Source: an optimization exercise on an open RTL-to-GDS flow (aim: small area, a short achievable clock period and few clock cycles per item). Production flows keep margins and buffers that such runs may drop. Not every run is shown, and edits may drop behaviour that the tests do not exercise. No functional check of the RTL was part of any run shown here. Power is estimated from default activity; no workload was simulated.

**Run 1: gate-type map**

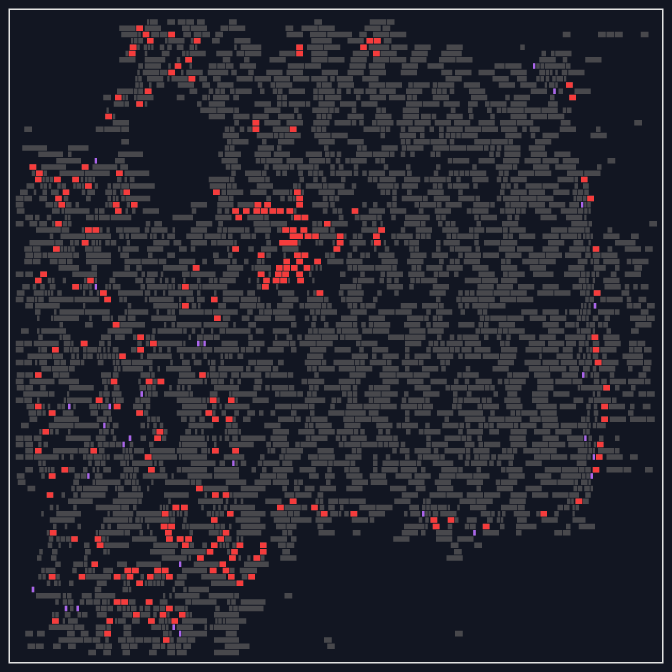
**Run 1: signal metal coverage by tile**

28 x 28 tiles, from black (low) to pale yellow (high), scaled to the fullest tile. Values are wire area over tile area, all layers added.
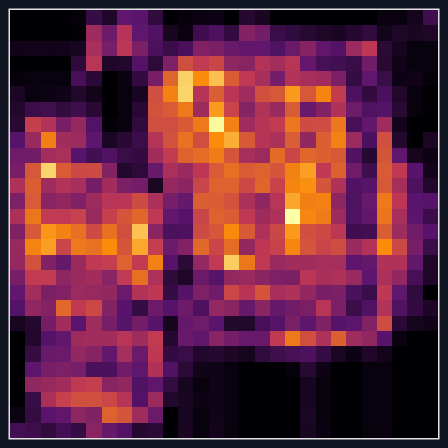
**Run 1: pin placement**

Pins as bars across the die edge, other pins in grey.
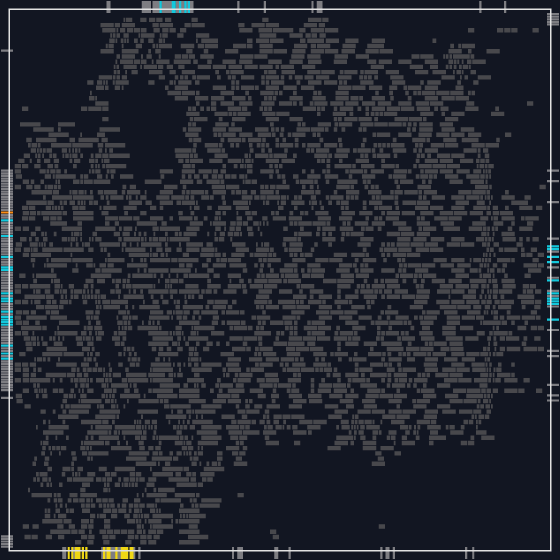
**Run 1: register map, names as in the netlist**

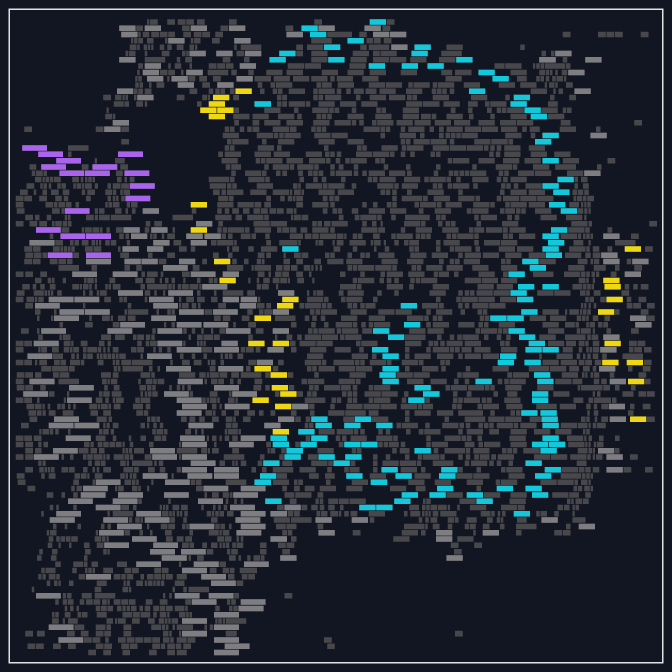
==> flow/design.v <==
`timescale 1ns / 1ps
module mul_pp_tree
(
    input  [31:0] A,
    input  [31:0] B,
    output [121:0] MID
);
wire pp0_0 = A[0] & B[0];
wire pp0_1 = A[1] & B[0];
wire pp0_2 = A[2] & B[0];
wire pp0_3 = A[3] & B[0];
wire pp0_4 = A[4] & B[0];
wire pp0_5 = A[5] & B[0];
wire pp0_6 = A[6] & B[0];
wire pp0_7 = A[7] & B[0];
wire pp0_8 = A[8] & B[0];
wire pp0_9 = A[9] & B[0];
wire pp0_10 = A[10] & B[0];
wire pp0_11 = A[11] & B[0];
wire pp0_12 = A[12] & B[0];
wire pp0_13 = A[13] & B[0];
wire pp0_14 = A[14] & B[0];
wire pp0_15 = A[15] & B[0];
wire pp0_16 = A[16] & B[0];
wire pp0_17 = A[17] & B[0];
wire pp0_18 = A[18] & B[0];
wire pp0_19 = A[19] & B[0];
wire pp0_20 = A[20] & B[0];
wire pp0_21 = A[21] & B[0];
wire pp0_22 = A[22] & B[0];
wire pp0_23 = A[23] & B[0];
wire pp0_24 = A[24] & B[0];
wire pp0_25 = A[25] & B[0];
wire pp0_26 = A[26] & B[0];
wire pp0_27 = A[27] & B[0];
wire pp0_28 = A[28] & B[0];
wire pp0_29 = A[29] & B[0];
wire pp0_30 = A[30] & B[0];
wire pp0_31 = A[31] & B[0];
wire pp1_0 = A[0] & B[1];
wire pp1_1 = A[1] & B[1];
wire pp1_2 = A[2] & B[1];
wire pp1_3 = A[3] & B[1];
wire pp1_4 = A[4] & B[1];
wire pp1_5 = A[5] & B[1];
wire pp1_6 = A[6] & B[1];
wire pp1_7 = A[7] & B[1];
wire pp1_8 = A[8] & B[1];
wire pp1_9 = A[9] & B[1];
wire pp1_10 = A[10] & B[1];
wire pp1_11 = A[11] & B[1];
wire pp1_12 = A[12] & B[1];
wire pp1_13 = A[13] & B[1];
wire pp1_14 = A[14] & B[1];
wire pp1_15 = A[15] & B[1];
wire pp1_16 = A[16] & B[1];
wire pp1_17 = A[17] & B[1];
wire pp1_18 = A[18] & B[1];
wire pp1_19 = A[19] & B[1];
wire pp1_20 = A[20] & B[1];
wire pp1_21 = A[21] & B[1];
wire pp1_22 = A[22] & B[1];
wire pp1_23 = A[23] & B[1];
wire pp1_24 = A[24] & B[1];
wire pp1_25 = A[25] & B[1];
wire pp1_26 = A[26] & B[1];
wire pp1_27 = A[27] & B[1];
wire pp1_28 = A[28] & B[1];
wire pp1_29 = A[29] & B[1];
wire pp1_30 = A[30] & B[1];
wire pp2_0 = A[0] & B[2];
wire pp2_1 = A[1] & B[2];
wire pp2_2 = A[2] & B[2];
wire pp2_3 = A[3] & B[2];
wire pp2_4 = A[4] & B[2];
wire pp2_5 = A[5] & B[2];
wire pp2_6 = A[6] & B[2];
wire pp2_7 = A[7] & B[2];
wire pp2_8 = A[8] & B[2];
wire pp2_9 = A[9] & B[2];
wire pp2_10 = A[10] & B[2];
wire pp2_11 = A[11] & B[2];
wire pp2_12 = A[12] & B[2];
wire pp2_13 = A[13] & B[2];
wire pp2_14 = A[14] & B[2];
wire pp2_15 = A[15] & B[2];
wire pp2_16 = A[16] & B[2];
wire pp2_17 = A[17] & B[2];
wire pp2_18 = A[18] & B[2];
wire pp2_19 = A[19] & B[2];
wire pp2_20 = A[20] & B[2];
wire pp2_21 = A[21] & B[2];
wire pp2_22 = A[22] & B[2];
wire pp2_23 = A[23] & B[2];
wire pp2_24 = A[24] & B[2];
wire pp2_25 = A[25] & B[2];
wire pp2_26 = A[26] & B[2];
wire pp2_27 = A[27] & B[2];
wire pp2_28 = A[28] & B[2];
wire pp2_29 = A[29] & B[2];
wire pp3_0 = A[0] & B[3];
wire pp3_1 = A[1] & B[3];
wire pp3_2 = A[2] & B[3];
wire pp3_3 = A[3] & B[3];
wire pp3_4 = A[4] & B[3];
wire pp3_5 = A[5] & B[3];
wire pp3_6 = A[6] & B[3];
wire pp3_7 = A[7] & B[3];
wire pp3_8 = A[8] & B[3];
wire pp3_9 = A[9] & B[3];
wire pp3_10 = A[10] & B[3];
wire pp3_11 = A[11] & B[3];
wire pp3_12 = A[12] & B[3];
wire pp3_13 = A[13] & B[3];
wire pp3_14 = A[14] & B[3];
wire pp3_15 = A[15] & B[3];
wire pp3_16 = A[16] & B[3];
wire pp3_17 = A[17] & B[3];
wire pp3_18 = A[18] & B[3];
wire pp3_19 = A[19] & B[3];
wire pp3_20 = A[20] & B[3];
wire pp3_21 = A[21] & B[3];
wire pp3_22 = A[22] & B[3];
wire pp3_23 = A[23] & B[3];
wire pp3_24 = A[24] & B[3];
wire pp3_25 = A[25] & B[3];
wire pp3_26 = A[26] & B[3];
wire pp3_27 = A[27] & B[3];
wire pp3_28 = A[28] & B[3];
wire pp4_0 = A[0] & B[4];
wire pp4_1 = A[1] & B[4];
wire pp4_2 = A[2] & B[4];
wire pp4_3 = A[3] & B[4];
wire pp4_4 = A[4] & B[4];
wire pp4_5 = A[5] & B[4];
wire pp4_6 = A[6] & B[4];
wire pp4_7 = A[7] & B[4];
wire pp4_8 = A[8] & B[4];
wire pp4_9 = A[9] & B[4];
wire pp4_10 = A[10] & B[4];
wire pp4_11 = A[11] & B[4];
wire pp4_12 = A[12] & B[4];
wire pp4_13 = A[13] & B[4];
wire pp4_14 = A[14] & B[4];
wire pp4_15 = A[15] & B[4];
wire pp4_16 = A[16] & B[4];
wire pp4_17 = A[17] & B[4];
wire pp4_18 = A[18] & B[4];
wire pp4_19 = A[19] & B[4];
wire pp4_20 = A[20] & B[4];
wire pp4_21 = A[21] & B[4];
wire pp4_22 = A[22] & B[4];
wire pp4_23 = A[23] & B[4];
wire pp4_24 = A[24] & B[4];
wire pp4_25 = A[25] & B[4];
wire pp4_26 = A[26] & B[4];
wire pp4_27 = A[27] & B[4];
wire pp5_0 = A[0] & B[5];
wire pp5_1 = A[1] & B[5];
wire pp5_2 = A[2] & B[5];
wire pp5_3 = A[3] & B[5];
wire pp5_4 = A[4] & B[5];
wire pp5_5 = A[5] & B[5];
wire pp5_6 = A[6] & B[5];
wire pp5_7 = A[7] & B[5];
wire pp5_8 = A[8] & B[5];
wire pp5_9 = A[9] & B[5];
wire pp5_10 = A[10] & B[5];
wire pp5_11 = A[11] & B[5];
wire pp5_12 = A[12] & B[5];
wire pp5_13 = A[13] & B[5];
wire pp5_14 = A[14] & B[5];
wire pp5_15 = A[15] & B[5];
wire pp5_16 = A[16] & B[5];
wire pp5_17 = A[17] & B[5];
wire pp5_18 = A[18] & B[5];
wire pp5_19 = A[19] & B[5];
wire pp5_20 = A[20] & B[5];
wire pp5_21 = A[21] & B[5];
wire pp5_22 = A[22] & B[5];
wire pp5_23 = A[23] & B[5];
wire pp5_24 = A[24] & B[5];
wire pp5_25 = A[25] & B[5];
wire pp5_26 = A[26] & B[5];
wire pp6_0 = A[0] & B[6];
wire pp6_1 = A[1] & B[6];
wire pp6_2 = A[2] & B[6];
wire pp6_3 = A[3] & B[6];
wire pp6_4 = A[4] & B[6];
wire pp6_5 = A[5] & B[6];
wire pp6_6 = A[6] & B[6];
wire pp6_7 = A[7] & B[6];
wire pp6_8 = A[8] & B[6];
wire pp6_9 = A[9] & B[6];
wire pp6_10 = A[10] & B[6];
wire pp6_11 = A[11] & B[6];
wire pp6_12 = A[12] & B[6];
wire pp6_13 = A[13] & B[6];
wire pp6_14 = A[14] & B[6];
wire pp6_15 = A[15] & B[6];
wire pp6_16 = A[16] & B[6];
wire pp6_17 = A[17] & B[6];
wire pp6_18 = A[18] & B[6];
wire pp6_19 = A[19] & B[6];
wire pp6_20 = A[20] & B[6];
wire pp6_21 = A[21] & B[6];
wire pp6_22 = A[22] & B[6];
wire pp6_23 = A[23] & B[6];
wire pp6_24 = A[24] & B[6];
wire pp6_25 = A[25] & B[6];
wire pp7_0 = A[0] & B[7];
wire pp7_1 = A[1] & B[7];
wire pp7_2 = A[2] & B[7];
wire pp7_3 = A[3] & B[7];
wire pp7_4 = A[4] & B[7];
wire pp7_5 = A[5] & B[7];
wire pp7_6 = A[6] & B[7];
wire pp7_7 = A[7] & B[7];
wire pp7_8 = A[8] & B[7];
wire pp7_9 = A[9] & B[7];
wire pp7_10 = A[10] & B[7];
wire pp7_11 = A[11] & B[7];
wire pp7_12 = A[12] & B[7];
wire pp7_13 = A[13] & B[7];
wire pp7_14 = A[14] & B[7];
wire pp7_15 = A[15] & B[7];
wire pp7_16 = A[16] & B[7];
wire pp7_17 = A[17] & B[7];
wire pp7_18 = A[18] & B[7];
wire pp7_19 = A[19] & B[7];
wire pp7_20 = A[20] & B[7];
wire pp7_21 = A[21] & B[7];
wire pp7_22 = A[22] & B[7];
wire pp7_23 = A[23] & B[7];
wire pp7_24 = A[24] & B[7];
wire pp8_0 = A[0] & B[8];
wire pp8_1 = A[1] & B[8];
wire pp8_2 = A[2] & B[8];
wire pp8_3 = A[3] & B[8];
wire pp8_4 = A[4] & B[8];
wire pp8_5 = A[5] & B[8];
wire pp8_6 = A[6] & B[8];
wire pp8_7 = A[7] & B[8];
wire pp8_8 = A[8] & B[8];
wire pp8_9 = A[9] & B[8];
wire pp8_10 = A[10] & B[8];
wire pp8_11 = A[11] & B[8];
wire pp8_12 = A[12] & B[8];
wire pp8_13 = A[13] & B[8];
wire pp8_14 = A[14] & B[8];
wire pp8_15 = A[15] & B[8];
wire pp8_16 = A[16] & B[8];
wire pp8_17 = A[17] & B[8];
wire pp8_18 = A[18] & B[8];
wire pp8_19 = A[19] & B[8];
wire pp8_20 = A[20] & B[8];
wire pp8_21 = A[21] & B[8];
wire pp8_22 = A[22] & B[8];
wire pp8_23 = A[23] & B[8];
wire pp9_0 = A[0] & B[9];
wire pp9_1 = A[1] & B[9];
wire pp9_2 = A[2] & B[9];
wire pp9_3 = A[3] & B[9];
wire pp9_4 = A[4] & B[9];
wire pp9_5 = A[5] & B[9];
wire pp9_6 = A[6] & B[9];
wire pp9_7 = A[7] & B[9];
wire pp9_8 = A[8] & B[9];
wire pp9_9 = A[9] & B[9];
wire pp9_10 = A[10] & B[9];
wire pp9_11 = A[11] & B[9];
wire pp9_12 = A[12] & B[9];
wire pp9_13 = A[13] & B[9];
wire pp9_14 = A[14] & B[9];
wire pp9_15 = A[15] & B[9];
wire pp9_16 = A[16] & B[9];
wire pp9_17 = A[17] & B[9];
wire pp9_18 = A[18] & B[9];
wire pp9_19 = A[19] & B[9];
wire pp9_20 = A[20] & B[9];
wire pp9_21 = A[21] & B[9];
wire pp9_22 = A[22] & B[9];
wire pp10_0 = A[0] & B[10];
wire pp10_1 = A[1] & B[10];
wire pp10_2 = A[2] & B[10];
wire pp10_3 = A[3] & B[10];
wire pp10_4 = A[4] & B[10];
wire pp10_5 = A[5] & B[10];
wire pp10_6 = A[6] & B[10];
wire pp10_7 = A[7] & B[10];
wire pp10_8 = A[8] & B[10];
wire pp10_9 = A[9] & B[10];
wire pp10_10 = A[10] & B[10];
wire pp10_11 = A[11] & B[10];
wire pp10_12 = A[12] & B[10];
wire pp10_13 = A[13] & B[10];
wire pp10_14 = A[14] & B[10];
wire pp10_15 = A[15] & B[10];
wire pp10_16 = A[16] & B[10];
wire pp10_17 = A[17] & B[10];
wire pp10_18 = A[18] & B[10];
wire pp10_19 = A[19] & B[10];
wire pp10_20 = A[20] & B[10];
wire pp10_21 = A[21] & B[10];
wire pp11_0 = A[0] & B[11];
wire pp11_1 = A[1] & B[11];
wire pp11_2 = A[2] & B[11];
wire pp11_3 = A[3] & B[11];
wire pp11_4 = A[4] & B[11];
wire pp11_5 = A[5] & B[11];
wire pp11_6 = A[6] & B[11];
wire pp11_7 = A[7] & B[11];
wire pp11_8 = A[8] & B[11];
wire pp11_9 = A[9] & B[11];
wire pp11_10 = A[10] & B[11];
wire pp11_11 = A[11] & B[11];
wire pp11_12 = A[12] & B[11];
wire pp11_13 = A[13] & B[11];
wire pp11_14 = A[14] & B[11];
wire pp11_15 = A[15] & B[11];
wire pp11_16 = A[16] & B[11];
wire pp11_17 = A[17] & B[11];
wire pp11_18 = A[18] & B[11];
wire pp11_19 = A[19] & B[11];
wire pp11_20 = A[20] & B[11];
wire pp12_0 = A[0] & B[12];
wire pp12_1 = A[1] & B[12];
wire pp12_2 = A[2] & B[12];
wire pp12_3 = A[3] & B[12];
wire pp12_4 = A[4] & B[12];
wire pp12_5 = A[5] & B[12];
wire pp12_6 = A[6] & B[12];
wire pp12_7 = A[7] & B[12];
wire pp12_8 = A[8] & B[12];
wire pp12_9 = A[9] & B[12];
wire pp12_10 = A[10] & B[12];
wire pp12_11 = A[11] & B[12];
wire pp12_12 = A[12] & B[12];
wire pp12_13 = A[13] & B[12];
wire pp12_14 = A[14] & B[12];
wire pp12_15 = A[15] & B[12];
wire pp12_16 = A[16] & B[12];
wire pp12_17 = A[17] & B[12];
wire pp12_18 = A[18] & B[12];
wire pp12_19 = A[19] & B[12];
wire pp13_0 = A[0] & B[13];
wire pp13_1 = A[1] & B[13];
wire pp13_2 = A[2] & B[13];
wire pp13_3 = A[3] & B[13];
wire pp13_4 = A[4] & B[13];
wire pp13_5 = A[5] & B[13];
wire pp13_6 = A[6] & B[13];
wire pp13_7 = A[7] & B[13];
wire pp13_8 = A[8] & B[13];
wire pp13_9 = A[9] & B[13];
wire pp13_10 = A[10] & B[13];
wire pp13_11 = A[11] & B[13];
wire pp13_12 = A[12] & B[13];
wire pp13_13 = A[13] & B[13];
wire pp13_14 = A[14] & B[13];
wire pp13_15 = A[15] & B[13];
wire pp13_16 = A[16] & B[13];
wire pp13_17 = A[17] & B[13];
wire pp13_18 = A[18] & B[13];
wire pp14_0 = A[0] & B[14];
wire pp14_1 = A[1] & B[14];
wire pp14_2 = A[2] & B[14];
wire pp14_3 = A[3] & B[14];
wire pp14_4 = A[4] & B[14];
wire pp14_5 = A[5] & B[14];
wire pp14_6 = A[6] & B[14];
wire pp14_7 = A[7] & B[14];
wire pp14_8 = A[8] & B[14];
wire pp14_9 = A[9] & B[14];
wire pp14_10 = A[10] & B[14];
wire pp14_11 = A[11] & B[14];
wire pp14_12 = A[12] & B[14];
wire pp14_13 = A[13] & B[14];
wire pp14_14 = A[14] & B[14];
wire pp14_15 = A[15] & B[14];
wire pp14_16 = A[16] & B[14];
wire pp14_17 = A[17] & B[14];
wire pp15_0 = A[0] & B[15];
wire pp15_1 = A[1] & B[15];
wire pp15_2 = A[2] & B[15];
wire pp15_3 = A[3] & B[15];
wire pp15_4 = A[4] & B[15];
wire pp15_5 = A[5] & B[15];
wire pp15_6 = A[6] & B[15];
wire pp15_7 = A[7] & B[15];
wire pp15_8 = A[8] & B[15];
wire pp15_9 = A[9] & B[15];
wire pp15_10 = A[10] & B[15];
wire pp15_11 = A[11] & B[15];
wire pp15_12 = A[12] & B[15];
wire pp15_13 = A[13] & B[15];
wire pp15_14 = A[14] & B[15];
wire pp15_15 = A[15] & B[15];
wire pp15_16 = A[16] & B[15];
wire pp16_0 = A[0] & B[16];
wire pp16_1 = A[1] & B[16];
wire pp16_2 = A[2] & B[16];
wire pp16_3 = A[3] & B[16];
wire pp16_4 = A[4] & B[16];
wire pp16_5 = A[5] & B[16];
wire pp16_6 = A[6] & B[16];
wire pp16_7 = A[7] & B[16];
wire pp16_8 = A[8] & B[16];
wire pp16_9 = A[9] & B[16];
wire pp16_10 = A[10] & B[16];
wire pp16_11 = A[11] & B[16];
wire pp16_12 = A[12] & B[16];
wire pp16_13 = A[13] & B[16];
wire pp16_14 = A[14] & B[16];
wire pp16_15 = A[15] & B[16];
wire pp17_0 = A[0] & B[17];
wire pp17_1 = A[1] & B[17];
wire pp17_2 = A[2] & B[17];
wire pp17_3 = A[3] & B[17];
wire pp17_4 = A[4] & B[17];
wire pp17_5 = A[5] & B[17];
wire pp17_6 = A[6] & B[17];
wire pp17_7 = A[7] & B[17];
wire pp17_8 = A[8] & B[17];
wire pp17_9 = A[9] & B[17];
wire pp17_10 = A[10] & B[17];
wire pp17_11 = A[11] & B[17];
wire pp17_12 = A[12] & B[17];
wire pp17_13 = A[13] & B[17];
wire pp17_14 = A[14] & B[17];
wire pp18_0 = A[0] & B[18];
wire pp18_1 = A[1] & B[18];
wire pp18_2 = A[2] & B[18];
wire pp18_3 = A[3] & B[18];
wire pp18_4 = A[4] & B[18];
wire pp18_5 = A[5] & B[18];
wire pp18_6 = A[6] & B[18];
wire pp18_7 = A[7] & B[18];
wire pp18_8 = A[8] & B[18];
wire pp18_9 = A[9] & B[18];
wire pp18_10 = A[10] & B[18];
wire pp18_11 = A[11] & B[18];
wire pp18_12 = A[12] & B[18];
wire pp18_13 = A[13] & B[18];
wire pp19_0 = A[0] & B[19];
wire pp19_1 = A[1] & B[19];
wire pp19_2 = A[2] & B[19];
wire pp19_3 = A[3] & B[19];
wire pp19_4 = A[4] & B[19];
wire pp19_5 = A[5] & B[19];
wire pp19_6 = A[6] & B[19];
wire pp19_7 = A[7] & B[19];
wire pp19_8 = A[8] & B[19];
wire pp19_9 = A[9] & B[19];
wire pp19_10 = A[10] & B[19];
wire pp19_11 = A[11] & B[19];
wire pp19_12 = A[12] & B[19];
wire pp20_0 = A[0] & B[20];
wire pp20_1 = A[1] & B[20];
wire pp20_2 = A[2] & B[20];
wire pp20_3 = A[3] & B[20];
wire pp20_4 = A[4] & B[20];
wire pp20_5 = A[5] & B[20];
wire pp20_6 = A[6] & B[20];
wire pp20_7 = A[7] & B[20];
wire pp20_8 = A[8] & B[20];
wire pp20_9 = A[9] & B[20];
wire pp20_10 = A[10] & B[20];
wire pp20_11 = A[11] & B[20];
wire pp21_0 = A[0] & B[21];
wire pp21_1 = A[1] & B[21];
wire pp21_2 = A[2] & B[21];
wire pp21_3 = A[3] & B[21];
wire pp21_4 = A[4] & B[21];
wire pp21_5 = A[5] & B[21];
wire pp21_6 = A[6] & B[21];
wire pp21_7 = A[7] & B[21];
wire pp21_8 = A[8] & B[21];
wire pp21_9 = A[9] & B[21];
wire pp21_10 = A[10] & B[21];
wire pp22_0 = A[0] & B[22];
wire pp22_1 = A[1] & B[22];
wire pp22_2 = A[2] & B[22];
wire pp22_3 = A[3] & B[22];
wire pp22_4 = A[4] & B[22];
wire pp22_5 = A[5] & B[22];
wire pp22_6 = A[6] & B[22];
wire pp22_7 = A[7] & B[22];
wire pp22_8 = A[8] & B[22];
wire pp22_9 = A[9] & B[22];
wire pp23_0 = A[0] & B[23];
wire pp23_1 = A[1] & B[23];
wire pp23_2 = A[2] & B[23];
wire pp23_3 = A[3] & B[23];
wire pp23_4 = A[4] & B[23];
wire pp23_5 = A[5] & B[23];
wire pp23_6 = A[6] & B[23];
wire pp23_7 = A[7] & B[23];
wire pp23_8 = A[8] & B[23];
wire pp24_0 = A[0] & B[24];
wire pp24_1 = A[1] & B[24];
wire pp24_2 = A[2] & B[24];
wire pp24_3 = A[3] & B[24];
wire pp24_4 = A[4] & B[24];
wire pp24_5 = A[5] & B[24];
wire pp24_6 = A[6] & B[24];
wire pp24_7 = A[7] & B[24];
wire pp25_0 = A[0] & B[25];
wire pp25_1 = A[1] & B[25];
wire pp25_2 = A[2] & B[25];
wire pp25_3 = A[3] & B[25];
wire pp25_4 = A[4] & B[25];
wire pp25_5 = A[5] & B[25];
wire pp25_6 = A[6] & B[25];
wire pp26_0 = A[0] & B[26];
wire pp26_1 = A[1] & B[26];
wire pp26_2 = A[2] & B[26];
wire pp26_3 = A[3] & B[26];
wire pp26_4 = A[4] & B[26];
wire pp26_5 = A[5] & B[26];
wire pp27_0 = A[0] & B[27];
wire pp27_1 = A[1] & B[27];
wire pp27_2 = A[2] & B[27];
wire pp27_3 = A[3] & B[27];
wire pp27_4 = A[4] & B[27];
wire pp28_0 = A[0] & B[28];
wire pp28_1 = A[1] & B[28];
wire pp28_2 = A[2] & B[28];
wire pp28_3 = A[3] & B[28];
wire pp29_0 = A[0] & B[29];
wire pp29_1 = A[1] & B[29];
wire pp29_2 = A[2] & B[29];
wire pp30_0 = A[0] & B[30];
wire pp30_1 = A[1] & B[30];
wire pp31_0 = A[0] & B[31];
wire m1, m2;
csa_ha u_m1 (.a(pp0_28), .b(pp1_27), .s(m1), .co(m2));
wire m3, m4;
csa_fa u_m3 (.a(pp0_29), .b(pp1_28), .c(pp2_27), .s(m3), .co(m4));
wire m5, m6;
csa_ha u_m5 (.a(pp3_26), .b(pp4_25), .s(m5), .co(m6));
wire m7, m8;
csa_fa u_m7 (.a(pp0_30), .b(pp1_29), .c(pp2_28), .s(m7), .co(m8));
wire m9, m10;
csa_fa u_m9 (.a(pp3_27), .b(pp4_26), .c(pp5_25), .s(m9), .co(m10));
wire m11, m12;
csa_ha u_m11 (.a(pp6_24), .b(pp7_23), .s(m11), .co(m12));
wire m13 = pp0_31 ^ pp1_30 ^ pp2_29;
wire m14 = pp3_28 ^ pp4_27 ^ pp5_26;
wire m15 = pp6_25 ^ pp7_24 ^ pp8_23;
wire m16 = pp9_22 ^ pp10_21;
wire m17, m18;
csa_ha u_m17 (.a(pp0_19), .b(pp1_18), .s(m17), .co(m18));
wire m19, m20;
csa_fa u_m19 (.a(pp0_20), .b(pp1_19), .c(pp2_18), .s(m19), .co(m20));
wire m21, m22;
csa_ha u_m21 (.a(pp3_17), .b(pp4_16), .s(m21), .co(m22));
wire m23, m24;
csa_fa u_m23 (.a(pp0_21), .b(pp1_20), .c(pp2_19), .s(m23), .co(m24));
wire m25, m26;
csa_fa u_m25 (.a(pp3_18), .b(pp4_17), .c(pp5_16), .s(m25), .co(m26));
wire m27, m28;
csa_ha u_m27 (.a(pp6_15), .b(pp7_14), .s(m27), .co(m28));
wire m29, m30;
csa_fa u_m29 (.a(pp0_22), .b(pp1_21), .c(pp2_20), .s(m29), .co(m30));
wire m31, m32;
csa_fa u_m31 (.a(pp3_19), .b(pp4_18), .c(pp5_17), .s(m31), .co(m32));
wire m33, m34;
csa_fa u_m33 (.a(pp6_16), .b(pp7_15), .c(pp8_14), .s(m33), .co(m34));
wire m35, m36;
csa_ha u_m35 (.a(pp9_13), .b(pp10_12), .s(m35), .co(m36));
wire m37, m38;
csa_fa u_m37 (.a(pp0_23), .b(pp1_22), .c(pp2_21), .s(m37), .co(m38));
wire m39, m40;
csa_fa u_m39 (.a(pp3_20), .b(pp4_19), .c(pp5_18), .s(m39), .co(m40));
wire m41, m42;
csa_fa u_m41 (.a(pp6_17), .b(pp7_16), .c(pp8_15), .s(m41), .co(m42));
wire m43, m44;
csa_fa u_m43 (.a(pp9_14), .b(pp10_13), .c(pp11_12), .s(m43), .co(m44));
wire m45, m46;
csa_ha u_m45 (.a(pp12_11), .b(pp13_10), .s(m45), .co(m46));
wire m47, m48;
csa_fa u_m47 (.a(pp0_24), .b(pp1_23), .c(pp2_22), .s(m47), .co(m48));
wire m49, m50;
csa_fa u_m49 (.a(pp3_21), .b(pp4_20), .c(pp5_19), .s(m49), .co(m50));
wire m51, m52;
csa_fa u_m51 (.a(pp6_18), .b(pp7_17), .c(pp8_16), .s(m51), .co(m52));
wire m53, m54;
csa_fa u_m53 (.a(pp9_15), .b(pp10_14), .c(pp11_13), .s(m53), .co(m54));
wire m55, m56;
csa_fa u_m55 (.a(pp12_12), .b(pp13_11), .c(pp14_10), .s(m55), .co(m56));
wire m57, m58;
csa_ha u_m57 (.a(pp15_9), .b(pp16_8), .s(m57), .co(m58));
wire m59, m60;
csa_fa u_m59 (.a(pp0_25), .b(pp1_24), .c(pp2_23), .s(m59), .co(m60));
wire m61, m62;
csa_fa u_m61 (.a(pp3_22), .b(pp4_21), .c(pp5_20), .s(m61), .co(m62));
wire m63, m64;
csa_fa u_m63 (.a(pp6_19), .b(pp7_18), .c(pp8_17), .s(m63), .co(m64));
wire m65, m66;
csa_fa u_m65 (.a(pp9_16), .b(pp10_15), .c(pp11_14), .s(m65), .co(m66));
wire m67, m68;
csa_fa u_m67 (.a(pp12_13), .b(pp13_12), .c(pp14_11), .s(m67), .co(m68));
wire m69, m70;
csa_fa u_m69 (.a(pp15_10), .b(pp16_9), .c(pp17_8), .s(m69), .co(m70));
wire m71, m72;
csa_ha u_m71 (.a(pp18_7), .b(pp19_6), .s(m71), .co(m72));
wire m73, m74;
csa_fa u_m73 (.a(pp0_26), .b(pp1_25), .c(pp2_24), .s(m73), .co(m74));
wire m75, m76;
csa_fa u_m75 (.a(pp3_23), .b(pp4_22), .c(pp5_21), .s(m75), .co(m76));
wire m77, m78;
csa_fa u_m77 (.a(pp6_20), .b(pp7_19), .c(pp8_18), .s(m77), .co(m78));
wire m79, m80;
csa_fa u_m79 (.a(pp9_17), .b(pp10_16), .c(pp11_15), .s(m79), .co(m80));
wire m81, m82;
csa_fa u_m81 (.a(pp12_14), .b(pp13_13), .c(pp14_12), .s(m81), .co(m82));
wire m83, m84;
csa_fa u_m83 (.a(pp15_11), .b(pp16_10), .c(pp17_9), .s(m83), .co(m84));
wire m85, m86;
csa_fa u_m85 (.a(pp18_8), .b(pp19_7), .c(pp20_6), .s(m85), .co(m86));
wire m87, m88;
csa_ha u_m87 (.a(pp21_5), .b(pp22_4), .s(m87), .co(m88));
wire m89, m90;
csa_fa u_m89 (.a(pp0_27), .b(pp1_26), .c(pp2_25), .s(m89), .co(m90));
wire m91, m92;
csa_fa u_m91 (.a(pp3_24), .b(pp4_23), .c(pp5_22), .s(m91), .co(m92));
wire m93, m94;
csa_fa u_m93 (.a(pp6_21), .b(pp7_20), .c(pp8_19), .s(m93), .co(m94));
wire m95, m96;
csa_fa u_m95 (.a(pp9_18), .b(pp10_17), .c(pp11_16), .s(m95), .co(m96));
wire m97, m98;
csa_fa u_m97 (.a(pp12_15), .b(pp13_14), .c(pp14_13), .s(m97), .co(m98));
wire m99, m100;
csa_fa u_m99 (.a(pp15_12), .b(pp16_11), .c(pp17_10), .s(m99), .co(m100));
wire m101, m102;
csa_fa u_m101 (.a(pp18_9), .b(pp19_8), .c(pp20_7), .s(m101), .co(m102));
wire m103, m104;
csa_fa u_m103 (.a(pp21_6), .b(pp22_5), .c(pp23_4), .s(m103), .co(m104));
wire m105, m106;
csa_ha u_m105 (.a(pp24_3), .b(pp25_2), .s(m105), .co(m106));
wire m107, m108;
csa_fa u_m107 (.a(pp2_26), .b(pp3_25), .c(pp4_24), .s(m107), .co(m108));
wire m109, m110;
csa_fa u_m109 (.a(pp5_23), .b(pp6_22), .c(pp7_21), .s(m109), .co(m110));
wire m111, m112;
csa_fa u_m111 (.a(pp8_20), .b(pp9_19), .c(pp10_18), .s(m111), .co(m112));
wire m113, m114;
csa_fa u_m113 (.a(pp11_17), .b(pp12_16), .c(pp13_15), .s(m113), .co(m114));
wire m115, m116;
csa_fa u_m115 (.a(pp14_14), .b(pp15_13), .c(pp16_12), .s(m115), .co(m116));
wire m117, m118;
csa_fa u_m117 (.a(pp17_11), .b(pp18_10), .c(pp19_9), .s(m117), .co(m118));
wire m119, m120;
csa_fa u_m119 (.a(pp20_8), .b(pp21_7), .c(pp22_6), .s(m119), .co(m120));
wire m121, m122;
csa_fa u_m121 (.a(pp23_5), .b(pp24_4), .c(pp25_3), .s(m121), .co(m122));
wire m123, m124;
csa_fa u_m123 (.a(pp26_2), .b(pp27_1), .c(pp28_0), .s(m123), .co(m124));
wire m125, m126;
csa_fa u_m125 (.a(pp5_24), .b(pp6_23), .c(pp7_22), .s(m125), .co(m126));
wire m127, m128;
csa_fa u_m127 (.a(pp8_21), .b(pp9_20), .c(pp10_19), .s(m127), .co(m128));
wire m129, m130;
csa_fa u_m129 (.a(pp11_18), .b(pp12_17), .c(pp13_16), .s(m129), .co(m130));
wire m131, m132;
csa_fa u_m131 (.a(pp14_15), .b(pp15_14), .c(pp16_13), .s(m131), .co(m132));
wire m133, m134;
csa_fa u_m133 (.a(pp17_12), .b(pp18_11), .c(pp19_10), .s(m133), .co(m134));
wire m135, m136;
csa_fa u_m135 (.a(pp20_9), .b(pp21_8), .c(pp22_7), .s(m135), .co(m136));
wire m137, m138;
csa_fa u_m137 (.a(pp23_6), .b(pp24_5), .c(pp25_4), .s(m137), .co(m138));
wire m139, m140;
csa_fa u_m139 (.a(pp26_3), .b(pp27_2), .c(pp28_1), .s(m139), .co(m140));
wire m141, m142;
csa_fa u_m141 (.a(pp29_0), .b(m3), .c(m5), .s(m141), .co(m142));
wire m143, m144;
csa_fa u_m143 (.a(pp8_22), .b(pp9_21), .c(pp10_20), .s(m143), .co(m144));
wire m145, m146;
csa_fa u_m145 (.a(pp11_19), .b(pp12_18), .c(pp13_17), .s(m145), .co(m146));
wire m147, m148;
csa_fa u_m147 (.a(pp14_16), .b(pp15_15), .c(pp16_14), .s(m147), .co(m148));
wire m149, m150;
csa_fa u_m149 (.a(pp17_13), .b(pp18_12), .c(pp19_11), .s(m149), .co(m150));
wire m151, m152;
csa_fa u_m151 (.a(pp20_10), .b(pp21_9), .c(pp22_8), .s(m151), .co(m152));
wire m153, m154;
csa_fa u_m153 (.a(pp23_7), .b(pp24_6), .c(pp25_5), .s(m153), .co(m154));
wire m155, m156;
csa_fa u_m155 (.a(pp26_4), .b(pp27_3), .c(pp28_2), .s(m155), .co(m156));
wire m157, m158;
csa_fa u_m157 (.a(pp29_1), .b(pp30_0), .c(m7), .s(m157), .co(m158));
wire m159, m160;
csa_fa u_m159 (.a(m9), .b(m11), .c(m4), .s(m159), .co(m160));
wire m161 = pp11_20 ^ pp12_19 ^ pp13_18;
wire m162 = pp14_17 ^ pp15_16 ^ pp16_15;
wire m163 = pp17_14 ^ pp18_13 ^ pp19_12;
wire m164 = pp20_11 ^ pp21_10 ^ pp22_9;
wire m165 = pp23_8 ^ pp24_7 ^ pp25_6;
wire m166 = pp26_5 ^ pp27_4 ^ pp28_3;
wire m167 = pp29_2 ^ pp30_1 ^ pp31_0;
wire m168 = m13 ^ m14 ^ m15;
wire m169 = m16 ^ m8 ^ m10;
wire m170, m171;
csa_ha u_m170 (.a(pp0_13), .b(pp1_12), .s(m170), .co(m171));
wire m172, m173;
csa_fa u_m172 (.a(pp0_14), .b(pp1_13), .c(pp2_12), .s(m172), .co(m173));
wire m174, m175;
csa_ha u_m174 (.a(pp3_11), .b(pp4_10), .s(m174), .co(m175));
wire m176, m177;
csa_fa u_m176 (.a(pp0_15), .b(pp1_14), .c(pp2_13), .s(m176), .co(m177));
wire m178, m179;
csa_fa u_m178 (.a(pp3_12), .b(pp4_11), .c(pp5_10), .s(m178), .co(m179));
wire m180, m181;
csa_ha u_m180 (.a(pp6_9), .b(pp7_8), .s(m180), .co(m181));
wire m182, m183;
csa_fa u_m182 (.a(pp0_16), .b(pp1_15), .c(pp2_14), .s(m182), .co(m183));
wire m184, m185;
csa_fa u_m184 (.a(pp3_13), .b(pp4_12), .c(pp5_11), .s(m184), .co(m185));
wire m186, m187;
csa_fa u_m186 (.a(pp6_10), .b(pp7_9), .c(pp8_8), .s(m186), .co(m187));
wire m188, m189;
csa_ha u_m188 (.a(pp9_7), .b(pp10_6), .s(m188), .co(m189));
wire m190, m191;
csa_fa u_m190 (.a(pp0_17), .b(pp1_16), .c(pp2_15), .s(m190), .co(m191));
wire m192, m193;
csa_fa u_m192 (.a(pp3_14), .b(pp4_13), .c(pp5_12), .s(m192), .co(m193));
wire m194, m195;
csa_fa u_m194 (.a(pp6_11), .b(pp7_10), .c(pp8_9), .s(m194), .co(m195));
wire m196, m197;
csa_fa u_m196 (.a(pp9_8), .b(pp10_7), .c(pp11_6), .s(m196), .co(m197));
wire m198, m199;
csa_ha u_m198 (.a(pp12_5), .b(pp13_4), .s(m198), .co(m199));
wire m200, m201;
csa_fa u_m200 (.a(pp0_18), .b(pp1_17), .c(pp2_16), .s(m200), .co(m201));
wire m202, m203;
csa_fa u_m202 (.a(pp3_15), .b(pp4_14), .c(pp5_13), .s(m202), .co(m203));
wire m204, m205;
csa_fa u_m204 (.a(pp6_12), .b(pp7_11), .c(pp8_10), .s(m204), .co(m205));
wire m206, m207;
csa_fa u_m206 (.a(pp9_9), .b(pp10_8), .c(pp11_7), .s(m206), .co(m207));
wire m208, m209;
csa_fa u_m208 (.a(pp12_6), .b(pp13_5), .c(pp14_4), .s(m208), .co(m209));
wire m210, m211;
csa_ha u_m210 (.a(pp15_3), .b(pp16_2), .s(m210), .co(m211));
wire m212, m213;
csa_fa u_m212 (.a(pp2_17), .b(pp3_16), .c(pp4_15), .s(m212), .co(m213));
wire m214, m215;
csa_fa u_m214 (.a(pp5_14), .b(pp6_13), .c(pp7_12), .s(m214), .co(m215));
wire m216, m217;
csa_fa u_m216 (.a(pp8_11), .b(pp9_10), .c(pp10_9), .s(m216), .co(m217));
wire m218, m219;
csa_fa u_m218 (.a(pp11_8), .b(pp12_7), .c(pp13_6), .s(m218), .co(m219));
wire m220, m221;
csa_fa u_m220 (.a(pp14_5), .b(pp15_4), .c(pp16_3), .s(m220), .co(m221));
wire m222, m223;
csa_fa u_m222 (.a(pp17_2), .b(pp18_1), .c(pp19_0), .s(m222), .co(m223));
wire m224, m225;
csa_fa u_m224 (.a(pp5_15), .b(pp6_14), .c(pp7_13), .s(m224), .co(m225));
wire m226, m227;
csa_fa u_m226 (.a(pp8_12), .b(pp9_11), .c(pp10_10), .s(m226), .co(m227));
wire m228, m229;
csa_fa u_m228 (.a(pp11_9), .b(pp12_8), .c(pp13_7), .s(m228), .co(m229));
wire m230, m231;
csa_fa u_m230 (.a(pp14_6), .b(pp15_5), .c(pp16_4), .s(m230), .co(m231));
wire m232, m233;
csa_fa u_m232 (.a(pp17_3), .b(pp18_2), .c(pp19_1), .s(m232), .co(m233));
wire m234, m235;
csa_fa u_m234 (.a(pp20_0), .b(m19), .c(m21), .s(m234), .co(m235));
wire m236, m237;
csa_fa u_m236 (.a(pp8_13), .b(pp9_12), .c(pp10_11), .s(m236), .co(m237));
wire m238, m239;
csa_fa u_m238 (.a(pp11_10), .b(pp12_9), .c(pp13_8), .s(m238), .co(m239));
wire m240, m241;
csa_fa u_m240 (.a(pp14_7), .b(pp15_6), .c(pp16_5), .s(m240), .co(m241));
wire m242, m243;
csa_fa u_m242 (.a(pp17_4), .b(pp18_3), .c(pp19_2), .s(m242), .co(m243));
wire m244, m245;
csa_fa u_m244 (.a(pp20_1), .b(pp21_0), .c(m23), .s(m244), .co(m245));
wire m246, m247;
csa_fa u_m246 (.a(m25), .b(m27), .c(m20), .s(m246), .co(m247));
wire m248, m249;
csa_fa u_m248 (.a(pp11_11), .b(pp12_10), .c(pp13_9), .s(m248), .co(m249));
wire m250, m251;
csa_fa u_m250 (.a(pp14_8), .b(pp15_7), .c(pp16_6), .s(m250), .co(m251));
wire m252, m253;
csa_fa u_m252 (.a(pp17_5), .b(pp18_4), .c(pp19_3), .s(m252), .co(m253));
wire m254, m255;
csa_fa u_m254 (.a(pp20_2), .b(pp21_1), .c(pp22_0), .s(m254), .co(m255));
wire m256, m257;
csa_fa u_m256 (.a(m29), .b(m31), .c(m33), .s(m256), .co(m257));
wire m258, m259;
csa_fa u_m258 (.a(m35), .b(m24), .c(m26), .s(m258), .co(m259));
wire m260, m261;
csa_fa u_m260 (.a(pp14_9), .b(pp15_8), .c(pp16_7), .s(m260), .co(m261));
wire m262, m263;
csa_fa u_m262 (.a(pp17_6), .b(pp18_5), .c(pp19_4), .s(m262), .co(m263));
wire m264, m265;
csa_fa u_m264 (.a(pp20_3), .b(pp21_2), .c(pp22_1), .s(m264), .co(m265));
wire m266, m267;
csa_fa u_m266 (.a(pp23_0), .b(m37), .c(m39), .s(m266), .co(m267));
wire m268, m269;
csa_fa u_m268 (.a(m41), .b(m43), .c(m45), .s(m268), .co(m269));
wire m270, m271;
csa_fa u_m270 (.a(m30), .b(m32), .c(m34), .s(m270), .co(m271));
wire m272, m273;
csa_fa u_m272 (.a(pp17_7), .b(pp18_6), .c(pp19_5), .s(m272), .co(m273));
wire m274, m275;
csa_fa u_m274 (.a(pp20_4), .b(pp21_3), .c(pp22_2), .s(m274), .co(m275));
wire m276, m277;
csa_fa u_m276 (.a(pp23_1), .b(pp24_0), .c(m47), .s(m276), .co(m277));
wire m278, m279;
csa_fa u_m278 (.a(m49), .b(m51), .c(m53), .s(m278), .co(m279));
wire m280, m281;
csa_fa u_m280 (.a(m55), .b(m57), .c(m38), .s(m280), .co(m281));
wire m282, m283;
csa_fa u_m282 (.a(m40), .b(m42), .c(m44), .s(m282), .co(m283));
wire m284, m285;
csa_fa u_m284 (.a(pp20_5), .b(pp21_4), .c(pp22_3), .s(m284), .co(m285));
wire m286, m287;
csa_fa u_m286 (.a(pp23_2), .b(pp24_1), .c(pp25_0), .s(m286), .co(m287));
wire m288, m289;
csa_fa u_m288 (.a(m59), .b(m61), .c(m63), .s(m288), .co(m289));
wire m290, m291;
csa_fa u_m290 (.a(m65), .b(m67), .c(m69), .s(m290), .co(m291));
wire m292, m293;
csa_fa u_m292 (.a(m71), .b(m48), .c(m50), .s(m292), .co(m293));
wire m294, m295;
csa_fa u_m294 (.a(m52), .b(m54), .c(m56), .s(m294), .co(m295));
wire m296, m297;
csa_fa u_m296 (.a(pp23_3), .b(pp24_2), .c(pp25_1), .s(m296), .co(m297));
wire m298, m299;
csa_fa u_m298 (.a(pp26_0), .b(m73), .c(m75), .s(m298), .co(m299));
wire m300, m301;
csa_fa u_m300 (.a(m77), .b(m79), .c(m81), .s(m300), .co(m301));
wire m302, m303;
csa_fa u_m302 (.a(m83), .b(m85), .c(m87), .s(m302), .co(m303));
wire m304, m305;
csa_fa u_m304 (.a(m60), .b(m62), .c(m64), .s(m304), .co(m305));
wire m306, m307;
csa_fa u_m306 (.a(m66), .b(m68), .c(m70), .s(m306), .co(m307));
wire m308, m309;
csa_fa u_m308 (.a(pp26_1), .b(pp27_0), .c(m89), .s(m308), .co(m309));
wire m310, m311;
csa_fa u_m310 (.a(m91), .b(m93), .c(m95), .s(m310), .co(m311));
wire m312, m313;
csa_fa u_m312 (.a(m97), .b(m99), .c(m101), .s(m312), .co(m313));
wire m314, m315;
csa_fa u_m314 (.a(m103), .b(m105), .c(m74), .s(m314), .co(m315));
wire m316, m317;
csa_fa u_m316 (.a(m76), .b(m78), .c(m80), .s(m316), .co(m317));
wire m318, m319;
csa_fa u_m318 (.a(m82), .b(m84), .c(m86), .s(m318), .co(m319));
wire m320, m321;
csa_fa u_m320 (.a(m1), .b(m107), .c(m109), .s(m320), .co(m321));
wire m322, m323;
csa_fa u_m322 (.a(m111), .b(m113), .c(m115), .s(m322), .co(m323));
wire m324, m325;
csa_fa u_m324 (.a(m117), .b(m119), .c(m121), .s(m324), .co(m325));
wire m326, m327;
csa_fa u_m326 (.a(m123), .b(m90), .c(m92), .s(m326), .co(m327));
wire m328, m329;
csa_fa u_m328 (.a(m94), .b(m96), .c(m98), .s(m328), .co(m329));
wire m330, m331;
csa_fa u_m330 (.a(m100), .b(m102), .c(m104), .s(m330), .co(m331));
wire m332, m333;
csa_fa u_m332 (.a(m2), .b(m125), .c(m127), .s(m332), .co(m333));
wire m334, m335;
csa_fa u_m334 (.a(m129), .b(m131), .c(m133), .s(m334), .co(m335));
wire m336, m337;
csa_fa u_m336 (.a(m135), .b(m137), .c(m139), .s(m336), .co(m337));
wire m338, m339;
csa_fa u_m338 (.a(m141), .b(m108), .c(m110), .s(m338), .co(m339));
wire m340, m341;
csa_fa u_m340 (.a(m112), .b(m114), .c(m116), .s(m340), .co(m341));
wire m342, m343;
csa_fa u_m342 (.a(m118), .b(m120), .c(m122), .s(m342), .co(m343));
wire m344, m345;
csa_fa u_m344 (.a(m6), .b(m143), .c(m145), .s(m344), .co(m345));
wire m346, m347;
csa_fa u_m346 (.a(m147), .b(m149), .c(m151), .s(m346), .co(m347));
wire m348, m349;
csa_fa u_m348 (.a(m153), .b(m155), .c(m157), .s(m348), .co(m349));
wire m350, m351;
csa_fa u_m350 (.a(m159), .b(m126), .c(m128), .s(m350), .co(m351));
wire m352, m353;
csa_fa u_m352 (.a(m130), .b(m132), .c(m134), .s(m352), .co(m353));
wire m354, m355;
csa_fa u_m354 (.a(m136), .b(m138), .c(m140), .s(m354), .co(m355));
wire m356 = m12 ^ m161 ^ m162;
wire m357 = m163 ^ m164 ^ m165;
wire m358 = m166 ^ m167 ^ m168;
wire m359 = m169 ^ m144 ^ m146;
wire m360 = m148 ^ m150 ^ m152;
wire m361 = m154 ^ m156 ^ m158;
wire m362, m363;
csa_ha u_m362 (.a(pp0_9), .b(pp1_8), .s(m362), .co(m363));
wire m364, m365;
csa_fa u_m364 (.a(pp0_10), .b(pp1_9), .c(pp2_8), .s(m364), .co(m365));
wire m366, m367;
csa_ha u_m366 (.a(pp3_7), .b(pp4_6), .s(m366), .co(m367));
wire m368, m369;
csa_fa u_m368 (.a(pp0_11), .b(pp1_10), .c(pp2_9), .s(m368), .co(m369));
wire m370, m371;
csa_fa u_m370 (.a(pp3_8), .b(pp4_7), .c(pp5_6), .s(m370), .co(m371));
wire m372, m373;
csa_ha u_m372 (.a(pp6_5), .b(pp7_4), .s(m372), .co(m373));
wire m374, m375;
csa_fa u_m374 (.a(pp0_12), .b(pp1_11), .c(pp2_10), .s(m374), .co(m375));
wire m376, m377;
csa_fa u_m376 (.a(pp3_9), .b(pp4_8), .c(pp5_7), .s(m376), .co(m377));
wire m378, m379;
csa_fa u_m378 (.a(pp6_6), .b(pp7_5), .c(pp8_4), .s(m378), .co(m379));
wire m380, m381;
csa_ha u_m380 (.a(pp9_3), .b(pp10_2), .s(m380), .co(m381));
wire m382, m383;
csa_fa u_m382 (.a(pp2_11), .b(pp3_10), .c(pp4_9), .s(m382), .co(m383));
wire m384, m385;
csa_fa u_m384 (.a(pp5_8), .b(pp6_7), .c(pp7_6), .s(m384), .co(m385));
wire m386, m387;
csa_fa u_m386 (.a(pp8_5), .b(pp9_4), .c(pp10_3), .s(m386), .co(m387));
wire m388, m389;
csa_fa u_m388 (.a(pp11_2), .b(pp12_1), .c(pp13_0), .s(m388), .co(m389));
wire m390, m391;
csa_fa u_m390 (.a(pp5_9), .b(pp6_8), .c(pp7_7), .s(m390), .co(m391));
wire m392, m393;
csa_fa u_m392 (.a(pp8_6), .b(pp9_5), .c(pp10_4), .s(m392), .co(m393));
wire m394, m395;
csa_fa u_m394 (.a(pp11_3), .b(pp12_2), .c(pp13_1), .s(m394), .co(m395));
wire m396, m397;
csa_fa u_m396 (.a(pp14_0), .b(m172), .c(m174), .s(m396), .co(m397));
wire m398, m399;
csa_fa u_m398 (.a(pp8_7), .b(pp9_6), .c(pp10_5), .s(m398), .co(m399));
wire m400, m401;
csa_fa u_m400 (.a(pp11_4), .b(pp12_3), .c(pp13_2), .s(m400), .co(m401));
wire m402, m403;
csa_fa u_m402 (.a(pp14_1), .b(pp15_0), .c(m176), .s(m402), .co(m403));
wire m404, m405;
csa_fa u_m404 (.a(m178), .b(m180), .c(m173), .s(m404), .co(m405));
wire m406, m407;
csa_fa u_m406 (.a(pp11_5), .b(pp12_4), .c(pp13_3), .s(m406), .co(m407));
wire m408, m409;
csa_fa u_m408 (.a(pp14_2), .b(pp15_1), .c(pp16_0), .s(m408), .co(m409));
wire m410, m411;
csa_fa u_m410 (.a(m182), .b(m184), .c(m186), .s(m410), .co(m411));
wire m412, m413;
csa_fa u_m412 (.a(m188), .b(m177), .c(m179), .s(m412), .co(m413));
wire m414, m415;
csa_fa u_m414 (.a(pp14_3), .b(pp15_2), .c(pp16_1), .s(m414), .co(m415));
wire m416, m417;
csa_fa u_m416 (.a(pp17_0), .b(m190), .c(m192), .s(m416), .co(m417));
wire m418, m419;
csa_fa u_m418 (.a(m194), .b(m196), .c(m198), .s(m418), .co(m419));
wire m420, m421;
csa_fa u_m420 (.a(m183), .b(m185), .c(m187), .s(m420), .co(m421));
wire m422, m423;
csa_fa u_m422 (.a(pp17_1), .b(pp18_0), .c(m200), .s(m422), .co(m423));
wire m424, m425;
csa_fa u_m424 (.a(m202), .b(m204), .c(m206), .s(m424), .co(m425));
wire m426, m427;
csa_fa u_m426 (.a(m208), .b(m210), .c(m191), .s(m426), .co(m427));
wire m428, m429;
csa_fa u_m428 (.a(m193), .b(m195), .c(m197), .s(m428), .co(m429));
wire m430, m431;
csa_fa u_m430 (.a(m17), .b(m212), .c(m214), .s(m430), .co(m431));
wire m432, m433;
csa_fa u_m432 (.a(m216), .b(m218), .c(m220), .s(m432), .co(m433));
wire m434, m435;
csa_fa u_m434 (.a(m222), .b(m201), .c(m203), .s(m434), .co(m435));
wire m436, m437;
csa_fa u_m436 (.a(m205), .b(m207), .c(m209), .s(m436), .co(m437));
wire m438, m439;
csa_fa u_m438 (.a(m18), .b(m224), .c(m226), .s(m438), .co(m439));
wire m440, m441;
csa_fa u_m440 (.a(m228), .b(m230), .c(m232), .s(m440), .co(m441));
wire m442, m443;
csa_fa u_m442 (.a(m234), .b(m213), .c(m215), .s(m442), .co(m443));
wire m444, m445;
csa_fa u_m444 (.a(m217), .b(m219), .c(m221), .s(m444), .co(m445));
wire m446, m447;
csa_fa u_m446 (.a(m22), .b(m236), .c(m238), .s(m446), .co(m447));
wire m448, m449;
csa_fa u_m448 (.a(m240), .b(m242), .c(m244), .s(m448), .co(m449));
wire m450, m451;
csa_fa u_m450 (.a(m246), .b(m225), .c(m227), .s(m450), .co(m451));
wire m452, m453;
csa_fa u_m452 (.a(m229), .b(m231), .c(m233), .s(m452), .co(m453));
wire m454, m455;
csa_fa u_m454 (.a(m28), .b(m248), .c(m250), .s(m454), .co(m455));
wire m456, m457;
csa_fa u_m456 (.a(m252), .b(m254), .c(m256), .s(m456), .co(m457));
wire m458, m459;
csa_fa u_m458 (.a(m258), .b(m237), .c(m239), .s(m458), .co(m459));
wire m460, m461;
csa_fa u_m460 (.a(m241), .b(m243), .c(m245), .s(m460), .co(m461));
wire m462, m463;
csa_fa u_m462 (.a(m36), .b(m260), .c(m262), .s(m462), .co(m463));
wire m464, m465;
csa_fa u_m464 (.a(m264), .b(m266), .c(m268), .s(m464), .co(m465));
wire m466, m467;
csa_fa u_m466 (.a(m270), .b(m249), .c(m251), .s(m466), .co(m467));
wire m468, m469;
csa_fa u_m468 (.a(m253), .b(m255), .c(m257), .s(m468), .co(m469));
wire m470, m471;
csa_fa u_m470 (.a(m46), .b(m272), .c(m274), .s(m470), .co(m471));
wire m472, m473;
csa_fa u_m472 (.a(m276), .b(m278), .c(m280), .s(m472), .co(m473));
wire m474, m475;
csa_fa u_m474 (.a(m282), .b(m261), .c(m263), .s(m474), .co(m475));
wire m476, m477;
csa_fa u_m476 (.a(m265), .b(m267), .c(m269), .s(m476), .co(m477));
wire m478, m479;
csa_fa u_m478 (.a(m58), .b(m284), .c(m286), .s(m478), .co(m479));
wire m480, m481;
csa_fa u_m480 (.a(m288), .b(m290), .c(m292), .s(m480), .co(m481));
wire m482, m483;
csa_fa u_m482 (.a(m294), .b(m273), .c(m275), .s(m482), .co(m483));
wire m484, m485;
csa_fa u_m484 (.a(m277), .b(m279), .c(m281), .s(m484), .co(m485));
wire m486, m487;
csa_fa u_m486 (.a(m72), .b(m296), .c(m298), .s(m486), .co(m487));
wire m488, m489;
csa_fa u_m488 (.a(m300), .b(m302), .c(m304), .s(m488), .co(m489));
wire m490, m491;
csa_fa u_m490 (.a(m306), .b(m285), .c(m287), .s(m490), .co(m491));
wire m492, m493;
csa_fa u_m492 (.a(m289), .b(m291), .c(m293), .s(m492), .co(m493));
wire m494, m495;
csa_fa u_m494 (.a(m88), .b(m308), .c(m310), .s(m494), .co(m495));
wire m496, m497;
csa_fa u_m496 (.a(m312), .b(m314), .c(m316), .s(m496), .co(m497));
wire m498, m499;
csa_fa u_m498 (.a(m318), .b(m297), .c(m299), .s(m498), .co(m499));
wire m500, m501;
csa_fa u_m500 (.a(m301), .b(m303), .c(m305), .s(m500), .co(m501));
wire m502, m503;
csa_fa u_m502 (.a(m106), .b(m320), .c(m322), .s(m502), .co(m503));
wire m504, m505;
csa_fa u_m504 (.a(m324), .b(m326), .c(m328), .s(m504), .co(m505));
wire m506, m507;
csa_fa u_m506 (.a(m330), .b(m309), .c(m311), .s(m506), .co(m507));
wire m508, m509;
csa_fa u_m508 (.a(m313), .b(m315), .c(m317), .s(m508), .co(m509));
wire m510, m511;
csa_fa u_m510 (.a(m124), .b(m332), .c(m334), .s(m510), .co(m511));
wire m512, m513;
csa_fa u_m512 (.a(m336), .b(m338), .c(m340), .s(m512), .co(m513));
wire m514, m515;
csa_fa u_m514 (.a(m342), .b(m321), .c(m323), .s(m514), .co(m515));
wire m516, m517;
csa_fa u_m516 (.a(m325), .b(m327), .c(m329), .s(m516), .co(m517));
wire m518, m519;
csa_fa u_m518 (.a(m142), .b(m344), .c(m346), .s(m518), .co(m519));
wire m520, m521;
csa_fa u_m520 (.a(m348), .b(m350), .c(m352), .s(m520), .co(m521));
wire m522, m523;
csa_fa u_m522 (.a(m354), .b(m333), .c(m335), .s(m522), .co(m523));
wire m524, m525;
csa_fa u_m524 (.a(m337), .b(m339), .c(m341), .s(m524), .co(m525));
wire m526 = m160 ^ m356 ^ m357;
wire m527 = m358 ^ m359 ^ m360;
wire m528 = m361 ^ m345 ^ m347;
wire m529 = m349 ^ m351 ^ m353;
wire m530, m531;
csa_ha u_m530 (.a(pp0_6), .b(pp1_5), .s(m530), .co(m531));
wire m532, m533;
csa_fa u_m532 (.a(pp0_7), .b(pp1_6), .c(pp2_5), .s(m532), .co(m533));
wire m534, m535;
csa_ha u_m534 (.a(pp3_4), .b(pp4_3), .s(m534), .co(m535));
wire m536, m537;
csa_fa u_m536 (.a(pp0_8), .b(pp1_7), .c(pp2_6), .s(m536), .co(m537));
wire m538, m539;
csa_fa u_m538 (.a(pp3_5), .b(pp4_4), .c(pp5_3), .s(m538), .co(m539));
wire m540, m541;
csa_ha u_m540 (.a(pp6_2), .b(pp7_1), .s(m540), .co(m541));
wire m542, m543;
csa_fa u_m542 (.a(pp2_7), .b(pp3_6), .c(pp4_5), .s(m542), .co(m543));
wire m544, m545;
csa_fa u_m544 (.a(pp5_4), .b(pp6_3), .c(pp7_2), .s(m544), .co(m545));
wire m546, m547;
csa_fa u_m546 (.a(pp8_1), .b(pp9_0), .c(m362), .s(m546), .co(m547));
wire m548, m549;
csa_fa u_m548 (.a(pp5_5), .b(pp6_4), .c(pp7_3), .s(m548), .co(m549));
wire m550, m551;
csa_fa u_m550 (.a(pp8_2), .b(pp9_1), .c(pp10_0), .s(m550), .co(m551));
wire m552, m553;
csa_fa u_m552 (.a(m364), .b(m366), .c(m363), .s(m552), .co(m553));
wire m554, m555;
csa_fa u_m554 (.a(pp8_3), .b(pp9_2), .c(pp10_1), .s(m554), .co(m555));
wire m556, m557;
csa_fa u_m556 (.a(pp11_0), .b(m368), .c(m370), .s(m556), .co(m557));
wire m558, m559;
csa_fa u_m558 (.a(m372), .b(m365), .c(m367), .s(m558), .co(m559));
wire m560, m561;
csa_fa u_m560 (.a(pp11_1), .b(pp12_0), .c(m374), .s(m560), .co(m561));
wire m562, m563;
csa_fa u_m562 (.a(m376), .b(m378), .c(m380), .s(m562), .co(m563));
wire m564, m565;
csa_fa u_m564 (.a(m369), .b(m371), .c(m373), .s(m564), .co(m565));
wire m566, m567;
csa_fa u_m566 (.a(m170), .b(m382), .c(m384), .s(m566), .co(m567));
wire m568, m569;
csa_fa u_m568 (.a(m386), .b(m388), .c(m375), .s(m568), .co(m569));
wire m570, m571;
csa_fa u_m570 (.a(m377), .b(m379), .c(m381), .s(m570), .co(m571));
wire m572, m573;
csa_fa u_m572 (.a(m171), .b(m390), .c(m392), .s(m572), .co(m573));
wire m574, m575;
csa_fa u_m574 (.a(m394), .b(m396), .c(m383), .s(m574), .co(m575));
wire m576, m577;
csa_fa u_m576 (.a(m385), .b(m387), .c(m389), .s(m576), .co(m577));
wire m578, m579;
csa_fa u_m578 (.a(m175), .b(m398), .c(m400), .s(m578), .co(m579));
wire m580, m581;
csa_fa u_m580 (.a(m402), .b(m404), .c(m391), .s(m580), .co(m581));
wire m582, m583;
csa_fa u_m582 (.a(m393), .b(m395), .c(m397), .s(m582), .co(m583));
wire m584, m585;
csa_fa u_m584 (.a(m181), .b(m406), .c(m408), .s(m584), .co(m585));
wire m586, m587;
csa_fa u_m586 (.a(m410), .b(m412), .c(m399), .s(m586), .co(m587));
wire m588, m589;
csa_fa u_m588 (.a(m401), .b(m403), .c(m405), .s(m588), .co(m589));
wire m590, m591;
csa_fa u_m590 (.a(m189), .b(m414), .c(m416), .s(m590), .co(m591));
wire m592, m593;
csa_fa u_m592 (.a(m418), .b(m420), .c(m407), .s(m592), .co(m593));
wire m594, m595;
csa_fa u_m594 (.a(m409), .b(m411), .c(m413), .s(m594), .co(m595));
wire m596, m597;
csa_fa u_m596 (.a(m199), .b(m422), .c(m424), .s(m596), .co(m597));
wire m598, m599;
csa_fa u_m598 (.a(m426), .b(m428), .c(m415), .s(m598), .co(m599));
wire m600, m601;
csa_fa u_m600 (.a(m417), .b(m419), .c(m421), .s(m600), .co(m601));
wire m602, m603;
csa_fa u_m602 (.a(m211), .b(m430), .c(m432), .s(m602), .co(m603));
wire m604, m605;
csa_fa u_m604 (.a(m434), .b(m436), .c(m423), .s(m604), .co(m605));
wire m606, m607;
csa_fa u_m606 (.a(m425), .b(m427), .c(m429), .s(m606), .co(m607));
wire m608, m609;
csa_fa u_m608 (.a(m223), .b(m438), .c(m440), .s(m608), .co(m609));
wire m610, m611;
csa_fa u_m610 (.a(m442), .b(m444), .c(m431), .s(m610), .co(m611));
wire m612, m613;
csa_fa u_m612 (.a(m433), .b(m435), .c(m437), .s(m612), .co(m613));
wire m614, m615;
csa_fa u_m614 (.a(m235), .b(m446), .c(m448), .s(m614), .co(m615));
wire m616, m617;
csa_fa u_m616 (.a(m450), .b(m452), .c(m439), .s(m616), .co(m617));
wire m618, m619;
csa_fa u_m618 (.a(m441), .b(m443), .c(m445), .s(m618), .co(m619));
wire m620, m621;
csa_fa u_m620 (.a(m247), .b(m454), .c(m456), .s(m620), .co(m621));
wire m622, m623;
csa_fa u_m622 (.a(m458), .b(m460), .c(m447), .s(m622), .co(m623));
wire m624, m625;
csa_fa u_m624 (.a(m449), .b(m451), .c(m453), .s(m624), .co(m625));
wire m626, m627;
csa_fa u_m626 (.a(m259), .b(m462), .c(m464), .s(m626), .co(m627));
wire m628, m629;
csa_fa u_m628 (.a(m466), .b(m468), .c(m455), .s(m628), .co(m629));
wire m630, m631;
csa_fa u_m630 (.a(m457), .b(m459), .c(m461), .s(m630), .co(m631));
wire m632, m633;
csa_fa u_m632 (.a(m271), .b(m470), .c(m472), .s(m632), .co(m633));
wire m634, m635;
csa_fa u_m634 (.a(m474), .b(m476), .c(m463), .s(m634), .co(m635));
wire m636, m637;
csa_fa u_m636 (.a(m465), .b(m467), .c(m469), .s(m636), .co(m637));
wire m638, m639;
csa_fa u_m638 (.a(m283), .b(m478), .c(m480), .s(m638), .co(m639));
wire m640, m641;
csa_fa u_m640 (.a(m482), .b(m484), .c(m471), .s(m640), .co(m641));
wire m642, m643;
csa_fa u_m642 (.a(m473), .b(m475), .c(m477), .s(m642), .co(m643));
wire m644, m645;
csa_fa u_m644 (.a(m295), .b(m486), .c(m488), .s(m644), .co(m645));
wire m646, m647;
csa_fa u_m646 (.a(m490), .b(m492), .c(m479), .s(m646), .co(m647));
wire m648, m649;
csa_fa u_m648 (.a(m481), .b(m483), .c(m485), .s(m648), .co(m649));
wire m650, m651;
csa_fa u_m650 (.a(m307), .b(m494), .c(m496), .s(m650), .co(m651));
wire m652, m653;
csa_fa u_m652 (.a(m498), .b(m500), .c(m487), .s(m652), .co(m653));
wire m654, m655;
csa_fa u_m654 (.a(m489), .b(m491), .c(m493), .s(m654), .co(m655));
wire m656, m657;
csa_fa u_m656 (.a(m319), .b(m502), .c(m504), .s(m656), .co(m657));
wire m658, m659;
csa_fa u_m658 (.a(m506), .b(m508), .c(m495), .s(m658), .co(m659));
wire m660, m661;
csa_fa u_m660 (.a(m497), .b(m499), .c(m501), .s(m660), .co(m661));
wire m662, m663;
csa_fa u_m662 (.a(m331), .b(m510), .c(m512), .s(m662), .co(m663));
wire m664, m665;
csa_fa u_m664 (.a(m514), .b(m516), .c(m503), .s(m664), .co(m665));
wire m666, m667;
csa_fa u_m666 (.a(m505), .b(m507), .c(m509), .s(m666), .co(m667));
wire m668, m669;
csa_fa u_m668 (.a(m343), .b(m518), .c(m520), .s(m668), .co(m669));
wire m670, m671;
csa_fa u_m670 (.a(m522), .b(m524), .c(m511), .s(m670), .co(m671));
wire m672, m673;
csa_fa u_m672 (.a(m513), .b(m515), .c(m517), .s(m672), .co(m673));
wire m674 = m355 ^ m526 ^ m527;
wire m675 = m528 ^ m529 ^ m519;
wire m676 = m521 ^ m523 ^ m525;
wire m677, m678;
csa_ha u_m677 (.a(pp0_4), .b(pp1_3), .s(m677), .co(m678));
wire m679, m680;
csa_fa u_m679 (.a(pp0_5), .b(pp1_4), .c(pp2_3), .s(m679), .co(m680));
wire m681, m682;
csa_ha u_m681 (.a(pp3_2), .b(pp4_1), .s(m681), .co(m682));
wire m683, m684;
csa_fa u_m683 (.a(pp2_4), .b(pp3_3), .c(pp4_2), .s(m683), .co(m684));
wire m685, m686;
csa_fa u_m685 (.a(pp5_1), .b(pp6_0), .c(m530), .s(m685), .co(m686));
wire m687, m688;
csa_fa u_m687 (.a(pp5_2), .b(pp6_1), .c(pp7_0), .s(m687), .co(m688));
wire m689, m690;
csa_fa u_m689 (.a(m532), .b(m534), .c(m531), .s(m689), .co(m690));
wire m691, m692;
csa_fa u_m691 (.a(pp8_0), .b(m536), .c(m538), .s(m691), .co(m692));
wire m693, m694;
csa_fa u_m693 (.a(m540), .b(m533), .c(m535), .s(m693), .co(m694));
wire m695, m696;
csa_fa u_m695 (.a(m542), .b(m544), .c(m546), .s(m695), .co(m696));
wire m697, m698;
csa_fa u_m697 (.a(m537), .b(m539), .c(m541), .s(m697), .co(m698));
wire m699, m700;
csa_fa u_m699 (.a(m548), .b(m550), .c(m552), .s(m699), .co(m700));
wire m701, m702;
csa_fa u_m701 (.a(m543), .b(m545), .c(m547), .s(m701), .co(m702));
wire m703, m704;
csa_fa u_m703 (.a(m554), .b(m556), .c(m558), .s(m703), .co(m704));
wire m705, m706;
csa_fa u_m705 (.a(m549), .b(m551), .c(m553), .s(m705), .co(m706));
wire m707, m708;
csa_fa u_m707 (.a(m560), .b(m562), .c(m564), .s(m707), .co(m708));
wire m709, m710;
csa_fa u_m709 (.a(m555), .b(m557), .c(m559), .s(m709), .co(m710));
wire m711, m712;
csa_fa u_m711 (.a(m566), .b(m568), .c(m570), .s(m711), .co(m712));
wire m713, m714;
csa_fa u_m713 (.a(m561), .b(m563), .c(m565), .s(m713), .co(m714));
wire m715, m716;
csa_fa u_m715 (.a(m572), .b(m574), .c(m576), .s(m715), .co(m716));
wire m717, m718;
csa_fa u_m717 (.a(m567), .b(m569), .c(m571), .s(m717), .co(m718));
wire m719, m720;
csa_fa u_m719 (.a(m578), .b(m580), .c(m582), .s(m719), .co(m720));
wire m721, m722;
csa_fa u_m721 (.a(m573), .b(m575), .c(m577), .s(m721), .co(m722));
wire m723, m724;
csa_fa u_m723 (.a(m584), .b(m586), .c(m588), .s(m723), .co(m724));
wire m725, m726;
csa_fa u_m725 (.a(m579), .b(m581), .c(m583), .s(m725), .co(m726));
wire m727, m728;
csa_fa u_m727 (.a(m590), .b(m592), .c(m594), .s(m727), .co(m728));
wire m729, m730;
csa_fa u_m729 (.a(m585), .b(m587), .c(m589), .s(m729), .co(m730));
wire m731, m732;
csa_fa u_m731 (.a(m596), .b(m598), .c(m600), .s(m731), .co(m732));
wire m733, m734;
csa_fa u_m733 (.a(m591), .b(m593), .c(m595), .s(m733), .co(m734));
wire m735, m736;
csa_fa u_m735 (.a(m602), .b(m604), .c(m606), .s(m735), .co(m736));
wire m737, m738;
csa_fa u_m737 (.a(m597), .b(m599), .c(m601), .s(m737), .co(m738));
wire m739, m740;
csa_fa u_m739 (.a(m608), .b(m610), .c(m612), .s(m739), .co(m740));
wire m741, m742;
csa_fa u_m741 (.a(m603), .b(m605), .c(m607), .s(m741), .co(m742));
wire m743, m744;
csa_fa u_m743 (.a(m614), .b(m616), .c(m618), .s(m743), .co(m744));
wire m745, m746;
csa_fa u_m745 (.a(m609), .b(m611), .c(m613), .s(m745), .co(m746));
wire m747, m748;
csa_fa u_m747 (.a(m620), .b(m622), .c(m624), .s(m747), .co(m748));
wire m749, m750;
csa_fa u_m749 (.a(m615), .b(m617), .c(m619), .s(m749), .co(m750));
wire m751, m752;
csa_fa u_m751 (.a(m626), .b(m628), .c(m630), .s(m751), .co(m752));
wire m753, m754;
csa_fa u_m753 (.a(m621), .b(m623), .c(m625), .s(m753), .co(m754));
wire m755, m756;
csa_fa u_m755 (.a(m632), .b(m634), .c(m636), .s(m755), .co(m756));
wire m757, m758;
csa_fa u_m757 (.a(m627), .b(m629), .c(m631), .s(m757), .co(m758));
wire m759, m760;
csa_fa u_m759 (.a(m638), .b(m640), .c(m642), .s(m759), .co(m760));
wire m761, m762;
csa_fa u_m761 (.a(m633), .b(m635), .c(m637), .s(m761), .co(m762));
wire m763, m764;
csa_fa u_m763 (.a(m644), .b(m646), .c(m648), .s(m763), .co(m764));
wire m765, m766;
csa_fa u_m765 (.a(m639), .b(m641), .c(m643), .s(m765), .co(m766));
wire m767, m768;
csa_fa u_m767 (.a(m650), .b(m652), .c(m654), .s(m767), .co(m768));
wire m769, m770;
csa_fa u_m769 (.a(m645), .b(m647), .c(m649), .s(m769), .co(m770));
wire m771, m772;
csa_fa u_m771 (.a(m656), .b(m658), .c(m660), .s(m771), .co(m772));
wire m773, m774;
csa_fa u_m773 (.a(m651), .b(m653), .c(m655), .s(m773), .co(m774));
wire m775, m776;
csa_fa u_m775 (.a(m662), .b(m664), .c(m666), .s(m775), .co(m776));
wire m777, m778;
csa_fa u_m777 (.a(m657), .b(m659), .c(m661), .s(m777), .co(m778));
wire m779, m780;
csa_fa u_m779 (.a(m668), .b(m670), .c(m672), .s(m779), .co(m780));
wire m781, m782;
csa_fa u_m781 (.a(m663), .b(m665), .c(m667), .s(m781), .co(m782));
wire m783 = m674 ^ m675 ^ m676;
wire m784 = m669 ^ m671 ^ m673;
assign MID = {m782, m780, m784, m783, m778, m776, m781, m779, m774, m772, m777, m775, m770, m768, m773, m771, m766, m764, m769, m767, m762, m760, m765, m763, m758, m756, m761, m759, m754, m752, m757, m755, m750, m748, m753, m751, m746, m744, m749, m747, m742, m740, m745, m743, m738, m736, m741, m739, m734, m732, m737, m735, m730, m728, m733, m731, m726, m724, m729, m727, m722, m720, m725, m723, m718, m716, m721, m719, m714, m712, m717, m715, m710, m708, m713, m711, m706, m704, m709, m707, m702, m700, m705, m703, m698, m696, m701, m699, m694, m692, m697, m695, m690, m688, m693, m691, m686, m684, m689, m687, m682, m680, m685, m683, m678, m681, m679, pp5_0, m677, pp4_0, pp3_1, pp2_2, pp3_0, pp2_1, pp1_2, pp0_3, pp2_0, pp1_1, pp0_2, pp1_0, pp0_1, pp0_0};
endmodule
module mac_tree
(
    input  [121:0] MID,
    input  [31:0] ACC,
    output [31:0] SUM
);
wire k1, k2;
csa_ha u_k1 (.a(MID[6]), .b(MID[7]), .s(k1), .co(k2));
wire k3, k4;
csa_fa u_k3 (.a(MID[10]), .b(MID[11]), .c(MID[12]), .s(k3), .co(k4));
wire k5, k6;
csa_fa u_k5 (.a(MID[14]), .b(MID[15]), .c(MID[16]), .s(k5), .co(k6));
wire k7, k8;
csa_fa u_k7 (.a(MID[18]), .b(MID[19]), .c(MID[20]), .s(k7), .co(k8));
wire k9, k10;
csa_fa u_k9 (.a(MID[22]), .b(MID[23]), .c(MID[24]), .s(k9), .co(k10));
wire k11, k12;
csa_fa u_k11 (.a(MID[26]), .b(MID[27]), .c(MID[28]), .s(k11), .co(k12));
wire k13, k14;
csa_fa u_k13 (.a(MID[30]), .b(MID[31]), .c(MID[32]), .s(k13), .co(k14));
wire k15, k16;
csa_fa u_k15 (.a(MID[34]), .b(MID[35]), .c(MID[36]), .s(k15), .co(k16));
wire k17, k18;
csa_fa u_k17 (.a(MID[38]), .b(MID[39]), .c(MID[40]), .s(k17), .co(k18));
wire k19, k20;
csa_fa u_k19 (.a(MID[42]), .b(MID[43]), .c(MID[44]), .s(k19), .co(k20));
wire k21, k22;
csa_fa u_k21 (.a(MID[46]), .b(MID[47]), .c(MID[48]), .s(k21), .co(k22));
wire k23, k24;
csa_fa u_k23 (.a(MID[50]), .b(MID[51]), .c(MID[52]), .s(k23), .co(k24));
wire k25, k26;
csa_fa u_k25 (.a(MID[54]), .b(MID[55]), .c(MID[56]), .s(k25), .co(k26));
wire k27, k28;
csa_fa u_k27 (.a(MID[58]), .b(MID[59]), .c(MID[60]), .s(k27), .co(k28));
wire k29, k30;
csa_fa u_k29 (.a(MID[62]), .b(MID[63]), .c(MID[64]), .s(k29), .co(k30));
wire k31, k32;
csa_fa u_k31 (.a(MID[66]), .b(MID[67]), .c(MID[68]), .s(k31), .co(k32));
wire k33, k34;
csa_fa u_k33 (.a(MID[70]), .b(MID[71]), .c(MID[72]), .s(k33), .co(k34));
wire k35, k36;
csa_fa u_k35 (.a(MID[74]), .b(MID[75]), .c(MID[76]), .s(k35), .co(k36));
wire k37, k38;
csa_fa u_k37 (.a(MID[78]), .b(MID[79]), .c(MID[80]), .s(k37), .co(k38));
wire k39, k40;
csa_fa u_k39 (.a(MID[82]), .b(MID[83]), .c(MID[84]), .s(k39), .co(k40));
wire k41, k42;
csa_fa u_k41 (.a(MID[86]), .b(MID[87]), .c(MID[88]), .s(k41), .co(k42));
wire k43, k44;
csa_fa u_k43 (.a(MID[90]), .b(MID[91]), .c(MID[92]), .s(k43), .co(k44));
wire k45, k46;
csa_fa u_k45 (.a(MID[94]), .b(MID[95]), .c(MID[96]), .s(k45), .co(k46));
wire k47, k48;
csa_fa u_k47 (.a(MID[98]), .b(MID[99]), .c(MID[100]), .s(k47), .co(k48));
wire k49, k50;
csa_fa u_k49 (.a(MID[102]), .b(MID[103]), .c(MID[104]), .s(k49), .co(k50));
wire k51, k52;
csa_fa u_k51 (.a(MID[106]), .b(MID[107]), .c(MID[108]), .s(k51), .co(k52));
wire k53, k54;
csa_fa u_k53 (.a(MID[110]), .b(MID[111]), .c(MID[112]), .s(k53), .co(k54));
wire k55, k56;
csa_fa u_k55 (.a(MID[114]), .b(MID[115]), .c(MID[116]), .s(k55), .co(k56));
wire k57 = MID[118] ^ MID[119] ^ MID[120];
wire k58, k59;
csa_ha u_k58 (.a(MID[3]), .b(MID[4]), .s(k58), .co(k59));
wire k60, k61;
csa_fa u_k60 (.a(MID[8]), .b(MID[9]), .c(ACC[3]), .s(k60), .co(k61));
wire k62, k63;
csa_fa u_k62 (.a(MID[13]), .b(ACC[4]), .c(k3), .s(k62), .co(k63));
wire k64, k65;
csa_fa u_k64 (.a(MID[17]), .b(ACC[5]), .c(k5), .s(k64), .co(k65));
wire k66, k67;
csa_fa u_k66 (.a(MID[21]), .b(ACC[6]), .c(k7), .s(k66), .co(k67));
wire k68, k69;
csa_fa u_k68 (.a(MID[25]), .b(ACC[7]), .c(k9), .s(k68), .co(k69));
wire k70, k71;
csa_fa u_k70 (.a(MID[29]), .b(ACC[8]), .c(k11), .s(k70), .co(k71));
wire k72, k73;
csa_fa u_k72 (.a(MID[33]), .b(ACC[9]), .c(k13), .s(k72), .co(k73));
wire k74, k75;
csa_fa u_k74 (.a(MID[37]), .b(ACC[10]), .c(k15), .s(k74), .co(k75));
wire k76, k77;
csa_fa u_k76 (.a(MID[41]), .b(ACC[11]), .c(k17), .s(k76), .co(k77));
wire k78, k79;
csa_fa u_k78 (.a(MID[45]), .b(ACC[12]), .c(k19), .s(k78), .co(k79));
wire k80, k81;
csa_fa u_k80 (.a(MID[49]), .b(ACC[13]), .c(k21), .s(k80), .co(k81));
wire k82, k83;
csa_fa u_k82 (.a(MID[53]), .b(ACC[14]), .c(k23), .s(k82), .co(k83));
wire k84, k85;
csa_fa u_k84 (.a(MID[57]), .b(ACC[15]), .c(k25), .s(k84), .co(k85));
wire k86, k87;
csa_fa u_k86 (.a(MID[61]), .b(ACC[16]), .c(k27), .s(k86), .co(k87));
wire k88, k89;
csa_fa u_k88 (.a(MID[65]), .b(ACC[17]), .c(k29), .s(k88), .co(k89));
wire k90, k91;
csa_fa u_k90 (.a(MID[69]), .b(ACC[18]), .c(k31), .s(k90), .co(k91));
wire k92, k93;
csa_fa u_k92 (.a(MID[73]), .b(ACC[19]), .c(k33), .s(k92), .co(k93));
wire k94, k95;
csa_fa u_k94 (.a(MID[77]), .b(ACC[20]), .c(k35), .s(k94), .co(k95));
wire k96, k97;
csa_fa u_k96 (.a(MID[81]), .b(ACC[21]), .c(k37), .s(k96), .co(k97));
wire k98, k99;
csa_fa u_k98 (.a(MID[85]), .b(ACC[22]), .c(k39), .s(k98), .co(k99));
wire k100, k101;
csa_fa u_k100 (.a(MID[89]), .b(ACC[23]), .c(k41), .s(k100), .co(k101));
wire k102, k103;
csa_fa u_k102 (.a(MID[93]), .b(ACC[24]), .c(k43), .s(k102), .co(k103));
wire k104, k105;
csa_fa u_k104 (.a(MID[97]), .b(ACC[25]), .c(k45), .s(k104), .co(k105));
wire k106, k107;
csa_fa u_k106 (.a(MID[101]), .b(ACC[26]), .c(k47), .s(k106), .co(k107));
wire k108, k109;
csa_fa u_k108 (.a(MID[105]), .b(ACC[27]), .c(k49), .s(k108), .co(k109));
wire k110, k111;
csa_fa u_k110 (.a(MID[109]), .b(ACC[28]), .c(k51), .s(k110), .co(k111));
wire k112, k113;
csa_fa u_k112 (.a(MID[113]), .b(ACC[29]), .c(k53), .s(k112), .co(k113));
wire k114, k115;
csa_fa u_k114 (.a(MID[117]), .b(ACC[30]), .c(k55), .s(k114), .co(k115));
wire k116 = MID[121] ^ ACC[31] ^ k57;
wire k117, k118;
csa_ha u_k117 (.a(MID[1]), .b(MID[2]), .s(k117), .co(k118));
wire k119, k120;
csa_fa u_k119 (.a(MID[5]), .b(ACC[2]), .c(k58), .s(k119), .co(k120));
wire k121, k122;
csa_fa u_k121 (.a(k1), .b(k60), .c(k59), .s(k121), .co(k122));
wire k123, k124;
csa_fa u_k123 (.a(k2), .b(k62), .c(k61), .s(k123), .co(k124));
wire k125, k126;
csa_fa u_k125 (.a(k4), .b(k64), .c(k63), .s(k125), .co(k126));
wire k127, k128;
csa_fa u_k127 (.a(k6), .b(k66), .c(k65), .s(k127), .co(k128));
wire k129, k130;
csa_fa u_k129 (.a(k8), .b(k68), .c(k67), .s(k129), .co(k130));
wire k131, k132;
csa_fa u_k131 (.a(k10), .b(k70), .c(k69), .s(k131), .co(k132));
wire k133, k134;
csa_fa u_k133 (.a(k12), .b(k72), .c(k71), .s(k133), .co(k134));
wire k135, k136;
csa_fa u_k135 (.a(k14), .b(k74), .c(k73), .s(k135), .co(k136));
wire k137, k138;
csa_fa u_k137 (.a(k16), .b(k76), .c(k75), .s(k137), .co(k138));
wire k139, k140;
csa_fa u_k139 (.a(k18), .b(k78), .c(k77), .s(k139), .co(k140));
wire k141, k142;
csa_fa u_k141 (.a(k20), .b(k80), .c(k79), .s(k141), .co(k142));
wire k143, k144;
csa_fa u_k143 (.a(k22), .b(k82), .c(k81), .s(k143), .co(k144));
wire k145, k146;
csa_fa u_k145 (.a(k24), .b(k84), .c(k83), .s(k145), .co(k146));
wire k147, k148;
csa_fa u_k147 (.a(k26), .b(k86), .c(k85), .s(k147), .co(k148));
wire k149, k150;
csa_fa u_k149 (.a(k28), .b(k88), .c(k87), .s(k149), .co(k150));
wire k151, k152;
csa_fa u_k151 (.a(k30), .b(k90), .c(k89), .s(k151), .co(k152));
wire k153, k154;
csa_fa u_k153 (.a(k32), .b(k92), .c(k91), .s(k153), .co(k154));
wire k155, k156;
csa_fa u_k155 (.a(k34), .b(k94), .c(k93), .s(k155), .co(k156));
wire k157, k158;
csa_fa u_k157 (.a(k36), .b(k96), .c(k95), .s(k157), .co(k158));
wire k159, k160;
csa_fa u_k159 (.a(k38), .b(k98), .c(k97), .s(k159), .co(k160));
wire k161, k162;
csa_fa u_k161 (.a(k40), .b(k100), .c(k99), .s(k161), .co(k162));
wire k163, k164;
csa_fa u_k163 (.a(k42), .b(k102), .c(k101), .s(k163), .co(k164));
wire k165, k166;
csa_fa u_k165 (.a(k44), .b(k104), .c(k103), .s(k165), .co(k166));
wire k167, k168;
csa_fa u_k167 (.a(k46), .b(k106), .c(k105), .s(k167), .co(k168));
wire k169, k170;
csa_fa u_k169 (.a(k48), .b(k108), .c(k107), .s(k169), .co(k170));
wire k171, k172;
csa_fa u_k171 (.a(k50), .b(k110), .c(k109), .s(k171), .co(k172));
wire k173, k174;
csa_fa u_k173 (.a(k52), .b(k112), .c(k111), .s(k173), .co(k174));
wire k175, k176;
csa_fa u_k175 (.a(k54), .b(k114), .c(k113), .s(k175), .co(k176));
wire k177 = k56 ^ k116 ^ k115;
wire [31:0] ra = {k177, k175, k173, k171, k169, k167, k165, k163, k161, k159, k157, k155, k153, k151, k149, k147, k145, k143, k141, k139, k137, k135, k133, k131, k129, k127, k125, k123, k121, k119, ACC[1], MID[0]};
wire [31:0] rb = {k176, k174, k172, k170, k168, k166, k164, k162, k160, k158, k156, k154, k152, k150, k148, k146, k144, k142, k140, k138, k136, k134, k132, k130, k128, k126, k124, k122, k120, k118, k117, ACC[0]};
assign SUM = ra + rb;
endmodule
module csa_fa (input a, input b, input c, output s, output co);
assign s = a ^ b ^ c;
assign co = (a & b) | (a & c) | (b & c);
endmodule
module csa_ha (input a, input b, output s, output co);
assign s = a ^ b;
assign co = a & b;
endmodule
`timescale 1ns / 1ps
module matrix_multiplier_v2
# (
    parameter ADDR_WIDTH = 17,
    parameter DATA_WIDTH = 32
)
(
    input clk,
    input rst,
    input start,
    input [DATA_WIDTH - 1 : 0] x_data,
    input [DATA_WIDTH - 1 : 0] y_data,
    input [ADDR_WIDTH - 1 : 0] x_rows,
    input [ADDR_WIDTH - 1 : 0] y_cols,
    input [ADDR_WIDTH - 1 : 0] x_cols_y_rows,
    output reg [ADDR_WIDTH - 1 : 0] x_addr,
    output reg [ADDR_WIDTH - 1 : 0] y_addr,
    output reg [ADDR_WIDTH - 1 : 0] z_addr,
    output reg [DATA_WIDTH - 1 : 0] z_data,
    output reg z_wen,
    output reg busy
);
localparam AW = ADDR_WIDTH;
localparam DW = DATA_WIDTH;
reg          act;        
reg          kz;         
reg          fst;        
reg [AW-1:0] kcnt;       
reg [AW-1:0] kload;      
reg [AW-1:0] cm1;        
reg [AW-1:0] rcnt;       
reg [AW-1:0] col;        
reg [AW-1:0] rowbase;    
wire last_k = (kcnt == 0);
wire last_c = (col == cm1);
wire last_r = (rcnt == 0);
always @(posedge clk) begin
    if (rst) begin
        act <= 1'b0;
    end else if (start && !act) begin
        act     <= (x_rows != 0) && (y_cols != 0);
        kz      <= (x_cols_y_rows == 0);
        kload   <= (x_cols_y_rows == 0) ? {AW{1'b0}} : x_cols_y_rows - 1'b1;
        kcnt    <= (x_cols_y_rows == 0) ? {AW{1'b0}} : x_cols_y_rows - 1'b1;
        cm1     <= y_cols - 1'b1;
        rcnt    <= x_rows - 1'b1;
        col     <= {AW{1'b0}};
        rowbase <= {AW{1'b0}};
        x_addr  <= {AW{1'b0}};
        y_addr  <= {AW{1'b0}};
        fst     <= 1'b1;
    end else if (act) begin
        fst <= last_k;
        if (!last_k) begin
            kcnt   <= kcnt - 1'b1;
            x_addr <= x_addr + 1'b1;
            y_addr <= y_addr + y_cols;
        end else begin
            kcnt <= kload;
            if (!last_c) begin
                col    <= col + 1'b1;
                y_addr <= col + 1'b1;
                x_addr <= rowbase;
            end else begin
                col     <= {AW{1'b0}};
                y_addr  <= {AW{1'b0}};
                rowbase <= rowbase + x_cols_y_rows;
                x_addr  <= rowbase + x_cols_y_rows;
                rcnt    <= rcnt - 1'b1;
                if (last_r)
                    act <= 1'b0;
            end
        end
    end
end
reg v1, f1, l1;
reg v2, f2, l2;
reg [DW-1:0] a_r, b_r;
reg v3, f3, l3;
localparam MW = 122;
reg [MW-1:0] mid_r;
wire [MW-1:0] mid;
wire [DW-1:0] sum;
mul_pp_tree mul_pp_tree
(
    .A(a_r),
    .B(b_r),
    .MID(mid)
);
mac_tree mac_tree
(
    .MID(mid_r),
    .ACC(f3 ? {DW{1'b0}} : z_data),
    .SUM(sum)
);
always @(posedge clk) begin
    if (rst) begin
        v1 <= 1'b0; v2 <= 1'b0; v3 <= 1'b0;
        z_wen <= 1'b0;
        busy  <= 1'b0;
    end else begin
        v1 <= act;
        v2 <= v1;
        v3 <= v2;
        z_wen <= v3 & l3;
        busy  <= (start & (x_rows != 0) & (y_cols != 0)) | act | v1 | v2 | v3;
    end
end
always @(posedge clk) begin
    f1 <= fst;    l1 <= last_k;
    f2 <= f1;     l2 <= l1;
    f3 <= f2;     l3 <= l2;
    a_r <= kz ? {DW{1'b0}} : x_data;
    b_r <= y_data;
    mid_r <= mid;
    z_data <= sum;
end
always @(posedge clk) begin
    if (start && !busy)
        z_addr <= {AW{1'b0}};
    else if (z_wen)
        z_addr <= z_addr + 1'b1;
end
endmodule
==> flow/run.sh <==
#!/bin/bash
# synth_recipe.tcl (not shown) runs the flow's synth.tcl, then flattens the netlist and writes it again
# the make line also repeats each setting of config.mk as NAME=value (left out here)
make -C /OpenROAD-flow-scripts/flow DESIGN_CONFIG=/design/flow/config.mk WORK_HOME=/design/flow/orfs CLKGATE_MAP_FILE= SYNTH_SCRIPT=/design/flow/synth_recipe.tcl finish
==> flow/config.mk <==
export PLATFORM = sky130hd
export DESIGN_NAME = matrix_multiplier_v2
export DESIGN_NICKNAME = matrix_multiplier_v2
export VERILOG_FILES = /design/flow/design.v
export SDC_FILE = /design/flow/constraint.sdc
export NUM_CORES = 4
export LEC_CHECK = 0
export CAP_MARGIN = 20
export CORE_MARGIN = 2
export CORE_UTILIZATION = 40
export SLEW_MARGIN = 20
export SYNTH_HIERARCHICAL = 1
export SYNTH_MINIMUM_KEEP_SIZE = 0
==> flow/constraint.sdc <==
create_clock -name core_clock -period 8.5 [get_ports {clk}]
set_input_delay 1.7000 -clock core_clock [delete_from_list [all_inputs] [get_ports {clk}]]
set_output_delay 1.7000 -clock core_clock [all_outputs]
set_load 0.01 [all_outputs]
==> run_results.csv, run 1 <==
group,metric,value,unit
run_status,status,"timing/DRC/antenna clean",
detailed_routing,ant_nets,0,
detailed_routing,drtPass1Iterations,5,
synthesis,synth_top_area_share,28.5,%
final_layout,fillers,7124,
clocking,cts_tree,"yes",
synthesis,muxShareOfSynthArea,0.814,%
clocking,h-tree-depth,2,
setup_path,critical_path_arrival,4870,ps
synthesis,ys_top_cells_by_count,"499 x and2_1, 438 x fa_1, 247 x dfxtp_1, 180 x nor2_1, 138 x edfxtp_1",
floorplanning,io_pins,203,
final_layout,mostFrequentLayoutCell,"and2_1",
final_layout,buffer_area_share,6.74,%
sta,fin_crit_sh,53.3,%
clocking,clock_latency,620,ps
sta,hold_viol,0,
power,internal_power,6590,uW
detailed_routing,route.top_layer_used,"met5",
synthesis,synth_top_family_by_area,"adder cells",
synthesis,ys.flop_type,"dfxtp_1",
placed_design,dp_hpwl,63.9,mm
power,pwr-share-comb,61.5,%
clocking,root_buffer,"clkbuf_16",
power,comb_cell_power,7360,uW
floorplanning,taps,1030,
setup_path,max_stage_delay,890,ps
clocking,cts_hold_buf,0,
final_layout,diodes,2,
final_layout,post_layout_nonfiller_instances,3938,
setup_path,end_kind,"flip-flop",
setup_path,worstPathCellList,"clkdlybuf4s50_1, ha_1, fa_1, a21o_1, a21o_1, a2111oi_0, o31ai_1, a31oi_1, xnor2_1, a21oi_1, nor2_1",
grt,grt_pass1_vias,22800,
floorplanning,initial_utilization,40.4,%
synthesis,synth.distinct_cells,74,
sta,rsz0062_at_grt,"no",
detailed_routing,drt-met1-wl,38.1,mm
grt,use_met2,36.9,%
clocking,cts.path.max_buffers,3,
detailed_routing,wl_met3,7.74,mm
detailed_routing,wire_per_inst,22.8,um
grt,met3_usage,5.64,%
setup_path,crit_end,"y_addr[14]$_SDFFCE_PP0P_",
setup_path,startpoint,"y_cols[0]",
hold_path,holdPathEnd,"f2$_DFF_P_",
synthesis,syn_avg_cell_area,10.9,um2
final_layout,clock_buffers,65,
About 'gate-type map':
[red] XOR/XNOR gates | cells: 228 | most used: xnor2_1
[purple] inverters | cells: 28 | most used: inv_1 | where: spread over the die

About 'signal metal coverage by tile':
fullest tile: 0.62
tiles over half the peak: 24%
mean over tiles: 0.19

About 'pin placement':
[orange] start | pins: 1 | direction: input | edge: west
[cyan] x_data | pins: 32 | direction: input | edge: 16 west, 10 east, 6 north
[yellow] y_cols | pins: 17 | direction: input | edge: south

About 'register map, names as in the netlist':
[purple] rcnt | placed flops: 17 | where: north-west
[cyan] mid_r | placed flops: 122
[yellow] a_r | placed flops: 32
not coloured: 214

--- run 2: outline of the changes from run 1 ---
flow/design.v: 1640 -> 1634 lines; modules unchanged: 0
  mul_pp_tree: edited, 1320 -> 1320 lines
  mac_tree: edited, 187 -> 187 lines
  matrix_multiplier_v2: edited, 123 -> 125 lines
  removed: csa_fa, csa_ha
==> module matrix_multiplier_v2 as of run 2 <==
module matrix_multiplier_v2
# (
    parameter ADDR_WIDTH = 17,
    parameter DATA_WIDTH = 32
)
(
    input clk,
    input rst,
    input start,
    input [DATA_WIDTH - 1 : 0] x_data,
    input [DATA_WIDTH - 1 : 0] y_data,
    input [ADDR_WIDTH - 1 : 0] x_rows,
    input [ADDR_WIDTH - 1 : 0] y_cols,
    input [ADDR_WIDTH - 1 : 0] x_cols_y_rows,
    output reg [ADDR_WIDTH - 1 : 0] x_addr,
    output reg [ADDR_WIDTH - 1 : 0] y_addr,
    output reg [ADDR_WIDTH - 1 : 0] z_addr,
    output reg [DATA_WIDTH - 1 : 0] z_data,
    output reg z_wen,
    output reg busy
);
localparam AW = ADDR_WIDTH;
localparam DW = DATA_WIDTH;
localparam MW = 122;
reg          act;        
reg          kz;         
reg          fst;        
reg [AW-1:0] kcnt;       
reg [AW-1:0] col;        
reg [AW-1:0] row;        
reg [AW-1:0] rowbase;    
wire [AW-1:0] col_inc = col + 1'b1;
wire [AW-1:0] row_inc = row + 1'b1;
wire [AW-1:0] x_inc   = x_addr + 1'b1;
wire last_k = kz | (kcnt == 1);
wire last_c = (col_inc == y_cols);
wire last_r = (row_inc == x_rows);
always @(posedge clk) begin
    if (rst)
        act <= 1'b0;
    else if (start)
        act <= (x_rows != 0) && (y_cols != 0);
    else if (last_k && last_c && last_r)
        act <= 1'b0;
end
always @(posedge clk) begin
    if (start) begin
        kz      <= (x_cols_y_rows == 0);
        kcnt    <= x_cols_y_rows;
        col     <= {AW{1'b0}};
        row     <= {AW{1'b0}};
        rowbase <= {AW{1'b0}};
        x_addr  <= {AW{1'b0}};
        y_addr  <= {AW{1'b0}};
        fst     <= 1'b1;
    end else begin
        fst <= last_k;
        if (!last_k) begin
            kcnt   <= kcnt - 1'b1;
            x_addr <= x_inc;
            y_addr <= y_addr + y_cols;
        end else begin
            kcnt <= x_cols_y_rows;
            if (!last_c) begin
                col    <= col_inc;
                y_addr <= col_inc;
                x_addr <= rowbase;
            end else begin
                col     <= {AW{1'b0}};
                y_addr  <= {AW{1'b0}};
                row     <= row_inc;
                rowbase <= x_inc;
                x_addr  <= x_inc;
            end
        end
    end
end
reg v1, f1, l1;
reg v2, f2, l2;
reg [DW-1:0] a_r, b_r;
reg v3, f3, l3;
reg [MW-1:0] mid_r;
wire [MW-1:0] mid;
wire [DW-1:0] sum;
mul_pp_tree mul_pp_tree
(
    .A(a_r),
    .B(b_r),
    .MID(mid)
);
mac_tree mac_tree
(
    .MID(mid_r),
    .ACC(f3 ? {DW{1'b0}} : z_data),
    .SUM(sum)
);
always @(posedge clk) begin
    if (rst) begin
        v1 <= 1'b0; v2 <= 1'b0; v3 <= 1'b0;
        z_wen <= 1'b0;
        busy  <= 1'b0;
    end else begin
        v1 <= act;
        v2 <= v1;
        v3 <= v2;
        z_wen <= v3 & l3;
        busy  <= (start & (x_rows != 0) & (y_cols != 0)) | act | v1 | v2 | v3;
    end
end
always @(posedge clk) begin
    f1 <= fst;    l1 <= last_k;
    f2 <= f1;     l2 <= l1;
    f3 <= f2;     l3 <= l2;
    a_r <= kz ? {DW{1'b0}} : x_data;
    b_r <= y_data;
    mid_r <= mid;
    z_data <= sum;
end
always @(posedge clk) begin
    if (start)
        z_addr <= {AW{1'b0}};
    else if (z_wen)
        z_addr <= z_addr + 1'b1;
end
endmodule
--- a/flow/config.mk
+++ b/flow/config.mk
@@ -9,5 +9,4 @@
 export CORE_MARGIN = 2
 export CORE_UTILIZATION = 40
+export SETUP_SLACK_MARGIN = 5
 export SLEW_MARGIN = 20
-export SYNTH_HIERARCHICAL = 1
-export SYNTH_MINIMUM_KEEP_SIZE = 0
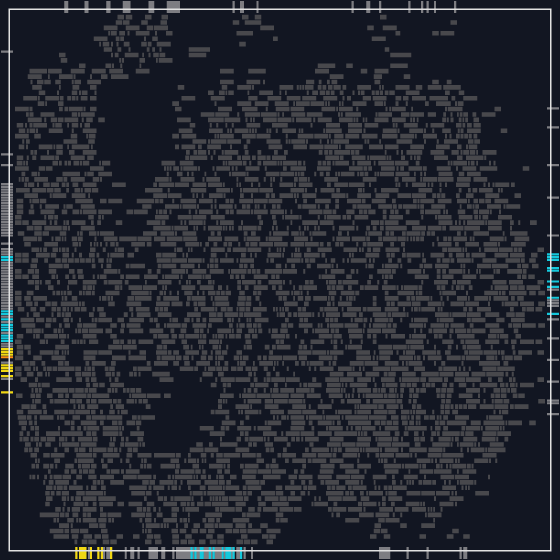
**Above:** run 2 (pin placement).
Pins as bars across the die edge, other pins in grey.
[orange] start | pins: 1 | direction: input | edge: west
[cyan] x_data | pins: 32 | direction: input | edge: 12 south, 11 west, 9 east
[yellow] y_cols | pins: 17 | direction: input | edge: 9 south, 8 west
all pins by edge: 73 south, 72 west, 33 north, 25 east

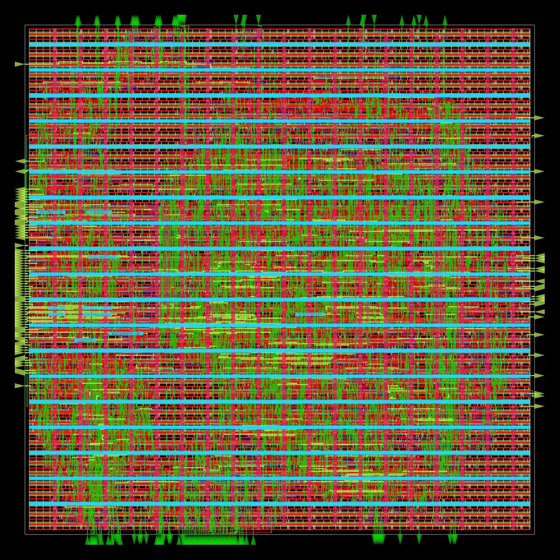
**Above:** run 2 (the whole layout, all layers).
row count: 98
die height: 271 um

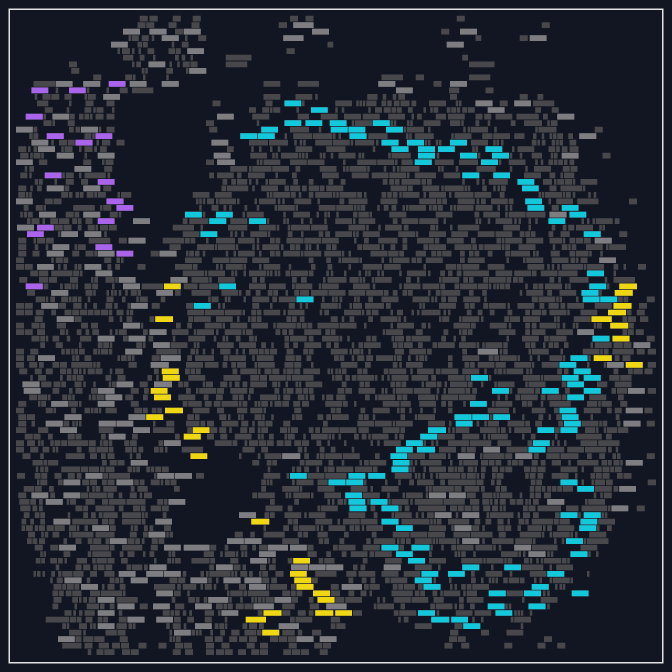
**Above:** run 2 (register map, names as in the netlist).
final core utilization: 49.1%
Reg area: 7110 um2
fraction of area in registers: 20.3%
Seq group: 2160 uW

==> run 2 against run 1 <==
  * Critical path depth grew 5
  * Still clean on timing, DRC and antenna
  * Area after synthesis is 6.9% lower
  * Critical endpoint is now z_data[18]$_DFF_P_
  * Clock skew fell by 14 ps
  * Die area fell by 6.8%
==> run_results.csv, run 2 <==
group,metric,value,unit
run_status,status,"timing/DRC/antenna clean",
setup_path,crit_required,9010,ps
detailed_routing,wire_per_inst,19.3,um
detailed_routing,vias,20800,
hold_path,holdCritStartpoint,"f1$_DFF_P_",
detailed_routing,drt-met1-wl,34.1,mm
clocking,cts.path.max_buffers,3,
power,p_total,10100,uW
floorplanning,taps,950,
synthesis,yosysWarnings,1,
detailed_routing,drc_errors,0,
final_layout,fin_area,34900,um2
final_layout,mostFrequentLayoutCell,"inv_1",
final_layout,largest_class,"multi-input combinational cells",
final_layout,seq_cells,351,
sta,slew_headroom,39.6,%
setup_path,critical_path_arrival,4460,ps
setup_path,worstPathCellList,"inv_2, fa_1, inv_1, fa_1, inv_1, fa_1, inv_2, ha_4, a21o_1, a211o_4, o32ai_4, nor2_4, a31o_4, a31o_4, a21oi_4, xnor2_1",
power,internal_power,5950,uW
power,pwr-share-comb,59.1,%
grt,grt_max_degree,83,
setup_path,crit_family,"adder cells",
detailed_routing,wl_met3,5.14,mm
clocking,cts_buffers,43,
sta,rsz0062_at_grt,"yes",
final_layout,clock_buffers,63,
synthesis,synth-adder-area-share,34.2,%
detailed_routing,route.top_layer_used,"met5",
final_layout,diodes,3,
detailed_routing,first_iter_violations,946,
clocking,clock_latency,580,ps
synthesis,synth_top_area_share,30.6,%
clocking,h-tree-depth,2,
sta,clock_skew,21.9,ps
hold_path,hp-class,"reg -> reg",
final_layout,clkCellAreaFrac,4.41,%
synthesis,synth_seq_cells,351,
final_layout,regMostFlops,"mid_r",
setup_path,crit_cells,16,
grt,use_met2,38.7,%
grt,met1_usage,28.6,%
clocking,root_buffer,"clkbuf_16",
grt,grt_overflow,0,
final_layout,fillers,6634,
floorplanning,die_area,73700,um2
setup_path,reg2regPathDepth,16,
synthesis,synth_edf_count,1,
setup_path,end_kind,"flip-flop",
placed_design,place_ws,3960,ps
clocking,cts_hold_buf,0,
grt,grt_pass1_vias,22100,
final_layout,buffer_area_share,8.98,%
hold_path,holdPathEnd,"f2$_DFF_P_",
detailed_routing,drtPass1Iterations,5,
floorplanning,io_pins,203,
setup_path,startpoint,"mid_r[38]$_DFF_P_",
grt,met3_usage,4.14,%
floorplanning,initial_utilization,40.2,%
final_layout,multi_input_area_share,56.9,%
placed_design,post-place-cells,4080,
clocking,cts.clk_slew.worst_paths,60,ps
setup_path,path_common_cell,"fa_1",
final_layout,syn2layout_area_growth,22.1,%
sta,final-setup-viol-count,0,
synthesis,muxShareOfSynthArea,1.39,%
setup_path,crit_end,"z_data[18]$_DFF_P_",
clocking,cts_tree,"yes",
final_layout,post_layout_nonfiller_instances,4224,
final_layout,drive_above_1_share,13.0,%
synthesis,ys_top_cells_by_count,"549 x inv_1, 437 x fa_1, 395 x and2_1, 350 x dfxtp_1, 230 x nand2_1",
final_layout,inverters,552,
synthesis,synth_top_family_by_area,"adder cells",
floorplanning,die_x,271,um
hold_path,min_path_cells,0,
detailed_routing,ant_nets,0,
final_layout,num-nonclk-buffers,300,
placed_design,portBuffers,202,
synthesis,ys.flop_type,"dfxtp_1",
synthesis,syn_avg_cell_area,9.48,um2
setup_path,max_stage_delay,530,ps
sta,fin_crit_sh,46.5,%
power,comb_cell_power,5990,uW
sta,hold_viol,0,
final_layout,final_cell_mix,"505 x inv_1, 393 x fa_1, 382 x and2_1, 319 x dfxtp_1, 219 x nand2_1",
synthesis,synth.distinct_cells,70,
power,power_per_cell_area,290,nW/um2
placed_design,dp_hpwl,56.0,mm
==> run 2 -> run 3 <==
--- a/flow/design.v
+++ b/flow/design.v
@@ -1530,56 +1530,53 @@
 );
 localparam AW = ADDR_WIDTH;
 localparam DW = DATA_WIDTH;
-localparam MW = 122;
 reg          act;        
 reg          kz;         
 reg          fst;        
 reg [AW-1:0] kcnt;       
+reg [AW-1:0] kload;      
+reg [AW-1:0] cm1;        
+reg [AW-1:0] rcnt;       
 reg [AW-1:0] col;        
-reg [AW-1:0] row;        
 reg [AW-1:0] rowbase;    
-wire [AW-1:0] col_inc = col + 1'b1;
-wire [AW-1:0] row_inc = row + 1'b1;
-wire [AW-1:0] x_inc   = x_addr + 1'b1;
-wire last_k = kz | (kcnt == 1);
-wire last_c = (col_inc == y_cols);
-wire last_r = (row_inc == x_rows);
+wire last_k = (kcnt == 0);
+wire last_c = (col == cm1);
+wire last_r = (rcnt == 0);
 always @(posedge clk) begin
-    if (rst)
-        act <= 1'b0;
-    else if (start)
-        act <= (x_rows != 0) && (y_cols != 0);
-    else if (last_k && last_c && last_r)
+    if (rst) begin
         act <= 1'b0;
-end
-always @(posedge clk) begin
-    if (start) begin
+    end else if (start && !act) begin
+        act     <= (x_rows != 0) && (y_cols != 0);
         kz      <= (x_cols_y_rows == 0);
-        kcnt    <= x_cols_y_rows;
+        kload   <= (x_cols_y_rows == 0) ? {AW{1'b0}} : x_cols_y_rows - 1'b1;
+        kcnt    <= (x_cols_y_rows == 0) ? {AW{1'b0}} : x_cols_y_rows - 1'b1;
+        cm1     <= y_cols - 1'b1;
+        rcnt    <= x_rows - 1'b1;
         col     <= {AW{1'b0}};
-        row     <= {AW{1'b0}};
         rowbase <= {AW{1'b0}};
         x_addr  <= {AW{1'b0}};
         y_addr  <= {AW{1'b0}};
         fst     <= 1'b1;
-    end else begin
+    end else if (act) begin
         fst <= last_k;
         if (!last_k) begin
             kcnt   <= kcnt - 1'b1;
-            x_addr <= x_inc;
+            x_addr <= x_addr + 1'b1;
             y_addr <= y_addr + y_cols;
         end else begin
-            kcnt <= x_cols_y_rows;
+            kcnt <= kload;
             if (!last_c) begin
-                col    <= col_inc;
-                y_addr <= col_inc;
+                col    <= col + 1'b1;
+                y_addr <= col + 1'b1;
                 x_addr <= rowbase;
             end else begin
                 col     <= {AW{1'b0}};
                 y_addr  <= {AW{1'b0}};
-                row     <= row_inc;
-                rowbase <= x_inc;
-                x_addr  <= x_inc;
+                rowbase <= rowbase + x_cols_y_rows;
+                x_addr  <= rowbase + x_cols_y_rows;
+                rcnt    <= rcnt - 1'b1;
+                if (last_r)
+                    act <= 1'b0;
             end
         end
     end
@@ -1588,6 +1585,7 @@
 reg v2, f2, l2;
 reg [DW-1:0] a_r, b_r;
 reg v3, f3, l3;
+localparam MW = 122;
 reg [MW-1:0] mid_r;
 wire [MW-1:0] mid;
 wire [DW-1:0] sum;
@@ -1626,7 +1624,7 @@
     z_data <= sum;
 end
 always @(posedge clk) begin
-    if (start)
+    if (start && !busy)
         z_addr <= {AW{1'b0}};
     else if (z_wen)
         z_addr <= z_addr + 1'b1;
--- a/flow/config.mk
+++ b/flow/config.mk
@@ -8,5 +8,4 @@
 export CAP_MARGIN = 20
 export CORE_MARGIN = 2
 export CORE_UTILIZATION = 40
-export SETUP_SLACK_MARGIN = 5
 export SLEW_MARGIN = 20
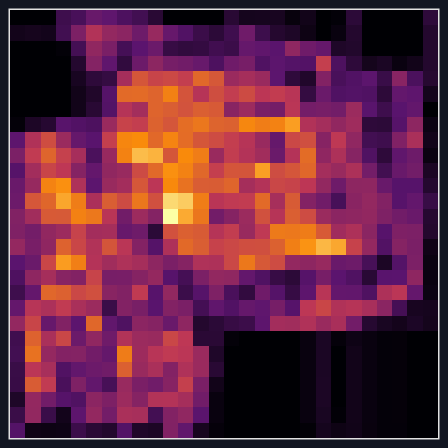
**Above:** run 3 (signal metal coverage by tile).
28 x 28 tiles, from black (low) to pale yellow (high), scaled to the fullest tile. Values are wire area over tile area, all layers added.
mean over tiles: 0.17
fullest tile: 0.56
emptiest ninth of the die: south-east
densest ninth of the die: centre
nearly empty tiles: 15%
tiles over half the peak: 20%

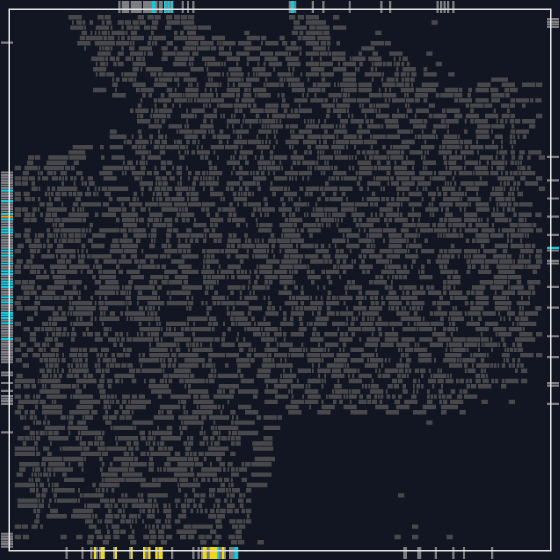
**Above:** run 3 (pin placement).
Pins as bars across the die edge, other pins in grey.
die height: 283 um
chip width: 283 um
port buffer count: 202

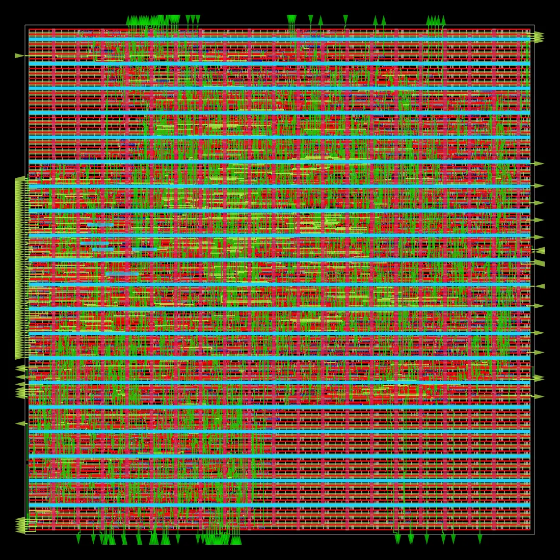
**Above:** run 3 (the whole layout, all layers).
final core utilization: 46.6%
Ports: 203
row count: 102
Routed WL: 83.5 mm

==> run 3 against run 2 <==
  * Power grew 12%
  * Sequential power grew 18%
  * Critical path type unchanged
  * Critical path depth down 8
  * Combinational power is 11% higher
  * Still clean
  * Worst hold slack improved by 1.1 ps
  * Largest power group unchanged
  * Maximum frequency shrank 19%
  * Cell count rose by 4.0%
  * Register-to-register slack worse by 940 ps
  * Core utilization is 2.5 points lower
  * Via count rose by 4.0%
  * First-iteration DRC count grew 58%
  * Highest routed layer unchanged
==> run_results.csv, run 3 <==
group,metric,value,unit
setup_path,crit_end,"rcnt[13]$_DFFE_PP_",
grt,grt_overflow,0,
final_layout,num-nonclk-buffers,236,
final_layout,drive_above_1_share,4.12,%
detailed_routing,wire_per_inst,19.0,um
synthesis,yosysWarnings,1,
grt,grt_max_degree,73,
clocking,cts.path.max_buffers,3,
final_layout,fillers,7395,
detailed_routing,wl_met3,5.55,mm
final_layout,syn2layout_area_growth,15.7,%
power,comb_cell_power,6660,uW
final_layout,mostFrequentLayoutCell,"inv_1",
setup_path,end_kind,"flip-flop",
power,internal_power,6520,uW
hold_path,hp-class,"reg -> reg",
hold_path,holdPathEnd,"l3$_DFF_P_",
grt,grt_pass1_vias,22500,
final_layout,clkCellAreaFrac,4.78,%
setup_path,critical_path_arrival,5120,ps
final_layout,seq_area,9090,um2
synthesis,synth-adder-area-share,32.3,%
synthesis,syn_avg_cell_area,9.84,um2
clocking,cts.clk_slew.worst_paths,60,ps
floorplanning,initial_utilization,40.3,%
grt,use_met2,35.4,%
setup_path,reg2regPathDepth,8,
synthesis,synth.distinct_cells,60,
grt,met3_usage,3.86,%
detailed_routing,first_iter_violations,1496,
floorplanning,taps,1040,
final_layout,final_cell_mix,"550 x inv_1, 438 x fa_1, 394 x and2_1, 242 x dfxtp_1, 223 x nand2_1",
setup_path,worstPathCellList,"or4_4, or4_4, or4_1, nor2_1, nor2_1, nor3_2, buf_4, and2_1",
setup_path,startpoint,"kcnt[8]$_DFFE_PP_",
clocking,cts_tree,"yes",
clocking,cts_hold_buf,0,
run_status,status,"timing/DRC/antenna clean",
synthesis,synth_top_area_share,28.2,%
sta,clock_skew,29.1,ps
final_layout,multi_input_area_share,54.1,%
grt,met1_usage,28.8,%
clocking,cts_buffers,47,
final_layout,regMostFlops,"mid_r",
sta,rsz0062_at_grt,"no",
hold_path,min_path_cells,0,
placed_design,place_ws,2970,ps
setup_path,crit_required,8720,ps
synthesis,synth_edf_count,138,
detailed_routing,drc_errors,0,
sta,fin_crit_sh,57.6,%
synthesis,ys_top_cells_by_count,"550 x inv_1, 438 x fa_1, 394 x and2_1, 247 x dfxtp_1, 223 x nand2_1",
power,pwr-share-comb,58.5,%
synthesis,synth_seq_cells,385,
final_layout,diodes,0,
power,pg_seq,2550,uW
power,power_per_cell_area,317,nW/um2
setup_path,max_stage_delay,840,ps
final_layout,post_layout_nonfiller_instances,4392,
final_layout,clock_buffers,68,
power,p_total,11400,uW
final_layout,buffer_area_share,6.40,%
detailed_routing,route.top_layer_used,"met5",
placed_design,dp_hpwl,59.9,mm
sta,slew_headroom,27.3,%
detailed_routing,drtPass1Iterations,5,
final_layout,seq_cells,385,
placed_design,post-place-cells,4304,
clocking,clock_latency,610,ps
clocking,h-tree-depth,2,
==> run 4: too many edits to list; what changed since run 3 <==
flow/design.v: 1632 -> 815 lines; modules unchanged: 0
  mul_pp_tree: edited, 1320 -> 392 lines
  mac_tree: edited, 187 -> 247 lines
  csa_fa: new, 4 lines
  csa_ha: new, 4 lines
  matrix_multiplier_v2: edited, 123 -> 166 lines
==> module matrix_multiplier_v2 as of run 4 <==
module matrix_multiplier_v2
# (
    parameter ADDR_WIDTH = 17,
    parameter DATA_WIDTH = 32
)
(
    input clk,
    input rst,
    input start,
    input [DATA_WIDTH - 1 : 0] x_data,
    input [DATA_WIDTH - 1 : 0] y_data,
    input [ADDR_WIDTH - 1 : 0] x_rows,
    input [ADDR_WIDTH - 1 : 0] y_cols,
    input [ADDR_WIDTH - 1 : 0] x_cols_y_rows,
    output reg [ADDR_WIDTH - 1 : 0] x_addr,
    output reg [ADDR_WIDTH - 1 : 0] y_addr,
    output reg [ADDR_WIDTH - 1 : 0] z_addr,
    output reg [DATA_WIDTH - 1 : 0] z_data,
    output reg z_wen,
    output reg busy
);
localparam AW = ADDR_WIDTH;
localparam DW = DATA_WIDTH;
localparam MW = 113;
localparam ND = 11;
reg          act;        
reg          kz;         
reg          k1, c1;     
reg          fst;        
reg          lk, lc, lr; 
reg [AW-1:0] kcnt;       
reg [AW-1:0] cm1;        
reg [AW-1:0] rcnt;       
reg [AW-1:0] col;        
reg [AW-1:0] rowbase;    
wire [AW-1:0] col_inc = col + 1'b1;
wire [AW-1:0] x_inc   = x_addr + 1'b1;
always @(posedge clk) begin
    if (rst)
        act <= 1'b0;
    else if (start)
        act <= (x_rows != 0) && (y_cols != 0);
    else if (lk && lc && lr)
        act <= 1'b0;
end
always @(posedge clk) begin
    if (start) begin
        kz      <= (x_cols_y_rows == 0);
        k1      <= (x_cols_y_rows == 1);
        c1      <= (y_cols == 1);
        lk      <= (x_cols_y_rows == 0) || (x_cols_y_rows == 1);
        lc      <= (y_cols == 1);
        lr      <= (x_rows == 1);
        kcnt    <= x_cols_y_rows;
        cm1     <= y_cols - 1'b1;
        rcnt    <= x_rows;
        col     <= {AW{1'b0}};
        rowbase <= {AW{1'b0}};
        x_addr  <= {AW{1'b0}};
        y_addr  <= {AW{1'b0}};
        fst     <= 1'b1;
    end else begin
        fst <= lk;
        if (!lk) begin
            kcnt   <= kcnt - 1'b1;
            lk     <= (kcnt == 2);
            x_addr <= x_inc;
            y_addr <= y_addr + cm1 + 1'b1;
        end else begin
            kcnt <= x_cols_y_rows;
            lk   <= kz | k1;
            if (!lc) begin
                lc     <= (col_inc == cm1);
                col    <= col_inc;
                y_addr <= col_inc;
                x_addr <= rowbase;
            end else begin
                lc      <= c1;
                col     <= {AW{1'b0}};
                y_addr  <= {AW{1'b0}};
                rcnt    <= rcnt - 1'b1;
                lr      <= (rcnt == 2);
                rowbase <= x_inc;
                x_addr  <= x_inc;
            end
        end
    end
end
reg v1, f1, l1;                      
reg v2, f2, l2;                      
reg [DW-1:0] a_r;
reg [DW-1:0] a3_r;                   
reg [ND-1:0] s1_r, s2_r, s3_r, s4_r, neg_r;   
reg v3, f3, l3;                      
reg [MW-1:0] mid_r;
reg v4, l4;                          
reg [DW-1:0] acc_s, acc_c;
wire [MW-1:0] mid;
wire [DW-1:0] nxt_s, nxt_c;
mul_pp_tree mul_pp_tree
(
    .A(a_r),
    .A3(a3_r),
    .S1(s1_r),
    .S2(s2_r),
    .S3(s3_r),
    .S4(s4_r),
    .NEG(neg_r),
    .MID(mid)
);
mac_tree mac_tree
(
    .MID(mid_r),
    .ACC(f3 ? {DW{1'b0}} : acc_s),
    .ACC2(f3 ? {DW{1'b0}} : acc_c),
    .S(nxt_s),
    .C(nxt_c)
);
always @(posedge clk) begin
    if (rst) begin
        v1 <= 1'b0; v2 <= 1'b0; v3 <= 1'b0; v4 <= 1'b0;
        z_wen <= 1'b0;
        busy  <= 1'b0;
    end else begin
        v1 <= act;
        v2 <= v1;
        v3 <= v2;
        v4 <= v3;
        z_wen <= v4 & l4;
        busy  <= (start & (x_rows != 0) & (y_cols != 0)) | act | v1 | v2 | v3 | v4;
    end
end
wire [DW+2:0] yb = {2'b00, y_data, 1'b0};
integer i;
reg [2:0] m, mag;
always @(posedge clk) begin
    for (i = 0; i < ND; i = i + 1) begin
        m   = {yb[3*i+2], 1'b0} + yb[3*i+1] + yb[3*i];
        mag = yb[3*i+3] ? 3'd4 - m : m;
        s1_r[i]  <= (mag == 3'd1);
        s2_r[i]  <= (mag == 3'd2);
        s3_r[i]  <= (mag == 3'd3);
        s4_r[i]  <= (mag == 3'd4);
        neg_r[i] <= yb[3*i+3] & (m != 3'd4);
    end
end
wire [DW-1:0] x_in = kz ? {DW{1'b0}} : x_data;
always @(posedge clk) begin
    f1 <= fst;    l1 <= lk;
    f2 <= f1;     l2 <= l1;
    f3 <= f2;     l3 <= l2;
    l4 <= l3;
    a_r <= x_in;
    a3_r <= x_in + {x_in[DW-2:0], 1'b0};
    mid_r <= mid;
    acc_s <= nxt_s;
    acc_c <= nxt_c;
    z_data <= acc_s + acc_c;
end
always @(posedge clk) begin
    if (start)
        z_addr <= {AW{1'b0}};
    else if (z_wen)
        z_addr <= z_addr + 1'b1;
end
endmodule
==> module csa_fa as of run 4 <==
module csa_fa (input a, input b, input c, output s, output co);
assign s = a ^ b ^ c;
assign co = (a & b) | (a & c) | (b & c);
endmodule
==> module csa_ha as of run 4 <==
module csa_ha (input a, input b, output s, output co);
assign s = a ^ b;
assign co = a & b;
endmodule
==> flow/flow/run.sh (new file) <==
#!/bin/bash
# The standard layout, with the ports buffered by a plain buffer
# instead of the delay cell buffer_ports picks by default.
set -euo pipefail
bash standard.sh "BUFFER_PORTS_ARGS=-buffer_cell sky130_fd_sc_hd__buf_1" SETUP_SLACK_MARGIN=5.65 finish > standard.log 2>&1
==> flow/standard.sh (new file) <==
#!/bin/bash
# synth_recipe.tcl (not shown) runs the flow's synth.tcl, then flattens the netlist and writes it again
# the make line also repeats each setting of config.mk as NAME=value (left out here)
make -C /OpenROAD-flow-scripts/flow DESIGN_CONFIG=/design/flow/config.mk WORK_HOME=/design/flow/orfs CLKGATE_MAP_FILE= SYNTH_SCRIPT=/design/flow/synth_recipe.tcl "${@:-finish}"
--- a/flow/config.mk
+++ b/flow/config.mk
@@ -8,4 +8,8 @@
 export CAP_MARGIN = 20
 export CORE_MARGIN = 2
-export CORE_UTILIZATION = 40
+export CORE_UTILIZATION = 75
+export CTS_CLUSTER_DIAMETER = 100
+export CTS_CLUSTER_SIZE = 20
 export SLEW_MARGIN = 20
+export SYNTH_HIERARCHICAL = 1
+export SYNTH_MINIMUM_KEEP_SIZE = 0
removed: flow/run.sh
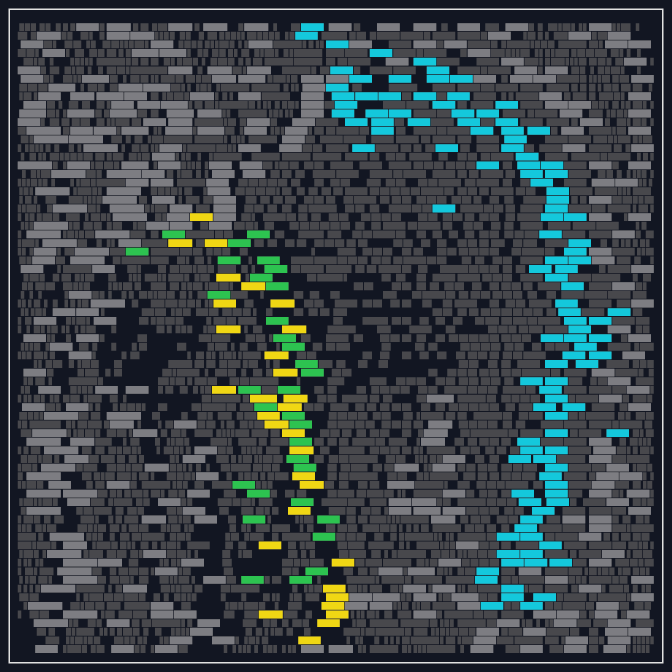
**Above:** run 4 (register map, names as in the netlist).
[cyan] mid_r | placed flops: 113
[yellow] a_r | placed flops: 31
[green] a3_r | placed flops: 32

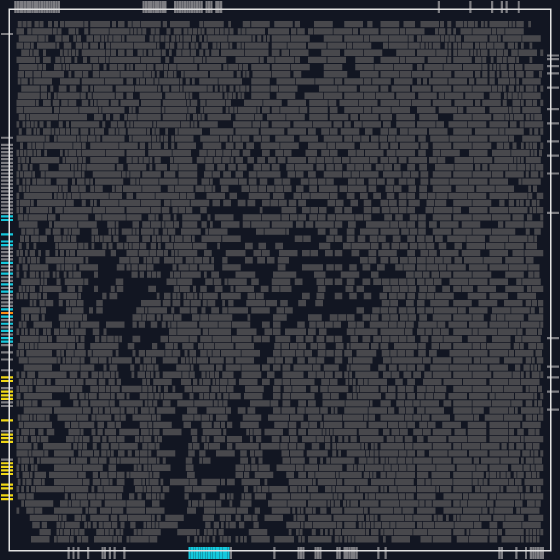
**Above:** run 4 (pin placement).
Pins as bars across the die edge, other pins in grey.
die height: 205 um
chip width: 205 um

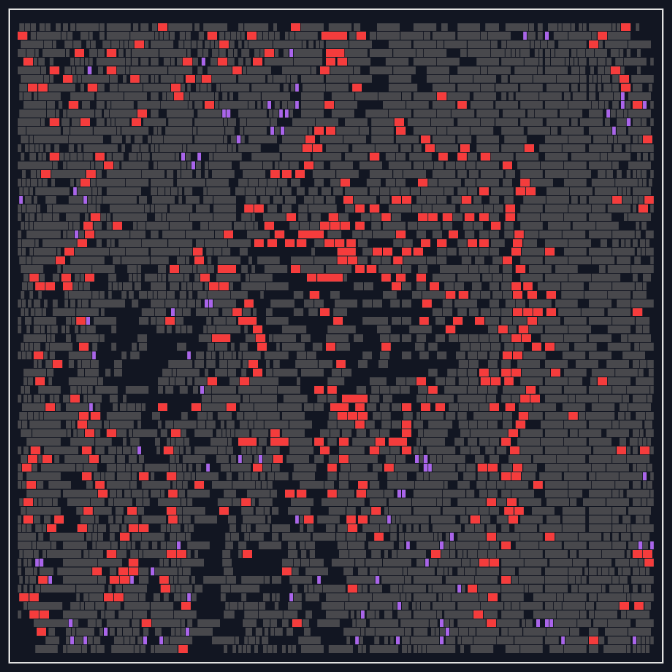
**Above:** run 4 (gate-type map).
[red] XOR/XNOR gates | cells: 376 | most used: xnor2_1 | where: spread over the die
[purple] inverters | cells: 85 | most used: inv_1 | where: spread over the die

==> run 4 against run 3 <==
  * Sequential share of layout area up 6.0 points
  * Still clean
  * Critical path type is now in -> reg
  * Die area fell by 47%
  * Sequential cell count up 97
  * Worst hold slack better by 6.0 ps
  * Critical endpoint is now a3_r[24]$_DFF_P_
  * Power shrank 14%
==> run_results.csv, run 4 <==
group,metric,value,unit
setup_path,max_stage_delay,240,ps
hold_path,hp-class,"reg -> reg",
final_layout,seq_area,10200,um2
power,pwr-share-comb,51.0,%
final_layout,clock_buffers,34,
detailed_routing,drc_errors,0,
sta,clock_skew,19.3,ps
placed_design,portBuffers,202,
setup_path,crit_end,"a3_r[24]$_DFF_P_",
power,power_leader,"combinational cells",
final_layout,syn2layout_area_growth,6.90,%
placed_design,dp_hpwl,55.7,mm
floorplanning,io_pins,203,
sta,setup_slack,4880,ps
setup_path,timing.rr.end,"a3_r[29]$_DFF_P_",
floorplanning,row_count,73,
grt,grt_overflow,0,
clocking,cts_tree,"yes",
sta,slew_headroom,19.0,%
setup_path,reg2regPathDepth,11,
detailed_routing,vias,24300,
power,power_per_cell_area,300,nW/um2
grt,grt_pass1_vias,23900,
final_layout,buffer_area_share,5.33,%
hold_path,min_path_cells,0,
detailed_routing,routed_via_density,6.85,
run_status,status,"timing/DRC/antenna clean",
detailed_routing,wl,83.6,mm
final_layout,regMostFlops,"mid_r",
synthesis,syn_avg_cell_area,9.80,um2
setup_path,worstPathCellList,"buf_6, nor2b_4, buf_6, buf_6, buf_6, ha_4, a21oi_4, a22oi_2, a21oi_2, o31ai_4, a21o_4, a31o_4, buf_6, buf_6, and2b_1, xnor2_1",
final_layout,drive_above_1_share,13.7,%
final_layout,post_layout_nonfiller_instances,3549,
power,switching_share,40.6,%
detailed_routing,drtPass1Iterations,10,
detailed_routing,wl_met3,8.00,mm
power,comb_cell_power,4960,uW
power,pg_seq,3390,uW
final_layout,post-route-util,81.6,%
detailed_routing,route.top_layer_used,"met5",
clocking,root_buffer,"clkbuf_16",
clocking,clock_latency,600,ps
setup_path,end_kind,"flip-flop",
setup_path,reg2reg_slack,5210,ps
final_layout,num-nonclk-buffers,285,
clocking,cts.path.max_buffers,3,
clocking,cts_buffers,28,
power,internal_power,5780,uW
hold_path,holdPathEnd,"f3$_DFF_P_",
setup_path,crit_required,9030,ps
sta,fin_crit_sh,42.6,%
final_layout,seq_cells,482,
final_layout,mostFrequentLayoutCell,"dfxtp_1",
sta,rsz0062_at_grt,"yes",
floorplanning,initial_utilization,76.3,%
placed_design,post-place-cells,3460,
grt,use_met2,66.0,%
grt,grt_max_degree,65,
final_layout,final_cell_mix,"372 x dfxtp_1, 288 x xnor2_1, 197 x nor2_1, 170 x fa_1, 169 x a22o_1",
clocking,cts.clk_slew.worst_paths,90,ps
detailed_routing,first_iter_violations,3292,
synthesis,yosysWarnings,7,
placed_design,place_ws,4150,ps
grt,met1_usage,45.5,%
clocking,cts_hold_buf,0,
setup_path,startpoint,"x_data[1]",
final_layout,diodes,2,
power,p_total,9740,uW
final_layout,fillers,2281,
floorplanning,taps,525,
final_layout,multi_input_area_share,57.9,%
final_layout,clkCellAreaFrac,2.35,%
detailed_routing,wire_per_inst,23.6,um

-- separate check: timing with driven ports --
The results above use ideal ports. As a check the final layouts listed here were re-extracted and re-timed, cells and wires unchanged.
Step 1 sets driving cells, clkbuf_16 on the clock port and buf_2 on the other inputs (assumed; they add their load-dependent delay and slew).
Step 2, shift: input delay + t, output delay - t, t = (earliest + latest rising clock arrival at the registers) / 2. This alone moves slack from input paths to output paths.
Three values: ideal ports, drivers, drivers and shift; two values: the first two.
run | shift t [ns] | setup slack, ns | hold WS [ns] | worst setup path after step 2 | pins driven straight from the clock port
run 1 | 0.673 | 3.974 / 4.018 / 3.345 | 0.323 / 0.323 / 0.323 | input to register | 1
run 2 | 0.632 | 4.548 / 4.548 / 4.418 | 0.325 / 0.325 / 0.325 | input to register | 1
run 3 | 0.665 | 3.604 / 3.604 / 3.027 | 0.326 / 0.326 / 0.326 | input to register | 1
run 4 | 0.655 | 4.877 / 4.904 / 4.249 | 0.332 / 0.332 / 0.332 | input to register | 1
After both steps every run listed still meets setup and hold. For run 1, which loses most, drivers alone change the setup slack by +0.044 ns; drivers and shift together by -0.629 ns.
